Background: an optimization exercise with open tools, aiming at small area and a short achievable clock period. Do not read the settings as production practice. RTL that was checked went through simulation tests only; none was proved equivalent to the original. The series may have gaps, and a smaller design here may also do less where the tests do not look. The RTL of runs 2, 5 and 6 was laid out without a check of its function.

==> flow/config.mk <==
export PLATFORM = sky130hd
export DESIGN_NAME = fp16_mac
export DESIGN_NICKNAME = fp16_mac
export VERILOG_FILES = /design/flow/design.v
export SDC_FILE = /design/flow/constraint.sdc
export NUM_CORES = 4
export LEC_CHECK = 0
export CAP_MARGIN = 20
export CORE_MARGIN = 2
export CORE_UTILIZATION = 40
export PLACE_DENSITY = 0.6
export SLEW_MARGIN = 20
==> flow/constraint.sdc <==
create_clock -name core_clock -period 18.0 [get_ports {clk}]
set_input_delay 3.6000 -clock core_clock [delete_from_list [all_inputs] [get_ports {clk}]]
set_output_delay 3.6000 -clock core_clock [all_outputs]
set_load 0.01 [all_outputs]
==> flow/design.v <==
module floatMult 
(
	input wire [15:0] a,
	input wire [15:0] b,
	output reg [15:0] product
);
reg sign; 
reg signed [5:0] exponent; 
reg [9:0] mantissa; 
reg [10:0] fractionA, fractionB;	 
reg [21:0] fraction; 
always @ (*) 
begin
	sign = 1'b0;
	exponent = 6'd0;
	mantissa = 10'd0;
	fractionA = 11'd0;
	fractionB = 11'd0;
	fraction = 22'd0;
	if (a == 0 || b == 0) 
		product = 0;				
	else 
	begin
		sign = a[15] ^ b[15]; 
		exponent = a[14:10] + b[14:10] - 5'd15 + 5'd2;
		fractionA = {1'b1,a[9:0]};
		fractionB = {1'b1,b[9:0]}; 
		fraction = fractionA * fractionB;
		if (fraction[21] == 1'b1) 
		begin
			fraction = fraction << 1;
			exponent = exponent - 1; 
		end 
		else if (fraction[20] == 1'b1) 
		begin
			fraction = fraction << 2;
			exponent = exponent - 2;
		end 
		else if (fraction[19] == 1'b1) 
		begin
			fraction = fraction << 3;
			exponent = exponent - 3;
		end 
		else if (fraction[18] == 1'b1) 
		begin
			fraction = fraction << 4;
			exponent = exponent - 4;
		end 
		else if (fraction[17] == 1'b1) 
		begin
			fraction = fraction << 5;
			exponent = exponent - 5;
		end 
		else if (fraction[16] == 1'b1) 
		begin
			fraction = fraction << 6;
			exponent = exponent - 6;
		end 
		else if (fraction[15] == 1'b1) 
		begin
			fraction = fraction << 7;
			exponent = exponent - 7;
		end 
		else if (fraction[14] == 1'b1) 
		begin
			fraction = fraction << 8;
			exponent = exponent - 8;
		end 
		else if (fraction[13] == 1'b1) 
		begin
			fraction = fraction << 9;
			exponent = exponent - 9;
		end 
		else if (fraction[12] == 1'b0) 
		begin
			fraction = fraction << 10;
			exponent = exponent - 10;
		end 
		mantissa = fraction[21:12];
		if(exponent[5]==1'b1) begin 
			product=16'b0000000000000000;
		end
		else begin
			product = {sign,exponent[4:0],mantissa}; 
		end
	end
end
endmodule
module floatAdd (
	input wire [15:0] floatA,
	input wire [15:0] floatB,
	output reg [15:0] sum
);
reg sign;
reg signed [5:0] exponent;  
reg [9:0] mantissa;
reg [4:0] exponentA, exponentB;
reg [10:0] fractionA, fractionB, fraction;	 
reg [7:0] shiftAmount;
reg cout;
always @ (*) begin
	sign = 1'b0;
	mantissa = 10'd0;
	fraction = 11'd0;
	shiftAmount = 8'd0;
	cout = 1'b0;
	exponentA = floatA[14:10];
	exponentB = floatB[14:10];
	fractionA = {1'b1,floatA[9:0]};
	fractionB = {1'b1,floatB[9:0]};
	exponent = exponentA;
	if (floatA == 0) begin						 
		sum = floatB;
	end else if (floatB == 0) begin					 
		sum = floatA;
	end else if (floatA[14:0] == floatB[14:0] && floatA[15]^floatB[15]==1'b1) begin
		sum=0;
	end else begin
		if (exponentB > exponentA) begin
			shiftAmount = exponentB - exponentA;
			fractionA = fractionA >> (shiftAmount);
			exponent = exponentB;
		end else if (exponentA > exponentB) begin 
			shiftAmount = exponentA - exponentB;
			fractionB = fractionB >> (shiftAmount);
			exponent = exponentA;
		end
		if (floatA[15] == floatB[15]) begin			 
			{cout,fraction} = fractionA + fractionB;
			if (cout == 1'b1) begin
				{cout,fraction} = {cout,fraction} >> 1;
				exponent = exponent + 1;
			end
			sign = floatA[15];
		end else begin						 
			if (floatA[15] == 1'b1) begin
				{cout,fraction} = fractionB - fractionA;
			end else begin
				{cout,fraction} = fractionA - fractionB;
			end
			sign = cout;
			if (cout == 1'b1) begin
				fraction = -fraction;
			end else begin
			end
			if (fraction [10] == 0) begin
				if (fraction[9] == 1'b1) begin
					fraction = fraction << 1;
					exponent = exponent - 1;
				end else if (fraction[8] == 1'b1) begin
					fraction = fraction << 2;
					exponent = exponent - 2;
				end else if (fraction[7] == 1'b1) begin
					fraction = fraction << 3;
					exponent = exponent - 3;
				end else if (fraction[6] == 1'b1) begin
					fraction = fraction << 4;
					exponent = exponent - 4;
				end else if (fraction[5] == 1'b1) begin
					fraction = fraction << 5;
					exponent = exponent - 5;
				end else if (fraction[4] == 1'b1) begin
					fraction = fraction << 6;
					exponent = exponent - 6;
				end else if (fraction[3] == 1'b1) begin
					fraction = fraction << 7;
					exponent = exponent - 7;
				end else if (fraction[2] == 1'b1) begin
					fraction = fraction << 8;
					exponent = exponent - 8;
				end else if (fraction[1] == 1'b1) begin
					fraction = fraction << 9;
					exponent = exponent - 9;
				end else if (fraction[0] == 1'b1) begin
					fraction = fraction << 10;
					exponent = exponent - 10;
				end 
			end
		end
		mantissa = fraction[9:0];
		if(exponent[5]==1'b1) begin  
			sum = 16'b0000000000000000;
		end
		else begin
			sum = {sign,exponent[4:0],mantissa};
		end		
	end		
end
endmodule
module fp16_mac (
    input clk,
    input rst,
    input clear,
    input en,
    input [15:0] a,
    input [15:0] b,
    output reg [15:0] acc
);
wire [15:0] product;
wire [15:0] sum;
floatMult mul (
    .a(a),
    .b(b),
    .product(product)
);
floatAdd add (
    .floatA(acc),
    .floatB(product),
    .sum(sum)
);
always @(posedge clk) begin
    if (rst || clear)
        acc <= 16'd0;
    else if (en)
        acc <= sum;
end
endmodule
==> flow/run.sh <==
#!/bin/bash
# synth_recipe.tcl (not shown) runs the flow's synth.tcl, then flattens the netlist and writes it again
# the make line also repeats each setting of config.mk as NAME=value (left out here)
make -C /OpenROAD-flow-scripts/flow DESIGN_CONFIG=/design/flow/config.mk WORK_HOME=/design/flow/orfs CLKGATE_MAP_FILE= SYNTH_SCRIPT=/design/flow/synth_recipe.tcl finish
**Run 1: a small window of the routed layout**

Region (78, 41) to (108, 71) um. Cells in gray, sequential cells in the stronger gray; small squares are vias.
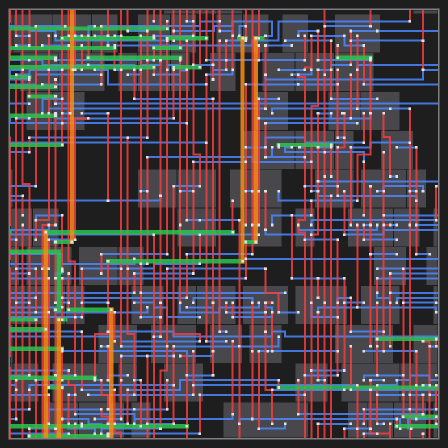
- M2: red
- M4: orange
- M3: green
- M1: blue
- most frequent: a21oi_1 (8), nand2_1 (6), buf_4 (6)
- sequential cells in the window: 0
- cells with their middle in the window: 71

**Run 1: cell placement**

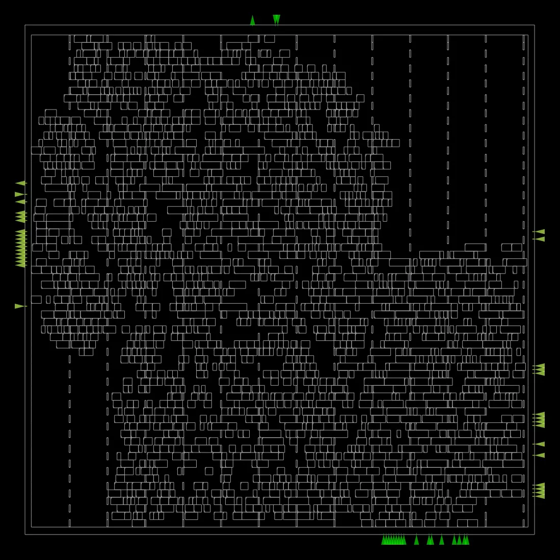
num sequential: 16
core area: 32500 um2
Post-Route Utilization: 0.444
sequential cell area share: 0.0222
FP Rows: 66

==> qor.csv, run 1 <==
stage,metric,value,unit
synth,yosysMostFrequentCell,inv_1,
placed_design,gp_congestion,0.993,
synth,synthesis.nets,2102,
final_layout,fillers,3352,
synth,synth_area_leader_cell,ha_1,
synth,yosys_warnings,3,
timing,fmax,59.0,MHz
timing,setup_tns,0,ns
critical_path,reg2reg_from,acc[12],
global_routing,antenna_found_initial,0,
hold_path,hp-start,acc[9],
synth,syn_avg_cell_area,7.20,um2
synth,synth-simple-area-share,0.218,
detailed_routing,drt.antenna.violating_nets,0,
timing,whs,0.662,ns
timing,fin_crit_sh,0.941,
synth,synth_top_family_by_area,compound AO/OA/AOI/OAI gates,
synth,seq_area_frac_synth,0.0242,
cts,clockRootBuffer,clkbuf_16,
synth,synthAdderAreaFrac,0.264,
synth,syn_inst,1838,
timing,slew_viol_final,0,
global_routing,grt.total_usage,0.268,
final_layout,reg.largest.list,acc x16,
synth,synth_mux_area_frac,0.0231,
final_layout,layout.nets,2103,
detailed_routing,first_iter_violations,1527,
floorplan,die_y,186,um
critical_path,endpoint_kind,flip-flop,
detailed_routing,vias,14100,
final_layout,fin_area,14400,um2
critical_path,start_kind,input pin,
cts,clock_path_buffers,2,
timing,final_hold_viol_count,0,
hold_path,worstHoldPathCells,2,
timing,tightest_slew,1.00,ns
synth,ys_ff_latch,16,
timing,fin_worst_skew,0.00248,ns
detailed_routing,via_per_inst,6.18,
critical_path,cp_slowest_stage_delay,0.68,ns
synth,yosys-top-cells-area,"ha_1, fa_1, inv_1",
critical_path,path_depth,51,
final_layout,top_register,acc,
critical_path,slowest_stage,clkdlybuf4s50_1,
synth,synth_xor_area_frac,0.0586,
cts,clk_pin_slew,0.05,ns
floorplan,io-pin-count,52,
critical_path,r2r_cells,30,
critical_path,cp-startpoint,a[3],
final_layout,drive_above_1_share,0.0735,
placed_design,post-place-ws,0.322,ns
synth,synth_cell_type_count,108,
placed_design,placed_area,14300,um2
synth,yosysTopAreaCellShare,0.134,
synth,synth_commonest_cells,"inv_1, nand2_1, ha_1",
critical_path,path_buf_inv,9,
global_routing,grt.overflow.total,0,
critical_path,worstPathArrival,17.02,ns
timing,relSlewSlack,0.331,
critical_path,crit_family,compound AO/OA/AOI/OAI gates,
detailed_routing,drc_errors,0,
final_layout,stdcell_count,2279,
floorplan,start_util,0.407,
timing,setup_violations,0,
critical_path,cp_common_cell,fa_1,
synth,synth-edff-count,0,
global_routing,grt_pass1_wl,73900,um
detailed_routing,drt-pass1-iter-count,6,
critical_path,rr_endpoint,acc[10],
detailed_routing,wire_per_inst,20.4,um
hold_path,hp-class,reg -> reg,
critical_path,criticalPathCategory,in -> reg,
synth,synth_compound_area_frac,0.318,
outcome,status,timing/DRC/antenna clean,
floorplan,die_x,186,um
final_layout,largest_reg_flops,16,
timing,fin_crit,16.94,ns
global_routing,grt_pass1_vias,13300,
cts,ctsHoldBuffers,0,
final_layout,syn2layout_area_growth,9.04,%
synth,dominantRegCellSynth,dfxtp_1,
floorplan,dieArea,34600,um2
synth,syn_area,13200,um2
global_routing,grt_max_degree,33,
critical_path,crit_path_end,acc[10],
job,cap_violations,0,
critical_path,rrSetupSlack,10.53,ns
detailed_routing,wl,46400,um
placed_design,placed_cells,2275,
placed_design,dpl.hpwl,36600,um
timing,setup_ws,1.06,ns
final_layout,n_antenna_cell,0,
synth,async_flop_share,0,
critical_path,cp_max_fo,13,
placed_design,portBuffers,51,
cts,cts_tree,done,
cts,clk_latency,0.25,ns
critical_path,critPathRequiredTime,18.08,ns
hold_path,whs_endpoint,acc[9],
cts,cts.sinks,16,
**Run 1: the clock tree on the layout**

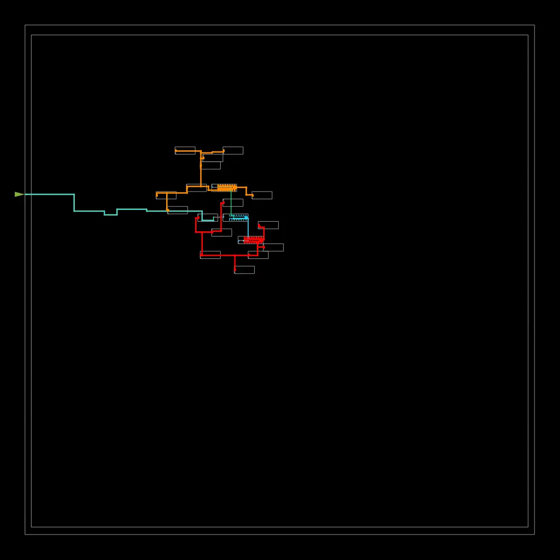
H-Tree Depth: 1
CTS Buf Count: 3

run 1: final cells by class:
cell class	instances	area [um2]	share of cell area
Multi-Input combinational cell	1503	11800	0.815
Timing Repair Buffer	108	938	0.0650
Inverter	207	779	0.0540
Tap cell	442	553	0.0383
Sequential cell	16	320	0.0222
Clock buffer	3	75.1	0.00520
run 1: kinds of logic after synthesis:
family	Yosys count
AND/OR/NAND/NOR	576
AO/OA/AOI/OAI	587
buffers and inverters	319
flip-flops	16
multiplexers	26
XOR/XNOR	86
adder cells (fa/ha/maj)	228
run 1: cells in the final DEF, fill, tap and decap left out, drive strengths merged, types with 51 or more instances in the layout:
cell | netlist | final
and2 | 72 | 72
o21ai | 106 | 106
fa | 86 | 86
ha | 142 | 142
nor2 | 115 | 115
clkdlybuf4s50 | 0 | 51
inv | 206 | 206
xnor2 | 57 | 57
nand2 | 179 | 179
a21oi | 134 | 134
buf | 31 | 57
run 1: routing by layer:
layer	global-route usage	part of all wire	routed length, um
met5	0	0	0
met4	0.0687	0.027	1260
met3	0.0260	0.079	3670
met2	0.423	0.44	20300
met1	0.388	0.46	21200
run 1: timing repair:
item                                    in CTS  in global routing
endpoints found under the setup margin       0                 16
gates resized for setup                      0                 16
buffers inserted                             0                  1
**Run 1: placed cells, one color a class**

Fill, decap, tap and diode cells in gray.
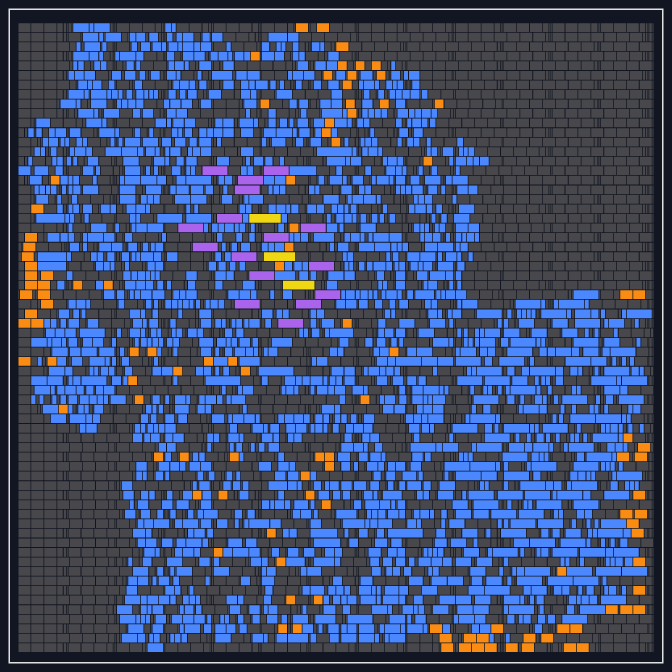

==> run 2: changes to the inputs <==
==> flow/design.v (replaced) <==
module floatMult
(
	input wire [15:0] a,
	input wire [15:0] b,
	output wire [15:0] product
);
wire [10:0] fa = {1'b1, a[9:0]};
wire [10:0] fb = {1'b1, b[9:0]};
wire [21:0] f = fa * fb;
wire [5:0] es = {1'b0, a[14:10]} + {1'b0, b[14:10]};    
wire [5:0] eh = es - 6'd14;                               
wire [5:0] el = es - 6'd15;                               
wire vh = (es >= 6'd14) && (es <= 6'd45);
wire vl = (es >= 6'd15) && (es <= 6'd46);
wire nz = (a != 16'd0) && (b != 16'd0);
wire [4:0] e = f[21] ? eh[4:0] : el[4:0];
wire [9:0] m = f[21] ? f[20:11] : f[19:10];
wire v = f[21] ? vh : vl;
assign product = (nz && v) ? {a[15] ^ b[15], e, m} : 16'd0;
endmodule
module floatAdd (
	input wire [15:0] floatA,
	input wire [15:0] floatB,
	output wire [15:0] sum
);
wire az = (floatA == 16'd0);
wire bz = (floatB == 16'd0);
wire agt = (floatA[14:0] > floatB[14:0]);
wire [14:0] l = agt ? floatA[14:0] : floatB[14:0];
wire [14:0] s = agt ? floatB[14:0] : floatA[14:0];
wire sign = agt ? floatA[15] : floatB[15];
wire sub = floatA[15] ^ floatB[15];
wire cancel = sub && (floatA[14:0] == floatB[14:0]);
wire [4:0] d = l[14:10] - s[14:10];
wire [10:0] fl = {1'b1, l[9:0]};
wire [10:0] fs = {1'b1, s[9:0]} >> d;
wire [11:0] t = {1'b0, fl} + {1'b0, fs};
wire [5:0] ea = {1'b0, l[14:10]} + {5'd0, t[11]};
wire [9:0] ma = t[11] ? t[10:1] : t[9:0];
wire [10:0] u = fl - fs;
reg [3:0] lz;
always @(*) begin
	casez (u)
		11'b1??????????: lz = 4'd0;
		11'b01?????????: lz = 4'd1;
		11'b001????????: lz = 4'd2;
		11'b0001???????: lz = 4'd3;
		11'b00001??????: lz = 4'd4;
		11'b000001?????: lz = 4'd5;
		11'b0000001????: lz = 4'd6;
		11'b00000001???: lz = 4'd7;
		11'b000000001??: lz = 4'd8;
		11'b0000000001?: lz = 4'd9;
		default:         lz = 4'd10;
	endcase
end
wire [10:0] un = u << lz;
wire [5:0] eb = {1'b0, l[14:10]} - {2'b0, lz};
wire [9:0] mb = un[9:0];
wire [5:0] e = sub ? eb : ea;
wire [9:0] m = sub ? mb : ma;
assign sum = az ? floatB :
             bz ? floatA :
             (cancel || e[5]) ? 16'd0 :
             {sign, e[4:0], m};
endmodule
module fp16_mac (
    input clk,
    input rst,
    input clear,
    input en,
    input [15:0] a,
    input [15:0] b,
    output [15:0] acc
);
wire [15:0] product;
reg  [15:0] s;
reg  [15:0] p;
floatMult mul (
    .a(a),
    .b(b),
    .product(product)
);
floatAdd add (
    .floatA(s),
    .floatB(p),
    .sum(acc)
);
always @(posedge clk) begin
    if (rst || clear) begin
        s <= 16'd0;
        p <= 16'd0;
    end else begin
        s <= acc;
        p <= en ? product : 16'd0;
    end
end
endmodule
**Run 2: placed cells, one color a class**

Fill, decap, tap and diode cells in gray.
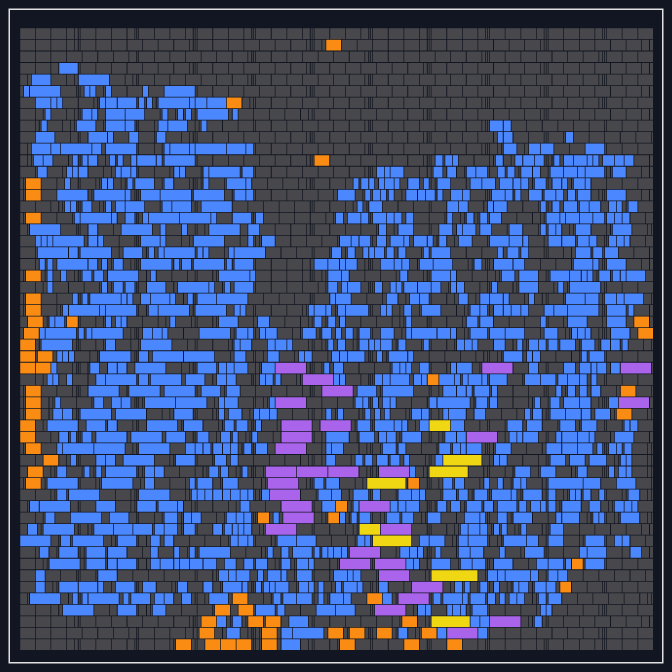
- remaining buffers and delay cells: orange (cells 59; share of their area 6.0%)
- clock drivers and dummy loads: yellow (cells 8; share of their area 1.9%)
- remaining logic cells: blue (cells 1058; share of their area 85%)
- sequential cells: purple (cells 32; share of their area 6.7%)

**Run 2: cell placement**

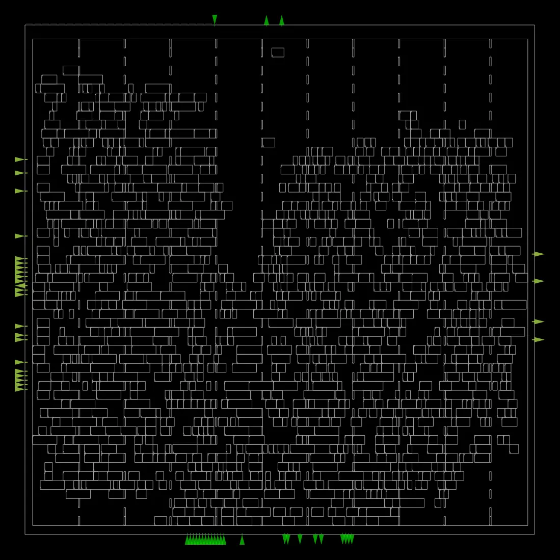
FP Rows: 54
sequential cell area share: 0.0650
Post-Route Utilization: 0.448
Post-Layout Cell Count: 1437

==> run 2 against run 1 <==
Against the previous run:
- sequential cell count increased by 16
- register-to-register slack got worse by 2.9 ns
- wire length decreased by 44%
- highest routed layer unchanged
- final area decreased by 32%
- synthesized cell count decreased by 37%
- non-clock buffer count decreased by 49
- still clean on timing, DRC and antenna
- final cell count decreased by 37%
- critical endpoint is now acc[8]
- worst hold slack got worse by 0.0010 ns
- critical path depth decreased by 13
- clock-buffer cell count increased by 4
==> qor.csv, run 2 <==
stage,metric,value,unit
global_routing,grt_use_met1,0.298,
floorplan,tap_cells,280,
hold_path,whs_endpoint,s[10],
global_routing,antenna_found_initial,0,
synth,yosysTopAreaCellShare,0.185,
timing,fmax,68.8,MHz
cts,cts_setup_buffers,0,
floorplan,die_y,154,um
timing,setup_violations,0,
final_layout,layout_common_cells,"nand2_1, inv_1, ha_1, fa_1, and2_1",
synth,syn_avg_cell_area,7.82,um2
final_layout,n_antenna_cell,0,
final_layout,n_sequential_cell,32,
final_layout,multi_input_area_share,0.779,
timing,rsz0062_at_grt,no,
final_layout,fillers,2236,
final_layout,num-multi-input-gates,944,
placed_design,placed_cells,1429,
cts,clk_latency,0.29,ns
final_layout,reg.largest.list,"p x16, s x16",
synth,synth_cell_type_count,83,
synth,yosysMostFrequentCell,nand2_1,
critical_path,cp_max_fo,47,
cts,ctsHoldBuffers,0,
cts,cts_tree,done,
final_layout,nClkBuffers,7,
critical_path,critPathRequiredTime,14.40,ns
final_layout,non_clock_inverter_count,114,
cts,clockRootBuffer,clkbuf_16,
global_routing,grt_pass1_vias,8130,
synth,synthAdderAreaFrac,0.334,
critical_path,start_kind,flip-flop,
synth,synth_mux_area_frac,0.0479,
final_layout,multiInputGateArea,7680,um2
timing,whs,0.661,ns
global_routing,grt.overflow.total,0,
synth,synthesis.nets,1375,
detailed_routing,m1WireLength,11500,um
synth,dominantRegCellSynth,dfxtp_1,
synth,synth_area_leader_cell,fa_1,
synth,synth-edff-count,0,
detailed_routing,drt.antenna.violating_nets,0,
detailed_routing,wl,26200,um
cts,cts.sinks,32,
timing,slew_viol_final,0,
detailed_routing,wire_per_inst,18.2,um
floorplan,core_area,22000,um2
placed_design,post-place-ws,3.75,ns
placed_design,placed_area,9660,um2
detailed_routing,via_per_inst,5.86,
critical_path,worstPathArrival,10.93,ns
critical_path,rrSetupSlack,7.63,ns
floorplan,die_x,154,um
critical_path,path_buf_inv,4,
timing,final_hold_viol_count,0,
synth,syn_inst,1149,
detailed_routing,top_layer,met4,
synth,yosys_warnings,2,
cts,clk_pin_slew,0.05,ns
detailed_routing,dr_wl_met3,1510,um
detailed_routing,met2WireLength,12400,um
hold_path,worstHoldPathCells,2,
cts,clock_path_buffers,2,
timing,setup_tns,0,ns
placed_design,gp_congestion,0.955,
global_routing,grt.total_usage,0.221,
global_routing,grt_max_degree,48,
synth,synth_commonest_cells,"nand2_1, inv_1, ha_1",
timing,fin_crit,14.53,ns
cts,cts.htree.levels,2,
detailed_routing,first_iter_violations,612,
global_routing,top_usage_layer,met2,
hold_path,hp-class,reg -> reg,
timing,fin_worst_skew,0.0171,ns
final_layout,clk_share,0.0185,
final_layout,final_common_cell,nand2_1,
final_layout,bufAreaShareNonClock,0.0579,
floorplan,start_util,0.409,
placed_design,dpl.hpwl,21800,um
synth,async_flop_share,0,
critical_path,rr_endpoint,s[15],
critical_path,endpoint_kind,primary output,
timing,tightest_slew,0.949,ns
cts,cts_resized,0,
critical_path,slowest_stage,a2111oi_0,
timing,fin_crit_sh,0.807,
synth,synth_top_family_by_area,adder cells,
detailed_routing,drt-pass1-iter-count,6,
synth,synth_xor_area_frac,0.0341,
timing,relSlewSlack,0.364,
floorplan,io-pin-count,52,
critical_path,cp_slowest_stage_delay,0.60,ns
detailed_routing,drc_errors,0,
floorplan,dieArea,23700,um2
final_layout,drive_above_1_share,0.0424,
final_layout,n_all_buffers,59,
synth,yosys-top-cells-area,"fa_1, ha_1, dfxtp_1",
job,cap_violations,0,
critical_path,cp-startpoint,p[10],
global_routing,grt_pass1_wl,42500,um
hold_path,hp-start,p[10],
placed_design,portBuffers,51,
critical_path,r2r_cells,37,
detailed_routing,vias,8418,
global_routing,met3_usage,0.0132,
critical_path,reg2reg_from,p[10],
synth,syn_area,8980,um2
cts,numCtsBuffers,5,
global_routing,grt_use_met2,0.383,
synth,synth_compound_area_frac,0.205,
critical_path,criticalPathCategory,reg -> out,
final_layout,ff_latch_area,641,um2
final_layout,largest_class,multi-input gates,
outcome,status,timing/DRC/antenna clean,
critical_path,crit_family,simple AND/OR/NAND/NOR gates,
critical_path,cp_common_cell,o21ai_0,
synth,synth-simple-area-share,0.232,
synth,seq_area_frac_synth,0.0713,
synth,ys_ff_latch,32,
final_layout,layout.nets,1382,
**Run 2: drive-strength map**

The bar under the picture is 50 um long.
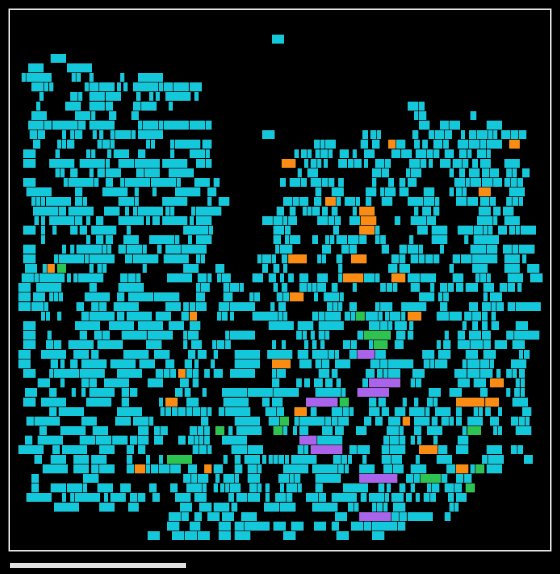
- x3 and x4: green (cells 13; share 1.1%; most used buf_4)
- x6 and larger: purple (cells 8; share 0.69%; most used clkbuf_16)
- x2: orange (cells 28; share 2.4%)
- x1 and smaller: cyan (cells 1108; share 96%; most used nand2_1)
Final Instance Area: 9850 um2
P&R area growth vs syn: 9.67%
setup slack after layout: 3.47 ns

[run 2: cell count changes in the layout (fill, tap and decap cells not counted), moves of 18 or more]
cell      delta
a21o_1      -18
a21oi_1     -62
a31oi_1     -19
buf_4       -49
ha_1        -35
inv_1       -92
nand2_1     -60
nand3_1     -27
nor2_1      -36
o211ai_1    -18
o21ai_0     -50
xnor2_1     -29
[run 2: cell families (layout without fill, tap and decap cells)]
family                     after synthesis  in the layout
AOI/OAI and AO/OA                      269            269
xor gates and xnor gates                35             35
adders and majority gates              190            190
buffers and inverters                  173            181
DFF                                     32             32
muxes                                   41             41
and+or+nand+nor                        409            409
[run 2: worst max path at each step]
stage / to / slack, ns / depth (start not counted)
after floorplan: acc[0] / 5.14 / 41
after global placement: acc[8] / 4.04 / 38
after detailed placement: acc[8] / 3.75 / 38
after CTS: acc[8] / 3.46 / 38
after global routing: acc[8] / 2.53 / 42
final: acc[8] / 3.47 / 38
**Run 2: the clock tree on the layout**

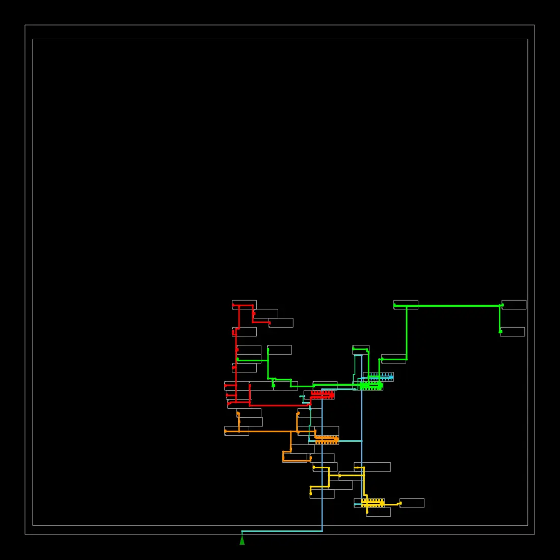

## Run 3: files that changed since run 2, shown whole
==> flow/design.v <==
module floatMult
(
	input wire [15:0] a,
	input wire [15:0] b,
	output wire [15:0] product
);
wire [10:0] fa = {1'b1, a[9:0]};
wire [10:0] fb = {1'b1, b[9:0]};
wire [21:0] f;
mul11 mul (.ma(a[9:0]), .mb(b[9:0]), .f(f));
wire [5:0] es = {1'b0, a[14:10]} + {1'b0, b[14:10]};    
wire [5:0] eh = es - 6'd14;                               
wire [5:0] el = es - 6'd15;                               
wire vh = (es >= 6'd14) && (es <= 6'd45);
wire vl = (es >= 6'd15) && (es <= 6'd46);
wire nz = (a != 16'd0) && (b != 16'd0);
wire [4:0] e = f[21] ? eh[4:0] : el[4:0];
wire [9:0] m = f[21] ? f[20:11] : f[19:10];
wire v = f[21] ? vh : vl;
assign product = (nz && v) ? {a[15] ^ b[15], e, m} : 16'd0;
endmodule
module mul11 (input wire [9:0] ma, input wire [9:0] mb, output wire [21:0] f);
wire pp0_0 = ma[0] & mb[0];
wire pp0_1 = ma[0] & mb[1];
wire pp0_2 = ma[0] & mb[2];
wire pp0_3 = ma[0] & mb[3];
wire pp0_4 = ma[0] & mb[4];
wire pp0_5 = ma[0] & mb[5];
wire pp0_6 = ma[0] & mb[6];
wire pp0_7 = ma[0] & mb[7];
wire pp0_8 = ma[0] & mb[8];
wire pp0_9 = ma[0] & mb[9];
wire pp1_0 = ma[1] & mb[0];
wire pp1_1 = ma[1] & mb[1];
wire pp1_2 = ma[1] & mb[2];
wire pp1_3 = ma[1] & mb[3];
wire pp1_4 = ma[1] & mb[4];
wire pp1_5 = ma[1] & mb[5];
wire pp1_6 = ma[1] & mb[6];
wire pp1_7 = ma[1] & mb[7];
wire pp1_8 = ma[1] & mb[8];
wire pp1_9 = ma[1] & mb[9];
wire pp2_0 = ma[2] & mb[0];
wire pp2_1 = ma[2] & mb[1];
wire pp2_2 = ma[2] & mb[2];
wire pp2_3 = ma[2] & mb[3];
wire pp2_4 = ma[2] & mb[4];
wire pp2_5 = ma[2] & mb[5];
wire pp2_6 = ma[2] & mb[6];
wire pp2_7 = ma[2] & mb[7];
wire pp2_8 = ma[2] & mb[8];
wire pp2_9 = ma[2] & mb[9];
wire pp3_0 = ma[3] & mb[0];
wire pp3_1 = ma[3] & mb[1];
wire pp3_2 = ma[3] & mb[2];
wire pp3_3 = ma[3] & mb[3];
wire pp3_4 = ma[3] & mb[4];
wire pp3_5 = ma[3] & mb[5];
wire pp3_6 = ma[3] & mb[6];
wire pp3_7 = ma[3] & mb[7];
wire pp3_8 = ma[3] & mb[8];
wire pp3_9 = ma[3] & mb[9];
wire pp4_0 = ma[4] & mb[0];
wire pp4_1 = ma[4] & mb[1];
wire pp4_2 = ma[4] & mb[2];
wire pp4_3 = ma[4] & mb[3];
wire pp4_4 = ma[4] & mb[4];
wire pp4_5 = ma[4] & mb[5];
wire pp4_6 = ma[4] & mb[6];
wire pp4_7 = ma[4] & mb[7];
wire pp4_8 = ma[4] & mb[8];
wire pp4_9 = ma[4] & mb[9];
wire pp5_0 = ma[5] & mb[0];
wire pp5_1 = ma[5] & mb[1];
wire pp5_2 = ma[5] & mb[2];
wire pp5_3 = ma[5] & mb[3];
wire pp5_4 = ma[5] & mb[4];
wire pp5_5 = ma[5] & mb[5];
wire pp5_6 = ma[5] & mb[6];
wire pp5_7 = ma[5] & mb[7];
wire pp5_8 = ma[5] & mb[8];
wire pp5_9 = ma[5] & mb[9];
wire pp6_0 = ma[6] & mb[0];
wire pp6_1 = ma[6] & mb[1];
wire pp6_2 = ma[6] & mb[2];
wire pp6_3 = ma[6] & mb[3];
wire pp6_4 = ma[6] & mb[4];
wire pp6_5 = ma[6] & mb[5];
wire pp6_6 = ma[6] & mb[6];
wire pp6_7 = ma[6] & mb[7];
wire pp6_8 = ma[6] & mb[8];
wire pp6_9 = ma[6] & mb[9];
wire pp7_0 = ma[7] & mb[0];
wire pp7_1 = ma[7] & mb[1];
wire pp7_2 = ma[7] & mb[2];
wire pp7_3 = ma[7] & mb[3];
wire pp7_4 = ma[7] & mb[4];
wire pp7_5 = ma[7] & mb[5];
wire pp7_6 = ma[7] & mb[6];
wire pp7_7 = ma[7] & mb[7];
wire pp7_8 = ma[7] & mb[8];
wire pp7_9 = ma[7] & mb[9];
wire pp8_0 = ma[8] & mb[0];
wire pp8_1 = ma[8] & mb[1];
wire pp8_2 = ma[8] & mb[2];
wire pp8_3 = ma[8] & mb[3];
wire pp8_4 = ma[8] & mb[4];
wire pp8_5 = ma[8] & mb[5];
wire pp8_6 = ma[8] & mb[6];
wire pp8_7 = ma[8] & mb[7];
wire pp8_8 = ma[8] & mb[8];
wire pp8_9 = ma[8] & mb[9];
wire pp9_0 = ma[9] & mb[0];
wire pp9_1 = ma[9] & mb[1];
wire pp9_2 = ma[9] & mb[2];
wire pp9_3 = ma[9] & mb[3];
wire pp9_4 = ma[9] & mb[4];
wire pp9_5 = ma[9] & mb[5];
wire pp9_6 = ma[9] & mb[6];
wire pp9_7 = ma[9] & mb[7];
wire pp9_8 = ma[9] & mb[8];
wire pp9_9 = ma[9] & mb[9];
wire s0, c0;
wire s1, c1;
wire s2, c2;
wire s3, c3;
wire s4, c4;
wire s5, c5;
wire s6, c6;
wire s7, c7;
wire s8, c8;
wire s9, c9;
wire s10, c10;
wire s11, c11;
wire s12, c12;
wire s13, c13;
wire s14, c14;
wire s15, c15;
wire s16, c16;
wire s17, c17;
wire s18, c18;
wire s19, c19;
wire s20, c20;
wire s21, c21;
wire s22, c22;
wire s23, c23;
wire s24, c24;
wire s25, c25;
wire s26, c26;
wire s27, c27;
wire s28, c28;
wire s29, c29;
wire s30, c30;
wire s31, c31;
wire s32, c32;
wire s33, c33;
wire s34, c34;
wire s35, c35;
wire s36, c36;
wire s37, c37;
wire s38, c38;
wire s39, c39;
wire s40, c40;
wire s41, c41;
wire s42, c42;
wire s43, c43;
wire s44, c44;
wire s45, c45;
wire s46, c46;
wire s47, c47;
wire s48, c48;
wire s49, c49;
wire s50, c50;
wire s51, c51;
wire s52, c52;
wire s53, c53;
wire s54, c54;
wire s55, c55;
wire s56, c56;
wire s57, c57;
wire s58, c58;
wire s59, c59;
wire s60, c60;
wire s61, c61;
wire s62, c62;
wire s63, c63;
wire s64, c64;
wire s65, c65;
wire s66, c66;
wire s67, c67;
wire s68, c68;
wire s69, c69;
wire s70, c70;
wire s71, c71;
wire s72, c72;
wire s73, c73;
wire s74, c74;
wire s75, c75;
wire s76, c76;
wire s77, c77;
wire s78, c78;
wire s79, c79;
wire s80, c80;
wire s81, c81;
wire s82, c82;
wire s83, c83;
wire s84, c84;
wire s85, c85;
wire s86, c86;
wire s87, c87;
wire s88, c88;
wire s89, c89;
ha_cell u1 (.a(pp0_9), .b(pp1_8), .s(s0), .co(c0));
fa_cell u2 (.a(ma[0]), .b(pp1_9), .c(pp2_8), .s(s1), .co(c1));
ha_cell u3 (.a(pp3_7), .b(pp4_6), .s(s2), .co(c2));
fa_cell u4 (.a(ma[1]), .b(pp2_9), .c(pp3_8), .s(s3), .co(c3));
ha_cell u5 (.a(pp4_7), .b(pp5_6), .s(s4), .co(c4));
fa_cell u6 (.a(ma[2]), .b(pp3_9), .c(pp4_8), .s(s5), .co(c5));
ha_cell u7 (.a(pp0_6), .b(pp1_5), .s(s6), .co(c6));
fa_cell u8 (.a(pp0_7), .b(pp1_6), .c(pp2_5), .s(s7), .co(c7));
ha_cell u9 (.a(pp3_4), .b(pp4_3), .s(s8), .co(c8));
fa_cell u10 (.a(pp0_8), .b(pp1_7), .c(pp2_6), .s(s9), .co(c9));
fa_cell u11 (.a(pp3_5), .b(pp4_4), .c(pp5_3), .s(s10), .co(c10));
ha_cell u12 (.a(pp6_2), .b(pp7_1), .s(s11), .co(c11));
fa_cell u13 (.a(pp2_7), .b(pp3_6), .c(pp4_5), .s(s12), .co(c12));
fa_cell u14 (.a(pp5_4), .b(pp6_3), .c(pp7_2), .s(s13), .co(c13));
fa_cell u15 (.a(pp8_1), .b(pp9_0), .c(s0), .s(s14), .co(c14));
fa_cell u16 (.a(pp5_5), .b(pp6_4), .c(pp7_3), .s(s15), .co(c15));
fa_cell u17 (.a(pp8_2), .b(pp9_1), .c(mb[0]), .s(s16), .co(c16));
fa_cell u18 (.a(c0), .b(s1), .c(s2), .s(s17), .co(c17));
fa_cell u19 (.a(pp6_5), .b(pp7_4), .c(pp8_3), .s(s18), .co(c18));
fa_cell u20 (.a(pp9_2), .b(mb[1]), .c(c1), .s(s19), .co(c19));
fa_cell u21 (.a(c2), .b(s3), .c(s4), .s(s20), .co(c20));
fa_cell u22 (.a(pp5_7), .b(pp6_6), .c(pp7_5), .s(s21), .co(c21));
fa_cell u23 (.a(pp8_4), .b(pp9_3), .c(mb[2]), .s(s22), .co(c22));
fa_cell u24 (.a(c3), .b(c4), .c(s5), .s(s23), .co(c23));
fa_cell u25 (.a(ma[3]), .b(pp4_9), .c(pp5_8), .s(s24), .co(c24));
fa_cell u26 (.a(pp6_7), .b(pp7_6), .c(pp8_5), .s(s25), .co(c25));
fa_cell u27 (.a(pp9_4), .b(mb[3]), .c(c5), .s(s26), .co(c26));
fa_cell u28 (.a(ma[4]), .b(pp5_9), .c(pp6_8), .s(s27), .co(c27));
fa_cell u29 (.a(pp7_7), .b(pp8_6), .c(pp9_5), .s(s28), .co(c28));
fa_cell u30 (.a(ma[5]), .b(pp6_9), .c(pp7_8), .s(s29), .co(c29));
ha_cell u31 (.a(pp0_4), .b(pp1_3), .s(s30), .co(c30));
fa_cell u32 (.a(pp0_5), .b(pp1_4), .c(pp2_3), .s(s31), .co(c31));
ha_cell u33 (.a(pp3_2), .b(pp4_1), .s(s32), .co(c32));
fa_cell u34 (.a(pp2_4), .b(pp3_3), .c(pp4_2), .s(s33), .co(c33));
fa_cell u35 (.a(pp5_1), .b(pp6_0), .c(s6), .s(s34), .co(c34));
fa_cell u36 (.a(pp5_2), .b(pp6_1), .c(pp7_0), .s(s35), .co(c35));
fa_cell u37 (.a(c6), .b(s7), .c(s8), .s(s36), .co(c36));
fa_cell u38 (.a(pp8_0), .b(c7), .c(c8), .s(s37), .co(c37));
fa_cell u39 (.a(s9), .b(s10), .c(s11), .s(s38), .co(c38));
fa_cell u40 (.a(c9), .b(c10), .c(c11), .s(s39), .co(c39));
fa_cell u41 (.a(s12), .b(s13), .c(s14), .s(s40), .co(c40));
fa_cell u42 (.a(c12), .b(c13), .c(c14), .s(s41), .co(c41));
fa_cell u43 (.a(s15), .b(s16), .c(s17), .s(s42), .co(c42));
fa_cell u44 (.a(c15), .b(c16), .c(c17), .s(s43), .co(c43));
fa_cell u45 (.a(s18), .b(s19), .c(s20), .s(s44), .co(c44));
fa_cell u46 (.a(c18), .b(c19), .c(c20), .s(s45), .co(c45));
fa_cell u47 (.a(s21), .b(s22), .c(s23), .s(s46), .co(c46));
fa_cell u48 (.a(c21), .b(c22), .c(c23), .s(s47), .co(c47));
fa_cell u49 (.a(s24), .b(s25), .c(s26), .s(s48), .co(c48));
fa_cell u50 (.a(mb[4]), .b(c24), .c(c25), .s(s49), .co(c49));
fa_cell u51 (.a(c26), .b(s27), .c(s28), .s(s50), .co(c50));
fa_cell u52 (.a(pp8_7), .b(pp9_6), .c(mb[5]), .s(s51), .co(c51));
fa_cell u53 (.a(c27), .b(c28), .c(s29), .s(s52), .co(c52));
fa_cell u54 (.a(ma[6]), .b(pp7_9), .c(pp8_8), .s(s53), .co(c53));
fa_cell u55 (.a(pp9_7), .b(mb[6]), .c(c29), .s(s54), .co(c54));
fa_cell u56 (.a(ma[7]), .b(pp8_9), .c(pp9_8), .s(s55), .co(c55));
ha_cell u57 (.a(pp0_3), .b(pp1_2), .s(s56), .co(c56));
fa_cell u58 (.a(pp2_2), .b(pp3_1), .c(pp4_0), .s(s57), .co(c57));
fa_cell u59 (.a(pp5_0), .b(c30), .c(s31), .s(s58), .co(c58));
fa_cell u60 (.a(c31), .b(c32), .c(s33), .s(s59), .co(c59));
fa_cell u61 (.a(c33), .b(c34), .c(s35), .s(s60), .co(c60));
fa_cell u62 (.a(c35), .b(c36), .c(s37), .s(s61), .co(c61));
fa_cell u63 (.a(c37), .b(c38), .c(s39), .s(s62), .co(c62));
fa_cell u64 (.a(c39), .b(c40), .c(s41), .s(s63), .co(c63));
fa_cell u65 (.a(c41), .b(c42), .c(s43), .s(s64), .co(c64));
fa_cell u66 (.a(c43), .b(c44), .c(s45), .s(s65), .co(c65));
fa_cell u67 (.a(c45), .b(c46), .c(s47), .s(s66), .co(c66));
fa_cell u68 (.a(c47), .b(c48), .c(s49), .s(s67), .co(c67));
fa_cell u69 (.a(c49), .b(c50), .c(s51), .s(s68), .co(c68));
fa_cell u70 (.a(c51), .b(c52), .c(s53), .s(s69), .co(c69));
fa_cell u71 (.a(mb[7]), .b(c53), .c(c54), .s(s70), .co(c70));
fa_cell u72 (.a(ma[8]), .b(pp9_9), .c(mb[8]), .s(s71), .co(c71));
ha_cell u73 (.a(pp0_2), .b(pp1_1), .s(s72), .co(c72));
fa_cell u74 (.a(pp2_1), .b(pp3_0), .c(s56), .s(s73), .co(c73));
fa_cell u75 (.a(s30), .b(c56), .c(s57), .s(s74), .co(c74));
fa_cell u76 (.a(s32), .b(c57), .c(s58), .s(s75), .co(c75));
fa_cell u77 (.a(s34), .b(c58), .c(s59), .s(s76), .co(c76));
fa_cell u78 (.a(s36), .b(c59), .c(s60), .s(s77), .co(c77));
fa_cell u79 (.a(s38), .b(c60), .c(s61), .s(s78), .co(c78));
fa_cell u80 (.a(s40), .b(c61), .c(s62), .s(s79), .co(c79));
fa_cell u81 (.a(s42), .b(c62), .c(s63), .s(s80), .co(c80));
fa_cell u82 (.a(s44), .b(c63), .c(s64), .s(s81), .co(c81));
fa_cell u83 (.a(s46), .b(c64), .c(s65), .s(s82), .co(c82));
fa_cell u84 (.a(s48), .b(c65), .c(s66), .s(s83), .co(c83));
fa_cell u85 (.a(s50), .b(c66), .c(s67), .s(s84), .co(c84));
fa_cell u86 (.a(s52), .b(c67), .c(s68), .s(s85), .co(c85));
fa_cell u87 (.a(s54), .b(c68), .c(s69), .s(s86), .co(c86));
fa_cell u88 (.a(s55), .b(c69), .c(s70), .s(s87), .co(c87));
fa_cell u89 (.a(c55), .b(c70), .c(s71), .s(s88), .co(c88));
fa_cell u90 (.a(ma[9]), .b(mb[9]), .c(c71), .s(s89), .co(c89));
wire [21:0] r0 = {1'b0, 1'b1, c88, c87, c86, c85, c84, c83, c82, c81, c80, c79, c78, c77, c76, c75, c74, c73, c72, pp2_0, pp0_1, pp0_0};
wire [21:0] r1 = {1'b0, c89, s89, s88, s87, s86, s85, s84, s83, s82, s81, s80, s79, s78, s77, s76, s75, s74, s73, s72, pp1_0, 1'b0};
assign f = r0 + r1;
endmodule
module fa_cell (input wire a, input wire b, input wire c, output wire s, output wire co);
assign {co, s} = a + b + c;
endmodule
module ha_cell (input wire a, input wire b, output wire s, output wire co);
assign {co, s} = a + b;
endmodule
module floatAdd (
	input wire [15:0] floatA,
	input wire [15:0] floatB,
	output wire [15:0] sum
);
wire az = (floatA == 16'd0);
wire bz = (floatB == 16'd0);
wire agt = (floatA[14:0] > floatB[14:0]);
wire sub = floatA[15] ^ floatB[15];
wire cancel = sub && (floatA[14:0] == floatB[14:0]);
wire sign = agt ? floatA[15] : floatB[15];
wire [5:0] dab = {1'b0, floatA[14:10]} - {1'b0, floatB[14:10]};
wire [4:0] dba = floatB[14:10] - floatA[14:10];
wire [4:0] d = dab[5] ? dba : dab[4:0];
wire [4:0] el = agt ? floatA[14:10] : floatB[14:10];
wire [10:0] fl = {1'b1, agt ? floatA[9:0] : floatB[9:0]};
wire [10:0] fsa = {1'b1, floatA[9:0]} ^ {11{sub}};
wire [10:0] fsb = {1'b1, floatB[9:0]} ^ {11{sub}};
wire [10:0] fs = agt ? fsb : fsa;
wire [10:0] fs1 = d[0] ? {sub, fs[10:1]} : fs;
wire [10:0] fs2 = d[1] ? {{2{sub}}, fs1[10:2]} : fs1;
wire [10:0] fs3 = d[2] ? {{4{sub}}, fs2[10:4]} : fs2;
wire [10:0] fs4 = (d[4] || (d[3] && (d[2:0] >= 3'd3))) ? {11{sub}} :
                  d[3] ? {{8{sub}}, fs3[10:8]} : fs3;
wire [11:0] t = {1'b0, fl} + {1'b0, fs4} + {11'd0, sub};
wire ovf = t[11] && !sub;
wire [9:0] ma = t[11] ? t[10:1] : t[9:0];
wire [5:0] ea = {1'b0, el} + 6'd1;
wire [10:0] u = t[10:0];
wire [3:0] lz;
assign lz[3] = (u[10:3] == 8'd0);
wire [10:0] u3 = lz[3] ? {u[2:0], 8'd0} : u;
assign lz[2] = (u3[10:7] == 4'd0);
wire [10:0] u2 = lz[2] ? {u3[6:0], 4'd0} : u3;
assign lz[1] = (u2[10:9] == 2'd0);
wire [10:0] u1 = lz[1] ? {u2[8:0], 2'd0} : u2;
assign lz[0] = !u1[10];
wire [10:0] un = lz[0] ? {u1[9:0], 1'b0} : u1;
wire [5:0] eb = {1'b0, el} - {2'b0, lz};
wire [4:0] e = sub ? eb[4:0] : (t[11] ? ea[4:0] : el);
wire [9:0] m = sub ? un[9:0] : ma;
wire zero = cancel || (sub ? eb[5] : (t[11] && el == 5'd31));
assign sum = az ? floatB :
             bz ? floatA :
             zero ? 16'd0 :
             {sign, e, m};
endmodule
module fp16_mac (
    input clk,
    input rst,
    input clear,
    input en,
    input [15:0] a,
    input [15:0] b,
    output [15:0] acc
);
wire [15:0] product;
reg  [15:0] s;
reg  [15:0] p;
floatMult mul (
    .a(a),
    .b(b),
    .product(product)
);
floatAdd add (
    .floatA(s),
    .floatB(p),
    .sum(acc)
);
always @(posedge clk) begin
    if (rst || clear) begin
        s <= 16'd0;
        p <= 16'd0;
    end else begin
        s <= acc;
        p <= en ? product : 16'd0;
    end
end
endmodule
==> flow/config.mk <==
export PLATFORM = sky130hd
export DESIGN_NAME = fp16_mac
export DESIGN_NICKNAME = fp16_mac
export VERILOG_FILES = /design/flow/design.v
export SDC_FILE = /design/flow/constraint.sdc
export NUM_CORES = 4
export LEC_CHECK = 0
export CAP_MARGIN = 20
export CORE_MARGIN = 2
export CORE_UTILIZATION = 40
export PLACE_DENSITY = 0.6
export SLEW_MARGIN = 20
export SYNTH_HIERARCHICAL = 1
export SYNTH_MINIMUM_KEEP_SIZE = 0
**Run 3: the clock tree on the layout**

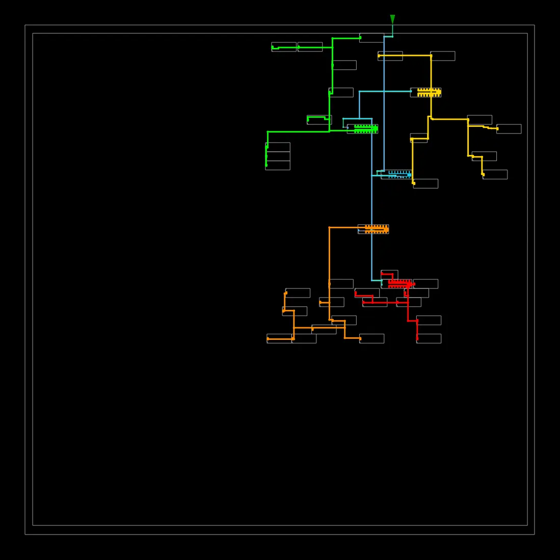
H-Tree Depth: 2
CTS Root Cell: clkbuf_16

**Run 3: cell placement**

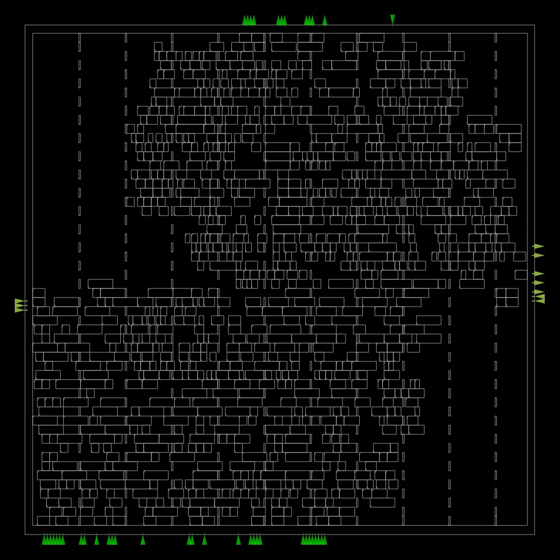
Post-Route Utilization: 0.442
sequential cell area share: 0.0668
Filler Cell Count: 2100
Post-Layout Cell Count: 1289
num sequential: 32

**Run 3: placed cells, one color a class**

Fill, decap, tap and diode cells in gray.
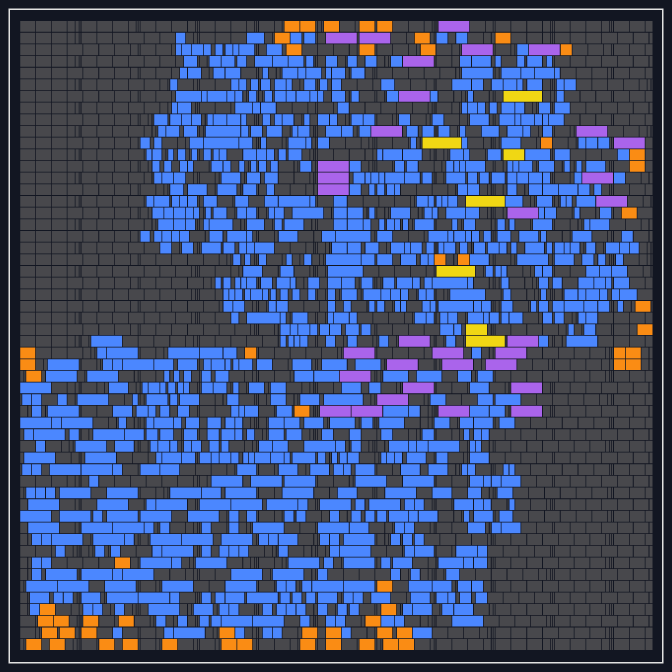
- sequential cells: purple (cells 32; share of their area 6.9%)
- remaining logic cells: blue (cells 912; share of their area 85%)
- remaining buffers and delay cells: orange (cells 58; share of their area 6.1%)
- clock drivers and dummy loads: yellow (cells 7; share of their area 1.7%)
core area: 21700 um2
Final Instance Area: 9600 um2

==> run 3 against run 2 <==
Against the previous run:
- wire length decreased by 6.9%
- fmax rose by 7.3%
- synthesized area shrank 2.3%
- via count decreased by 8.5%
- critical path depth is 9 lower
- final area is 2.6% lower
- critical endpoint is now acc[7]
- global-route usage decreased by 0.67 points
- final cell count shrank 10%
- die area shrank 2.3%
- still clean on timing, DRC and antenna
==> qor.csv, run 3 <==
stage,metric,value,unit
outcome,status,timing/DRC/antenna clean,
critical_path,endpoint_kind,primary output,
global_routing,grt.overflow.total,0,
timing,fmax,73.9,MHz
timing,final_hold_viol_count,0,
placed_design,portBuffers,51,
detailed_routing,via_per_inst,5.98,
global_routing,grt_pass1_wl,41000,um
floorplan,die_x,152,um
timing,slew_viol_final,0,
detailed_routing,drt-pass1-iter-count,7,
cts,cts_tree,done,
final_layout,drive_above_1_share,0.0753,
critical_path,rr_endpoint,s[7],
final_layout,syn2layout_area_growth,9.43,%
cts,clock_path_buffers,2,
timing,setup_violations,0,
timing,setup_tns,0,ns
global_routing,grt_use_met1,0.315,
synth,synthesis.nets,1188,
detailed_routing,top_layer,met4,
critical_path,start_kind,flip-flop,
floorplan,fp-row-count,54,
synth,syn_inst,991,
placed_design,dpl.hpwl,19400,um
critical_path,critPathRequiredTime,14.40,ns
global_routing,met3_usage,0.0180,
critical_path,worstPathArrival,9.93,ns
cts,clk_pin_slew,0.05,ns
critical_path,criticalPathCategory,reg -> out,
final_layout,multiInputGateArea,7730,um2
cts,cts.sinks,32,
timing,rsz0062_at_grt,no,
hold_path,whs_endpoint,s[14],
cts,cts_setup_buffers,0,
critical_path,cp_slowest_stage_delay,0.87,ns
timing,relSlewSlack,0.282,
global_routing,grt_pass1_vias,7650,
final_layout,final_common_cell,and2_1,
job,cap_violations,0,
detailed_routing,wl,24400,um
detailed_routing,wire_per_inst,18.9,um
timing,fin_crit,13.53,ns
detailed_routing,vias,7705,
global_routing,grt_max_degree,43,
floorplan,dieArea,23100,um2
critical_path,cp_common_cell,ha_1,
final_layout,n_antenna_cell,0,
final_layout,layout_common_cells,"and2_1, fa_1, ha_1, clkdlybuf4s50_1, o21ai_0",
timing,fin_worst_skew,0.00842,ns
detailed_routing,drt.antenna.violating_nets,0,
cts,cts_resized,0,
final_layout,layout.nets,1206,
synth,syn_area,8770,um2
hold_path,hp-start,p[14],
detailed_routing,dr_wl_met3,1140,um
detailed_routing,met2WireLength,11300,um
global_routing,grt.total_usage,0.214,
critical_path,rrSetupSlack,8.56,ns
detailed_routing,first_iter_violations,643,
synth,syn_avg_cell_area,8.85,um2
global_routing,grt_use_met2,0.353,
cts,clk_latency,0.28,ns
cts,ctsHoldBuffers,0,
final_layout,ff_latch_area,641,um2
global_routing,top_usage_layer,met2,
synth,yosys_warnings,7,
critical_path,slowest_stage,ha_1,
global_routing,antenna_found_initial,0,
timing,fin_crit_sh,0.752,
placed_design,gp_congestion,0.940,
critical_path,reg2reg_from,s[10],
hold_path,worstHoldPathCells,3,
critical_path,cp_max_fo,27,
floorplan,io-pin-count,52,
hold_path,hp-class,reg -> reg,
detailed_routing,m1WireLength,11800,um
timing,tightest_slew,1.06,ns
floorplan,start_util,0.404,
final_layout,reg.largest.list,"p x16, s x16",
detailed_routing,drc_errors,0,
cts,numCtsBuffers,5,
placed_design,post-place-ws,4.85,ns
timing,setup_ws,4.47,ns
placed_design,placed_area,9440,um2
floorplan,die_y,152,um
critical_path,r2r_cells,29,
## run 3: through the flow
stage / util / hold slack (ns) / cells
finish: 0.442 / 0.728 / 1289
global route: 0.442 / 0.767 / 1289
CTS: 0.442 / 0.733 / 1289
detailed placement: 0.435 / 0.729 / 1282
global placement: 0.435 / 0.722 / 1282
floorplan: - / 0.656 / 991
## run 3: how the worst max path moves through the flow
stage | start | end | cells after the start
final | s[10] | acc[7] | 29
after global routing | s[10] | acc[7] | 29
after CTS | s[10] | acc[7] | 29
after detailed placement | s[10] | acc[7] | 29
after global placement | s[10] | acc[7] | 29
after floorplan | s[10] | acc[7] | 33
## run 3: cell type report
type / instances / area share
clock buffers: 7 / 0.0159
inverters: 41 / 0.0163
multi-input cells: 871 / 0.806
flip-flops and latches: 32 / 0.0668
well taps: 280 / 0.0365
repair buffers: 58 / 0.0587
## run 3: worst max-delay path, delay by kind of cell (launching register included)
kind                     cells  cell delay, ns
buffers and inverters        4            0.93
multiplexers                 2            0.96
AND/OR/NAND/NOR              6            1.23
flip-flops                   1            0.42
AO/OA/AOI/OAI               12            3.99
adder cells (fa/ha/maj)      3            1.47
XOR/XNOR                     2            0.64
**Run 3: a small window of the routed layout**

Region (61, 31) to (91, 61) um. Cells in gray, sequential cells in the stronger gray; small squares are vias.
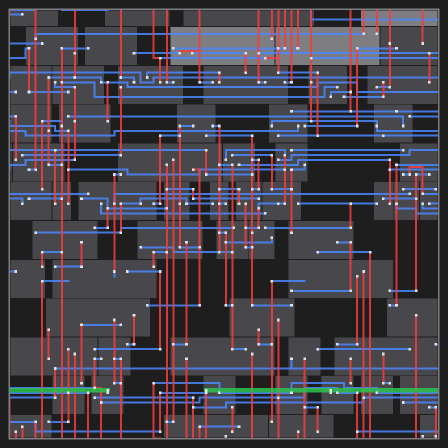

==> run 4: changes to the inputs <==
==> flow/flow/run.sh (new file) <==
#!/bin/bash
# Standard synthesis and layout; repair_timing aims for extra setup slack.
set -euo pipefail
bash standard.sh synth > synth.log 2>&1
bash standard.sh SETUP_SLACK_MARGIN=9 finish > layout.log 2>&1
==> flow/standard.sh (new file) <==
#!/bin/bash
# synth_recipe.tcl (not shown) runs the flow's synth.tcl, then flattens the netlist and writes it again
# the make line also repeats each setting of config.mk as NAME=value (left out here)
make -C /OpenROAD-flow-scripts/flow DESIGN_CONFIG=/design/flow/config.mk WORK_HOME=/design/flow/orfs CLKGATE_MAP_FILE= SYNTH_SCRIPT=/design/flow/synth_recipe.tcl "${@:-finish}"
removed: flow/run.sh
**Run 4: a small window of the routed layout**

Region (61, 31) to (91, 61) um. Cells in gray, sequential cells in the stronger gray; small squares are vias.
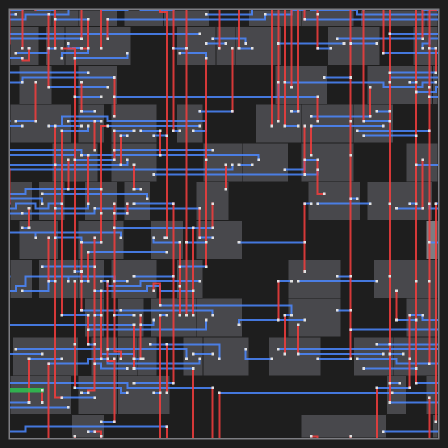
- M2: red
- M1: blue
- M3: green
- sequential cells in the window: 0
- cells with their middle in the window: 59
- most frequent: mux2i_1 (8), a211oi_1 (5)

**Run 4: drive-strength map**

The bar under the picture is 50 um long.
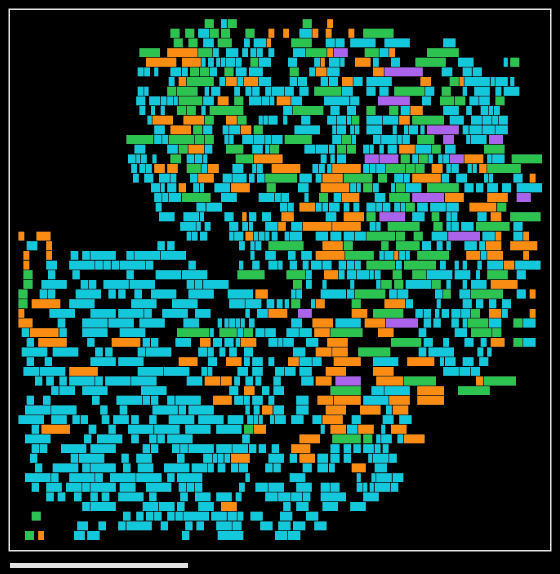
- x2: orange (cells 143; share 13%; most used buf_2)
- x3 and x4: green (cells 142; share 13%; most used buf_4)
- x1 and smaller: cyan (cells 775; share 72%; most used and2_1)
- x6 and larger: purple (cells 16; share 1.5%; most used buf_6)

==> run 4 against run 3 <==
Against the previous run:
- still clean on timing, DRC and antenna
- non-clock buffer count is 65 higher
- global-route usage is 1.4 points higher
- register-to-register slack better by 2.1 ns
- die area stayed put
- final cell count is 5.3% higher
- sequential share of layout area is 0.34 points lower
- critical path type unchanged
==> qor.csv, run 4 <==
stage,metric,value,unit
global_routing,met3_usage,0.0268,
final_layout,syn2layout_area_growth,24.0,%
cts,cts.sinks,32,
critical_path,cp-startpoint,p[8],
synth,synthesis.nets,1188,
synth,syn_inst,991,
floorplan,start_util,0.404,
synth,syn_area,8770,um2
final_layout,final_common_cell,and2_1,
critical_path,reg2reg_from,p[8],
cts,clockRootBuffer,clkbuf_16,
global_routing,grt.total_usage,0.228,
critical_path,critPathRequiredTime,14.40,ns
detailed_routing,m1WireLength,12600,um
cts,clk_latency,0.29,ns
critical_path,worstPathArrival,7.40,ns
final_layout,fin_area,10900,um2
final_layout,reg.largest.list,"p x16, s x16",
floorplan,core_area,21700,um2
global_routing,grt_max_degree,45,
detailed_routing,drt-pass1-iter-count,5,
cts,cts_tree,done,
floorplan,fp-row-count,54,
timing,fin_crit,11.00,ns
cts,ctsHoldBuffers,0,
cts,clock_path_buffers,2,
critical_path,path_depth,33,
detailed_routing,via_per_inst,5.96,
timing,fin_worst_skew,0.00327,ns
global_routing,grt_pass1_wl,43300,um
detailed_routing,first_iter_violations,640,
synth,syn_avg_cell_area,8.85,um2
hold_path,hp-start,p[14],
final_layout,drive_above_1_share,0.280,
global_routing,grt_pass1_vias,8003,
global_routing,grt.overflow.total,0,
critical_path,rrSetupSlack,10.65,ns
detailed_routing,top_layer,met4,
critical_path,r2r_cells,34,
detailed_routing,vias,8090,
critical_path,endpoint_kind,primary output,
critical_path,criticalPathCategory,reg -> out,
timing,fin_crit_sh,0.611,
detailed_routing,drt.antenna.violating_nets,0,
hold_path,hp-class,reg -> reg,
critical_path,crit_family,compound AO/OA/AOI/OAI gates,
job,cap_violations,0,
critical_path,path_buf_inv,5,
synth,yosys_warnings,7,
hold_path,worstHoldPathCells,3,
outcome,status,timing/DRC/antenna clean,
detailed_routing,drc_errors,0,
cts,clk_pin_slew,0.06,ns
timing,slew_viol_final,0,
timing,setup_ws,7.00,ns
critical_path,cp_max_fo,6,
placed_design,placed_cells,1281,
global_routing,antenna_found_initial,0,
global_routing,grt_use_met2,0.373,
timing,tightest_slew,0.996,ns
hold_path,whs_endpoint,s[14],
timing,relSlewSlack,0.336,
placed_design,dpl.hpwl,19700,um
critical_path,slowest_stage,mux4_2,
critical_path,crit_path_end,acc[8],
detailed_routing,wire_per_inst,19.9,um
detailed_routing,wl,27000,um
cts,cts.htree.levels,2,
detailed_routing,dr_wl_met3,1390,um
placed_design,post-place-ws,5.32,ns
detailed_routing,met2WireLength,12500,um
final_layout,stdcell_count,1357,
critical_path,cp_slowest_stage_delay,0.54,ns
critical_path,start_kind,flip-flop,
floorplan,dieArea,23100,um2
timing,rsz0062_at_grt,yes,
placed_design,gp_congestion,0.916,
timing,setup_tns,0,ns
cts,numCtsBuffers,5,
critical_path,cp_common_cell,a21o_1,
floorplan,die_y,152,um
timing,fmax,90.9,MHz
critical_path,rr_endpoint,s[7],
timing,final_hold_viol_count,0,
global_routing,top_usage_layer,met2,
final_layout,layout_common_cells,"and2_1, fa_1, buf_4, ha_1, nand2_1",
final_layout,layout.nets,1272,
timing,setup_violations,0,
floorplan,die_x,152,um
placed_design,placed_area,9710,um2
global_routing,grt_use_met1,0.327,
**Run 4: nets reached from selected ports**

The bar under the picture is 50 um long.
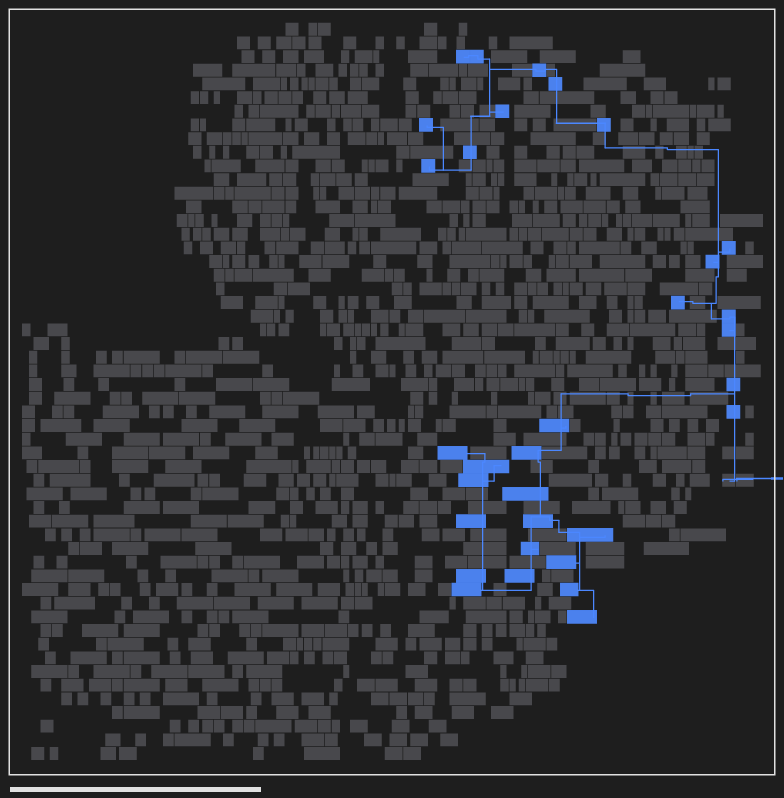
- clear: blue (bits 1; direction input; edge east; end cells 32; buffers 2; wire 386 um)
I/O Pins: 52
Port Buffer Count: 51

==> run 4: timing repair <==
action / in CTS / in global routing
gates cloned: 1 / 0
gates resized for setup: 219 / 66
endpoints found under the hold margin: 0 / 0
buffers inserted: 52 / 14
pin swaps: 51 / 41
endpoints found under the setup margin: 32 / 32
==> run 4: final cells by class <==
cell class                 instances  area (um2)
multi-input combinational        872        8520
inverter                          41         164
tap                              280         350
antenna                            1        2.50
clock buffer                       5         125
timing repair buffer             123         978
clock inverter                     3        45.0
fill                            2022       10800
sequential                        32         689
==> run 4: per-stage QoR <==
stage	hold slack, ns	util
2_1_floorplan	0.656	-
3_3_place_gp	0.681	0.448
3_5_place_dp	0.693	0.448
4_1_cts	0.708	0.489
5_1_grt	0.742	0.501
6_report	0.708	0.501
**Run 4: the clock tree on the layout**

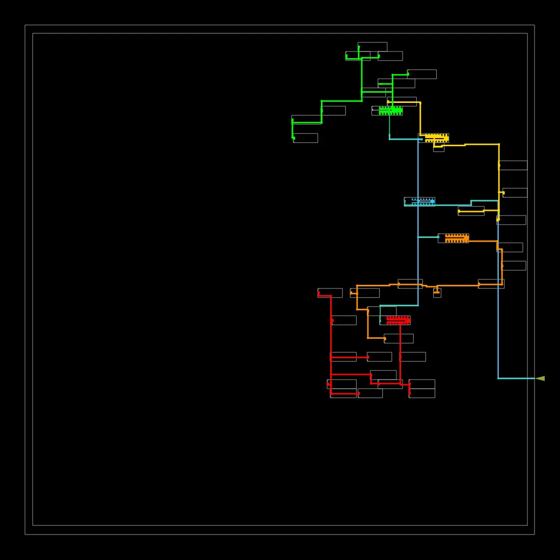

==> run 5: changes to the inputs <==
--- a/flow/design.v
+++ b/flow/design.v
@@ -4,6 +4,6 @@
 	input wire [15:0] b,
-	output wire [15:0] product
+	output wire [15:0] product_h,    
+	output wire [15:0] product_l,    
+	output wire f21
 );
-wire [10:0] fa = {1'b1, a[9:0]};
-wire [10:0] fb = {1'b1, b[9:0]};
 wire [21:0] f;
@@ -16,6 +16,6 @@
 wire nz = (a != 16'd0) && (b != 16'd0);
-wire [4:0] e = f[21] ? eh[4:0] : el[4:0];
-wire [9:0] m = f[21] ? f[20:11] : f[19:10];
-wire v = f[21] ? vh : vl;
-assign product = (nz && v) ? {a[15] ^ b[15], e, m} : 16'd0;
+wire sign = a[15] ^ b[15];
+assign f21 = f[21];
+assign product_h = (nz && vh) ? {sign, eh[4:0], f[20:11]} : 16'd0;
+assign product_l = (nz && vl) ? {sign, el[4:0], f[19:10]} : 16'd0;
 endmodule
@@ -315,2 +315,4 @@
 	input wire [15:0] floatB,
+	input wire dn,
+	input wire [4:0] dm,
 	output wire [15:0] sum
@@ -319,37 +321,45 @@
 wire bz = (floatB == 16'd0);
-wire agt = (floatA[14:0] > floatB[14:0]);
 wire sub = floatA[15] ^ floatB[15];
-wire cancel = sub && (floatA[14:0] == floatB[14:0]);
-wire sign = agt ? floatA[15] : floatB[15];
-wire [5:0] dab = {1'b0, floatA[14:10]} - {1'b0, floatB[14:10]};
-wire [4:0] dba = floatB[14:10] - floatA[14:10];
-wire [4:0] d = dab[5] ? dba : dab[4:0];
-wire [4:0] el = agt ? floatA[14:10] : floatB[14:10];
-wire [10:0] fl = {1'b1, agt ? floatA[9:0] : floatB[9:0]};
-wire [10:0] fsa = {1'b1, floatA[9:0]} ^ {11{sub}};
-wire [10:0] fsb = {1'b1, floatB[9:0]} ^ {11{sub}};
-wire [10:0] fs = agt ? fsb : fsa;
-wire [10:0] fs1 = d[0] ? {sub, fs[10:1]} : fs;
-wire [10:0] fs2 = d[1] ? {{2{sub}}, fs1[10:2]} : fs1;
-wire [10:0] fs3 = d[2] ? {{4{sub}}, fs2[10:4]} : fs2;
-wire [10:0] fs4 = (d[4] || (d[3] && (d[2:0] >= 3'd3))) ? {11{sub}} :
-                  d[3] ? {{8{sub}}, fs3[10:8]} : fs3;
-wire [11:0] t = {1'b0, fl} + {1'b0, fs4} + {11'd0, sub};
-wire ovf = t[11] && !sub;
+wire [15:0] x = dn ? floatB : floatA;
+wire [15:0] y = dn ? floatA : floatB;
+wire d0 = (dm == 5'd0);
+wire swap = d0 && (y[9:0] > x[9:0]);
+wire cancel = sub && d0 && (x[9:0] == y[9:0]);
+wire sign = swap ? y[15] : x[15];
+wire [4:0] ex = x[14:10];
+wire [10:0] fx = {1'b1, x[9:0]};
+wire [10:0] fyi = {1'b1, y[9:0]} ^ {11{sub}};
+wire [10:0] fxi = fx ^ {11{sub}};
+wire [10:0] s1 = dm[0] ? {sub, fyi[10:1]} : fyi;
+wire [10:0] s2 = dm[1] ? {{2{sub}}, s1[10:2]} : s1;
+wire [10:0] s3 = dm[2] ? {{4{sub}}, s2[10:4]} : s2;
+wire big = dm[4] || (dm[3] && (dm[2:0] >= 3'd3));
+wire [10:0] s4 = big ? {11{sub}} : dm[3] ? {{8{sub}}, s3[10:8]} : s3;
+wire [10:0] opa = swap ? {1'b1, y[9:0]} : fx;
+wire [10:0] opb = swap ? fxi : s4;
+wire [11:0] t = {1'b0, opa} + {1'b0, opb} + {11'd0, sub};
 wire [9:0] ma = t[11] ? t[10:1] : t[9:0];
-wire [5:0] ea = {1'b0, el} + 6'd1;
+wire [4:0] ea = ex + 5'd1;
 wire [10:0] u = t[10:0];
-wire [3:0] lz;
-assign lz[3] = (u[10:3] == 8'd0);
-wire [10:0] u3 = lz[3] ? {u[2:0], 8'd0} : u;
-assign lz[2] = (u3[10:7] == 4'd0);
-wire [10:0] u2 = lz[2] ? {u3[6:0], 4'd0} : u3;
-assign lz[1] = (u2[10:9] == 2'd0);
-wire [10:0] u1 = lz[1] ? {u2[8:0], 2'd0} : u2;
-assign lz[0] = !u1[10];
-wire [10:0] un = lz[0] ? {u1[9:0], 1'b0} : u1;
-wire [5:0] eb = {1'b0, el} - {2'b0, lz};
-wire [4:0] e = sub ? eb[4:0] : (t[11] ? ea[4:0] : el);
+reg [3:0] lz;
+always @(*) begin
+	casez (u)
+		11'b1??????????: lz = 4'd0;
+		11'b01?????????: lz = 4'd1;
+		11'b001????????: lz = 4'd2;
+		11'b0001???????: lz = 4'd3;
+		11'b00001??????: lz = 4'd4;
+		11'b000001?????: lz = 4'd5;
+		11'b0000001????: lz = 4'd6;
+		11'b00000001???: lz = 4'd7;
+		11'b000000001??: lz = 4'd8;
+		11'b0000000001?: lz = 4'd9;
+		default:         lz = 4'd10;
+	endcase
+end
+wire [10:0] un = u << lz;
+wire [5:0] eb = {1'b0, ex} - {2'b0, lz};
+wire [4:0] e = sub ? eb[4:0] : (t[11] ? ea : ex);
 wire [9:0] m = sub ? un[9:0] : ma;
-wire zero = cancel || (sub ? eb[5] : (t[11] && el == 5'd31));
+wire zero = cancel || (sub ? eb[5] : (t[11] && ex == 5'd31));
 assign sum = az ? floatB :
@@ -368,5 +378,8 @@
 );
-wire [15:0] product;
+wire [15:0] prod_h, prod_l;    
+wire        f21;
 reg  [15:0] s;
 reg  [15:0] p;
+reg         dn;                
+reg  [4:0]  dm;                
 floatMult mul (
@@ -374,3 +387,5 @@
     .b(b),
-    .product(product)
+    .product_h(prod_h),
+    .product_l(prod_l),
+    .f21(f21)
 );
@@ -379,11 +394,26 @@
     .floatB(p),
+    .dn(dn),
+    .dm(dm),
     .sum(acc)
 );
+wire [5:0] xh = {1'b0, acc[14:10]} - {1'b0, prod_h[14:10]};
+wire [5:0] yh = {1'b0, prod_h[14:10]} - {1'b0, acc[14:10]};
+wire [5:0] xl = {1'b0, acc[14:10]} - {1'b0, prod_l[14:10]};
+wire [5:0] yl = {1'b0, prod_l[14:10]} - {1'b0, acc[14:10]};
+wire load = en && !rst && !clear;
 always @(posedge clk) begin
-    if (rst || clear) begin
+    if (rst || clear)
         s <= 16'd0;
+    else
+        s <= acc;
+    if (!load)
         p <= 16'd0;
+    else
+        p <= f21 ? prod_h : prod_l;
+    if (f21) begin
+        dn <= xh[5];
+        dm <= xh[5] ? yh[4:0] : xh[4:0];
     end else begin
-        s <= acc;
-        p <= en ? product : 16'd0;
+        dn <= xl[5];
+        dm <= xl[5] ? yl[4:0] : xl[4:0];
     end
**Run 5: the clock tree on the layout**

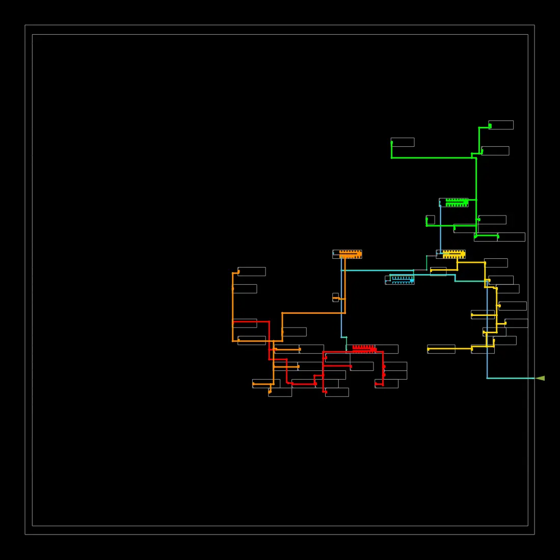
num sequential: 38
CTS Buf Count: 5
Clock Sinks: 38

**Run 5: drive-strength map**

The bar under the picture is 50 um long.
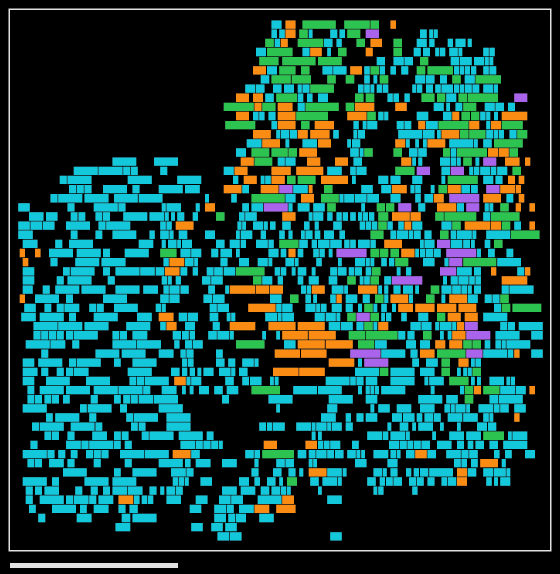
- x1 and smaller: cyan (cells 963; share 77%; most used and2_1)
- x2: orange (cells 138; share 11%; most used mux2_2)
- x3 and x4: green (cells 132; share 11%; most used buf_4)
- x6 and larger: purple (cells 23; share 1.8%; most used buf_6)
Final Instance Area: 12000 um2
setup slack after layout: 7.68 ns
Non-CTS buffers: 137
P&R area growth vs syn: 22.0%

==> run 5 against run 4 <==
Against the previous run:
- critical path depth decreased by 5
- sequential share of layout area increased by 0.37 points
- sequential cell count increased by 6
- worst hold slack improved by 0.064 ns
- final area increased by 10%
- clock-buffer cell count increased by 1
- clock skew increased by 0.0023 ns
- largest cell class unchanged
==> qor.csv, run 5 <==
stage,metric,value,unit
synth,syn_avg_cell_area,8.35,um2
cts,cts.htree.levels,2,
floorplan,io-pin-count,52,
timing,fin_crit,10.32,ns
detailed_routing,vias,9572,
critical_path,path_buf_inv,5,
cts,ctsHoldBuffers,0,
placed_design,placed_area,10800,um2
global_routing,grt.overflow.total,0,
timing,final_hold_viol_count,0,
timing,setup_violations,0,
final_layout,n_antenna_cell,0,
final_layout,drive_above_1_share,0.233,
floorplan,die_x,161,um
final_layout,reg.largest.list,"p x16, s x16, dm x5",
floorplan,core_area,24200,um2
final_layout,fillers,2341,
cts,clk_latency,0.29,ns
synth,synthesis.nets,1374,
placed_design,placed_cells,1492,
global_routing,grt_pass1_wl,50700,um
timing,fin_worst_skew,0.00561,ns
timing,fmax,96.9,MHz
timing,rsz0062_at_grt,yes,
detailed_routing,wl,31500,um
global_routing,antenna_found_initial,0,
detailed_routing,wire_per_inst,19.9,um
synth,yosys_warnings,8,
cts,clk_pin_slew,0.06,ns
critical_path,crit_family,compound AO/OA/AOI/OAI gates,
synth,syn_inst,1177,
final_layout,final_common_cell,and2_1,
final_layout,stdcell_count,1580,
timing,whs,0.772,ns
critical_path,critPathRequiredTime,14.40,ns
placed_design,portBuffers,51,
cts,clockRootBuffer,clkbuf_16,
timing,relSlewSlack,0.403,
global_routing,grt_max_degree,39,
detailed_routing,first_iter_violations,741,
timing,fin_crit_sh,0.574,
critical_path,endpoint_kind,primary output,
timing,setup_tns,0,ns
detailed_routing,drc_errors,0,
floorplan,die_y,161,um
detailed_routing,via_per_inst,6.06,
floorplan,dieArea,25800,um2
critical_path,worstPathArrival,6.72,ns
final_layout,layout_common_cells,"and2_1, fa_1, buf_4, nor2_1, nand2_1",
hold_path,hp-class,reg -> reg,
critical_path,criticalPathCategory,reg -> out,
global_routing,grt.total_usage,0.241,
placed_design,gp_congestion,0.924,
job,cap_violations,0,
synth,syn_area,9830,um2
critical_path,cp_slowest_stage_delay,0.56,ns
critical_path,cp_max_fo,12,
outcome,status,timing/DRC/antenna clean,
timing,slew_viol_final,0,
placed_design,post-place-ws,6.04,ns
timing,tightest_slew,0.895,ns
detailed_routing,drt-pass1-iter-count,5,
detailed_routing,drt.antenna.violating_nets,0,
final_layout,layout.nets,1452,
floorplan,start_util,0.405,
**Run 5: sequential cells grouped by signal name**

Other sequential cells in the stronger gray, the rest of the logic in the fainter gray.
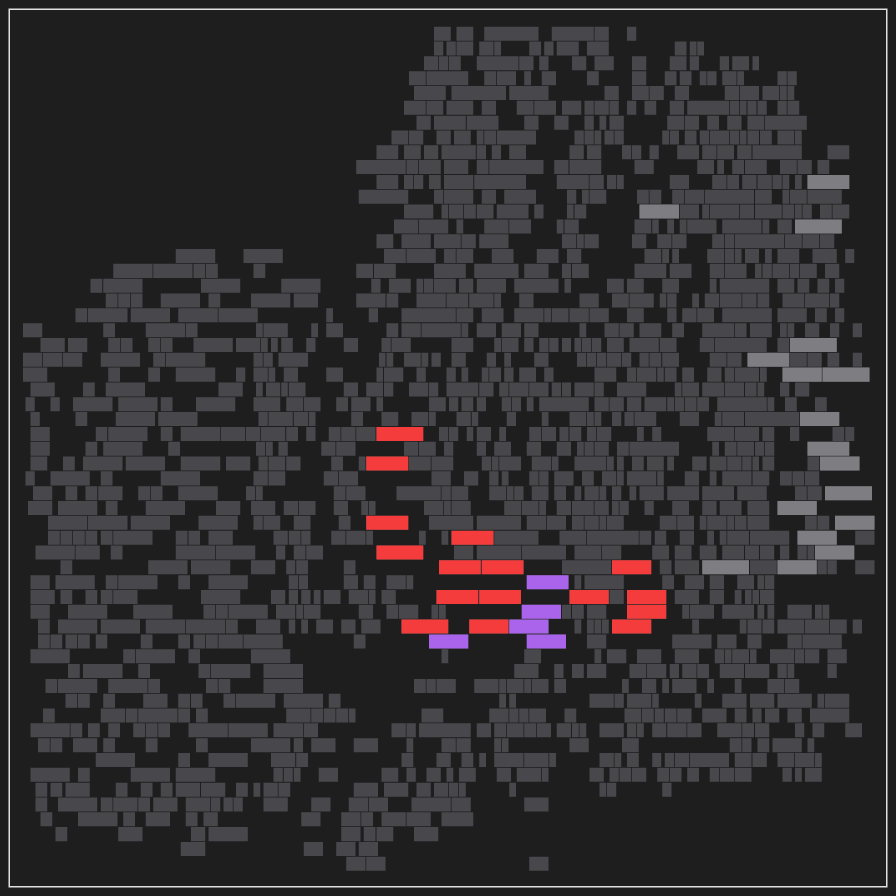
- p: red (sequential cells 16)
- dm: purple (sequential cells 5)
Reg area: 805 um2
Post-Route Utilization: 0.494
sequential cell area share: 0.0671

## run 5: routing by layer
metal	up-vias	share of wire	wire, um	global-route usage
li1	4437	-	-	-
met1	4605	0.43	13600	0.321
met2	433	0.46	14600	0.403
met3	97	0.073	2290	0.0354
met4	0	0.032	1010	0.0759
met5	-	0	0	0
## run 5: what timing repair did
| action | in CTS | in global routing |
|---|---|---|
| pin swaps | 44 | 44 |
| setup endpoints to repair | 20 | 21 |
| cloned | 2 | 0 |
| gates resized for setup | 130 | 66 |
| buffers inserted | 52 | 26 |
## run 5: final timing paths
path	startpoint	to	slack, ns	cells past startpoint
worst min-delay path	p[0]	s[0]	0.77	3
worst max-delay path	s[5]	acc[12]	7.68	28
worst min register to register	p[0]	s[0]	0.77	3
worst max register to register	s[5]	dm[2]	9.65	39
## run 5: final cells by class
| class | count | area (um2) | area share |
|---|---|---|---|
| Clock buffer | 6 | 139 | 0.0116 |
| Clock inverter | 2 | 12.5 | 0.00104 |
| Inverter | 46 | 179 | 0.0149 |
| Multi-Input combinational cell | 1027 | 9280 | 0.774 |
| Sequential cell | 38 | 805 | 0.0671 |
| Tap cell | 324 | 405 | 0.0338 |
| Timing Repair Buffer | 137 | 1170 | 0.0976 |
**Run 5: a small window of the routed layout**

Region (65, 33) to (95, 63) um. Cells in gray, sequential cells in the stronger gray; small squares are vias.
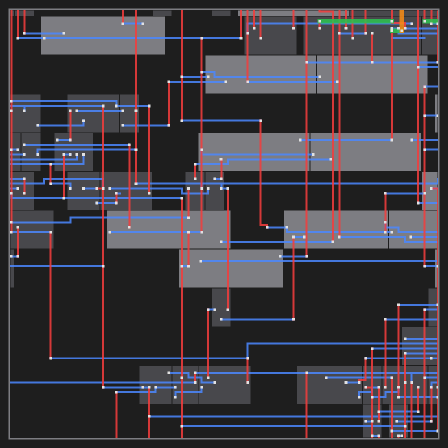

==> run 6: changes to the inputs <==
==> flow/flow/run.sh (replaced) <==
#!/bin/bash
# Standard synthesis and layout; repair_timing aims for extra setup slack.
set -euo pipefail
bash standard.sh synth > synth.log 2>&1
bash standard.sh SETUP_SLACK_MARGIN=7.5 finish > layout.log 2>&1
**Run 6: a small window of the routed layout**

Region (65, 33) to (95, 63) um. Cells in gray, sequential cells in the stronger gray; small squares are vias.
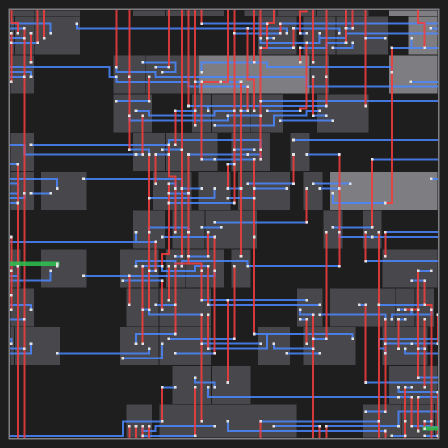
- M2: red
- M3: green
- M1: blue
- cells with their middle in the window: 59
- sequential cells in the window: 2
- netlist names of flops here include: p (2)
- most frequent: mux2i_1 (9), nor2_1 (9)

**Run 6: cell placement**

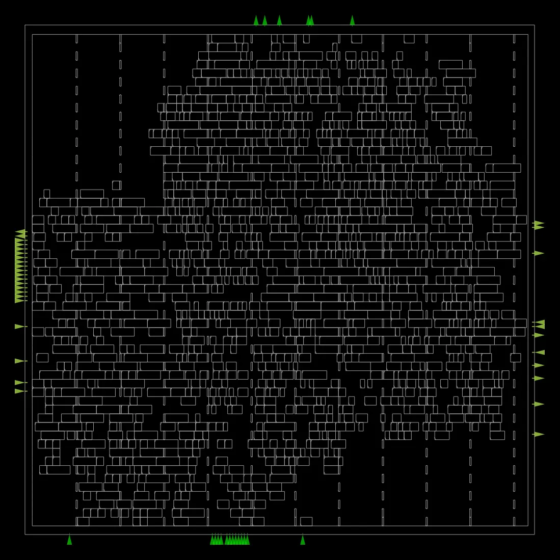
FP Rows: 57
Tapcells: 324

==> run 6 against run 5 <==
Against the previous run:
- clock skew rose by 0.0039 ns
- non-clock buffer count fell by 11
- utilization fell by 0.17 points
- worst setup slack got worse by 0.14 ns
- still clean on timing, DRC and antenna
- clock-buffer cell count fell by 1
- final cell count fell by 0.70%
- critical endpoint is now acc[7]
- via count fell by 0.45%
==> qor.csv, run 6 <==
stage,metric,value,unit
timing,setup_violations,0,
detailed_routing,first_iter_violations,1045,
timing,fin_worst_skew,0.00949,ns
timing,setup_ws,7.54,ns
floorplan,die_x,161,um
job,cap_violations,0,
global_routing,grt_max_degree,40,
cts,ctsHoldBuffers,0,
critical_path,cp_max_fo,8,
timing,fin_crit_sh,0.581,
detailed_routing,vias,9529,
critical_path,reg2reg_from,s[2],
synth,syn_area,9830,um2
final_layout,syn2layout_area_growth,21.6,%
cts,clock_path_buffers,2,
final_layout,reg.largest.list,"p x16, s x16, dm x5",
global_routing,grt_pass1_wl,50100,um
final_layout,fin_area,11900,um2
final_layout,drive_above_1_share,0.206,
critical_path,cp_common_cell,buf_6,
detailed_routing,wl,32100,um
synth,yosys_warnings,8,
cts,cts_resized,124,
final_layout,n_antenna_cell,0,
floorplan,dieArea,25800,um2
outcome,status,timing/DRC/antenna clean,
timing,setup_tns,0,ns
placed_design,placed_cells,1495,
critical_path,r2r_cells,36,
cts,cts_setup_buffers,39,
floorplan,io-pin-count,52,
critical_path,endpoint_kind,primary output,
placed_design,placed_area,10500,um2
critical_path,critPathRequiredTime,14.40,ns
detailed_routing,wire_per_inst,20.5,um
critical_path,start_kind,flip-flop,
timing,tightest_slew,0.767,ns
floorplan,start_util,0.405,
hold_path,hp-class,reg -> reg,
cts,cts.sinks,38,
critical_path,cp_slowest_stage_delay,0.42,ns
detailed_routing,via_per_inst,6.07,
timing,relSlewSlack,0.482,
cts,clk_latency,0.28,ns
cts,clk_pin_slew,0.06,ns
timing,slew_viol_final,0,
synth,syn_inst,1177,
timing,fin_crit,10.46,ns
cts,clockRootBuffer,clkbuf_16,
detailed_routing,drt.antenna.violating_nets,0,
placed_design,post-place-ws,5.73,ns
synth,synthesis.nets,1374,
detailed_routing,drc_errors,0,
final_layout,final_common_cell,and2_1,
final_layout,multiInputGateArea,9230,um2
global_routing,grt.overflow.total,0,
detailed_routing,drt-pass1-iter-count,5,
timing,whs,0.785,ns
final_layout,layout.nets,1441,
cts,numCtsBuffers,5,
hold_path,worstHoldPathCells,3,
timing,fmax,95.6,MHz
critical_path,criticalPathCategory,reg -> out,
global_routing,antenna_found_initial,0,
cts,cts.htree.levels,2,
critical_path,slowest_stage,dfxtp_4,
final_layout,stdcell_count,1569,
placed_design,gp_congestion,0.986,
critical_path,worstPathArrival,6.86,ns
timing,final_hold_viol_count,0,
placed_design,dpl.hpwl,23000,um
hold_path,whs_endpoint,s[0],
final_layout,fillers,2321,
critical_path,rr_endpoint,dm[1],
floorplan,die_y,161,um
timing,rsz0062_at_grt,yes,
cts,cts_tree,done,
critical_path,rrSetupSlack,9.94,ns
global_routing,grt_pass1_vias,9199,
hold_path,hp-start,p[0],
floorplan,core_area,24200,um2
placed_design,portBuffers,51,
synth,syn_avg_cell_area,8.35,um2
final_layout,layout_common_cells,"and2_1, fa_1, nand2_1, nor2_1, buf_4",
critical_path,path_buf_inv,6,
global_routing,grt.total_usage,0.238,
critical_path,crit_family,compound AO/OA/AOI/OAI gates,
**Run 6: sequential cells grouped by signal name**

Other sequential cells in the stronger gray, the rest of the logic in the fainter gray.
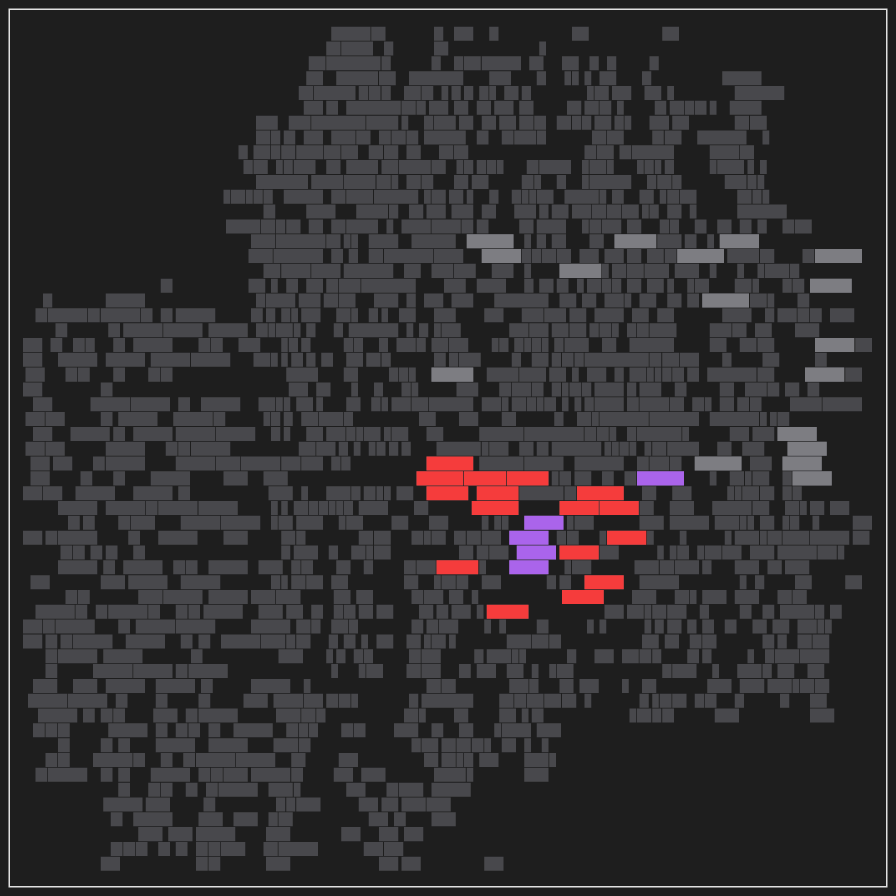
- p: red (sequential cells 16; where center)
- dm: purple (sequential cells 5; where center)
- not colored: 17
Post-Route Utilization: 0.493
sequential cell area share: 0.0680
Reg area: 812 um2

## run 6: metal layers
metal | vias up | part of all wire | wire length [um] | track usage
met5 | - | 0 | 0 | 0.00947
met4 | 0 | 0.020 | 646 | 0.0446
met3 | 55 | 0.072 | 2300 | 0.0341
met2 | 396 | 0.46 | 14800 | 0.385
met1 | 4672 | 0.45 | 14400 | 0.341
li1 | 4406 | - | - | -
## run 6: layout make-up
class / count / share of cell area
Inverter: 46 / 0.0149
Tap cell: 324 / 0.0339
Timing Repair Buffer: 126 / 0.0970
Clock buffer: 5 / 0.0105
Multi-Input combinational cell: 1027 / 0.772
Clock inverter: 3 / 0.00377
Sequential cell: 38 / 0.0680
## run 6: how the worst max path moves through the flow
| stage | to | slack, ns | startpoint | depth (start not counted) |
|---|---|---|---|---|
| floorplan | acc[11] | 7.72 | s[2] | 30 |
| global placement | acc[7] | 5.84 | s[3] | 31 |
| detailed placement | acc[7] | 5.73 | s[3] | 31 |
| CTS | acc[7] | 7.44 | p[7] | 27 |
| global route | acc[7] | 7.30 | s[6] | 30 |
| finish | acc[7] | 7.54 | s[2] | 30 |

==> gallery <==
Nets reached from selected ports.
The bar under the picture is 50 um long.
shot_01.png
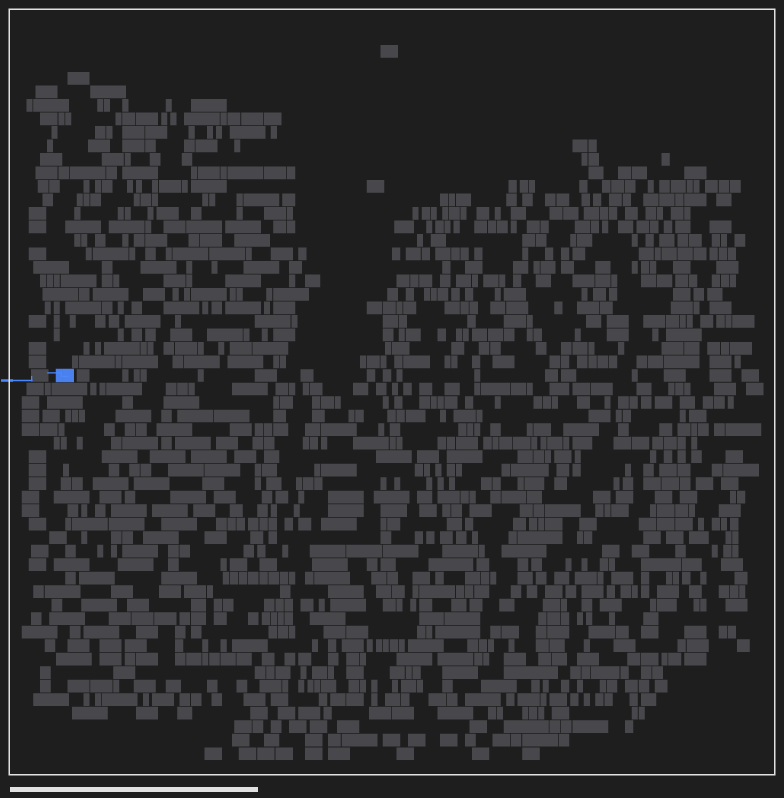
shot_02.png
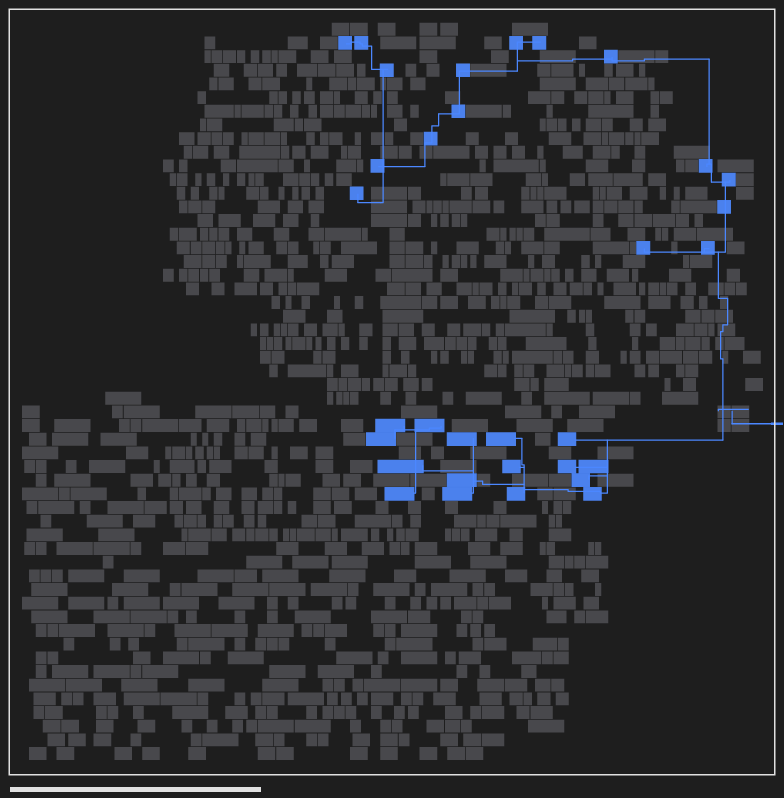
shot_03.png
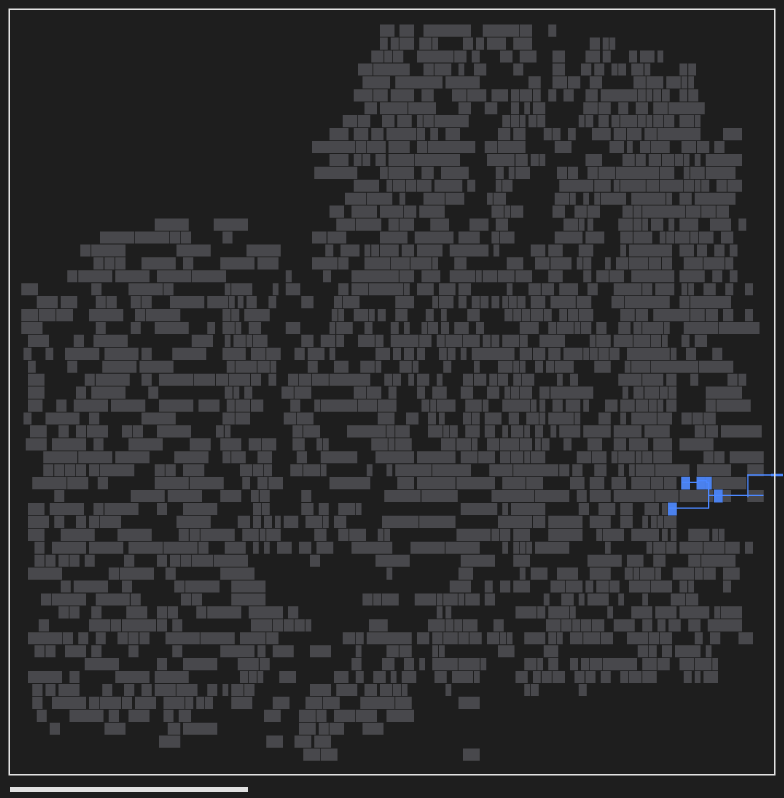
shot_04.png
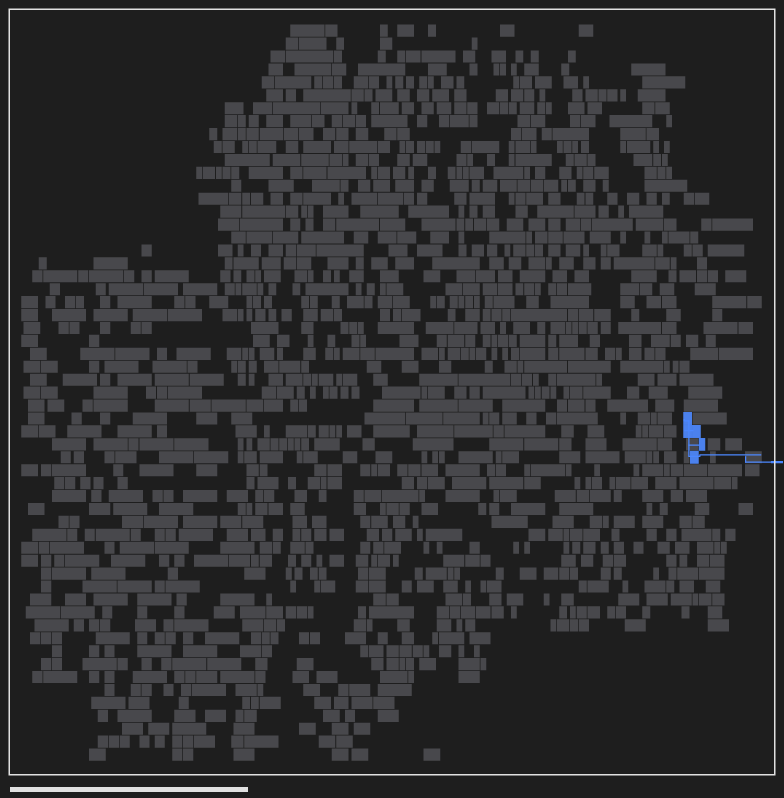
shot_05.png
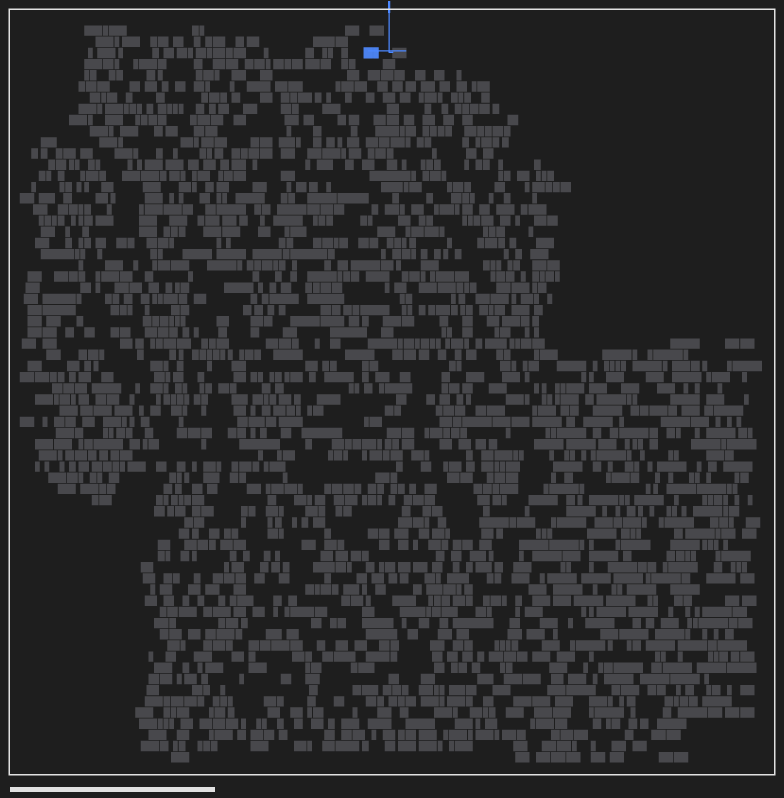
Run 6 is shot_04.png.
Run 2 is shot_01.png.
Run 5 is shot_03.png.
Run 1 is shot_05.png.
Run 3 is shot_02.png.

Key to shot_01.png:
- clear: blue (bits 1; direction input; edge west; end cells 2; buffers 1; wire 9.60 um)


## Gallery

Drive-strength map.
The bar under the picture is 50 um long.
Plate I
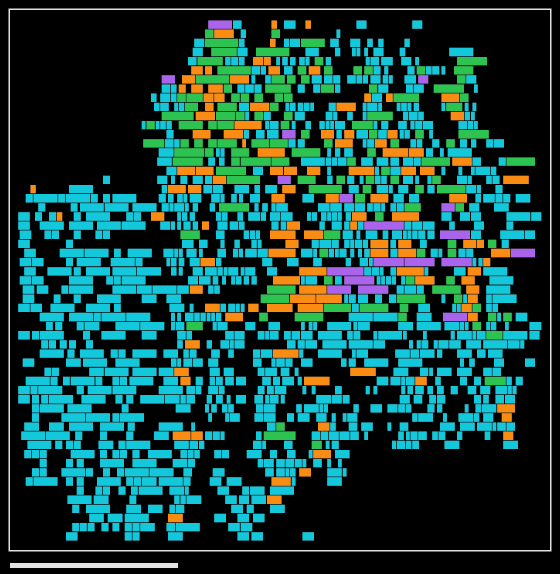
Plate II
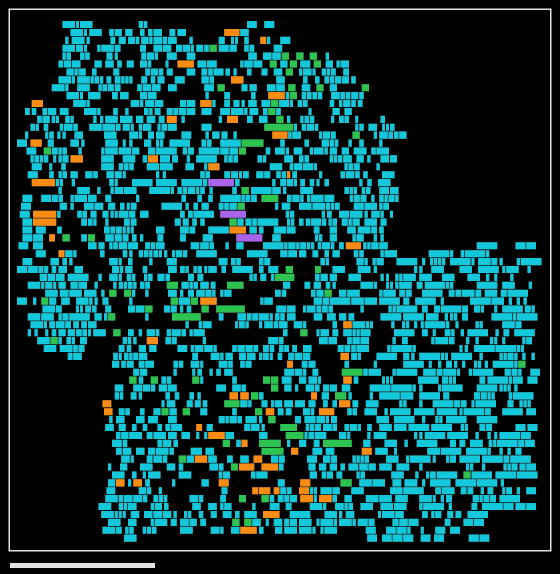
Plate III
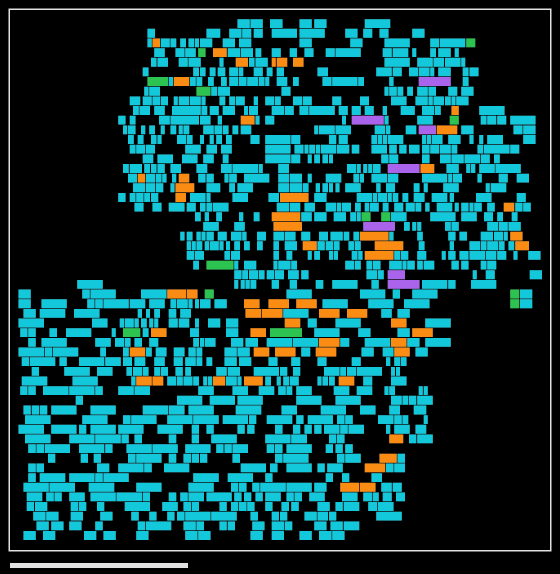
The one with the largest die is Plate II.
The one with the most cells is Plate II.
run 6 -> Plate I
run 1 -> Plate II
run 3 -> Plate III

Key to Plate II:
- x2: orange (cells 57; share 3.1%)
- x1 and smaller: cyan (cells 1702; share 93%; most used inv_1)
- x3 and x4: green (cells 75; share 4.1%; most used buf_4)
- x6 and larger: purple (cells 3; share 0.16%; most used clkbuf_16)

-- afterwards: timing with drivers on the ports --
No port has a modelled driver above. Below, the same layouts with a new extraction and two added sets of constraints.
Step 1 (the two cells are an assumption about what drives the block):
set clk [get_ports {clk}]
set_driving_cell -lib_cell sky130_fd_sc_hd__clkbuf_16 $clk
set_driving_cell -lib_cell sky130_fd_sc_hd__buf_2 [delete_from_list [all_inputs] $clk]
Step 2, shift: input delay + t, output delay - t, t = (earliest + latest rising clock arrival at the registers) / 2. This alone moves slack from input paths to output paths.
a / b / c = no drivers / after step 1 / after step 2; a / b = the first two.
run | shift t [ns] | setup slack, ns | worst register clock-pin slew, ns | worst slew at a driven data input, ns | cell pins on the clock port's net
run 1 | 0.284 | 1.057 / 1.073 / 0.789 | 0.05 / 0.05 | 0.04 | 1
run 2 | 0.319 | 3.473 / 3.436 / 3.755 | 0.07 / 0.07 | 0.04 | 1
run 3 | 0.308 | 4.466 / 4.436 / 4.744 | 0.05 / 0.05 | 0.06 | 1
run 4 | 0.323 | 7.000 / 6.961 / 7.284 | 0.06 / 0.06 | 0.04 | 1
run 5 | 0.322 | 7.677 / 7.639 / 7.961 | 0.06 / 0.06 | 0.03 | 1
run 6 | 0.312 | 7.537 / 7.501 / 7.813 | 0.07 / 0.07 | 0.04 | 1
After both steps every run listed still meets setup and hold. For run 1, which loses most, drivers alone change the setup slack by +0.016 ns; drivers and shift together by -0.268 ns.
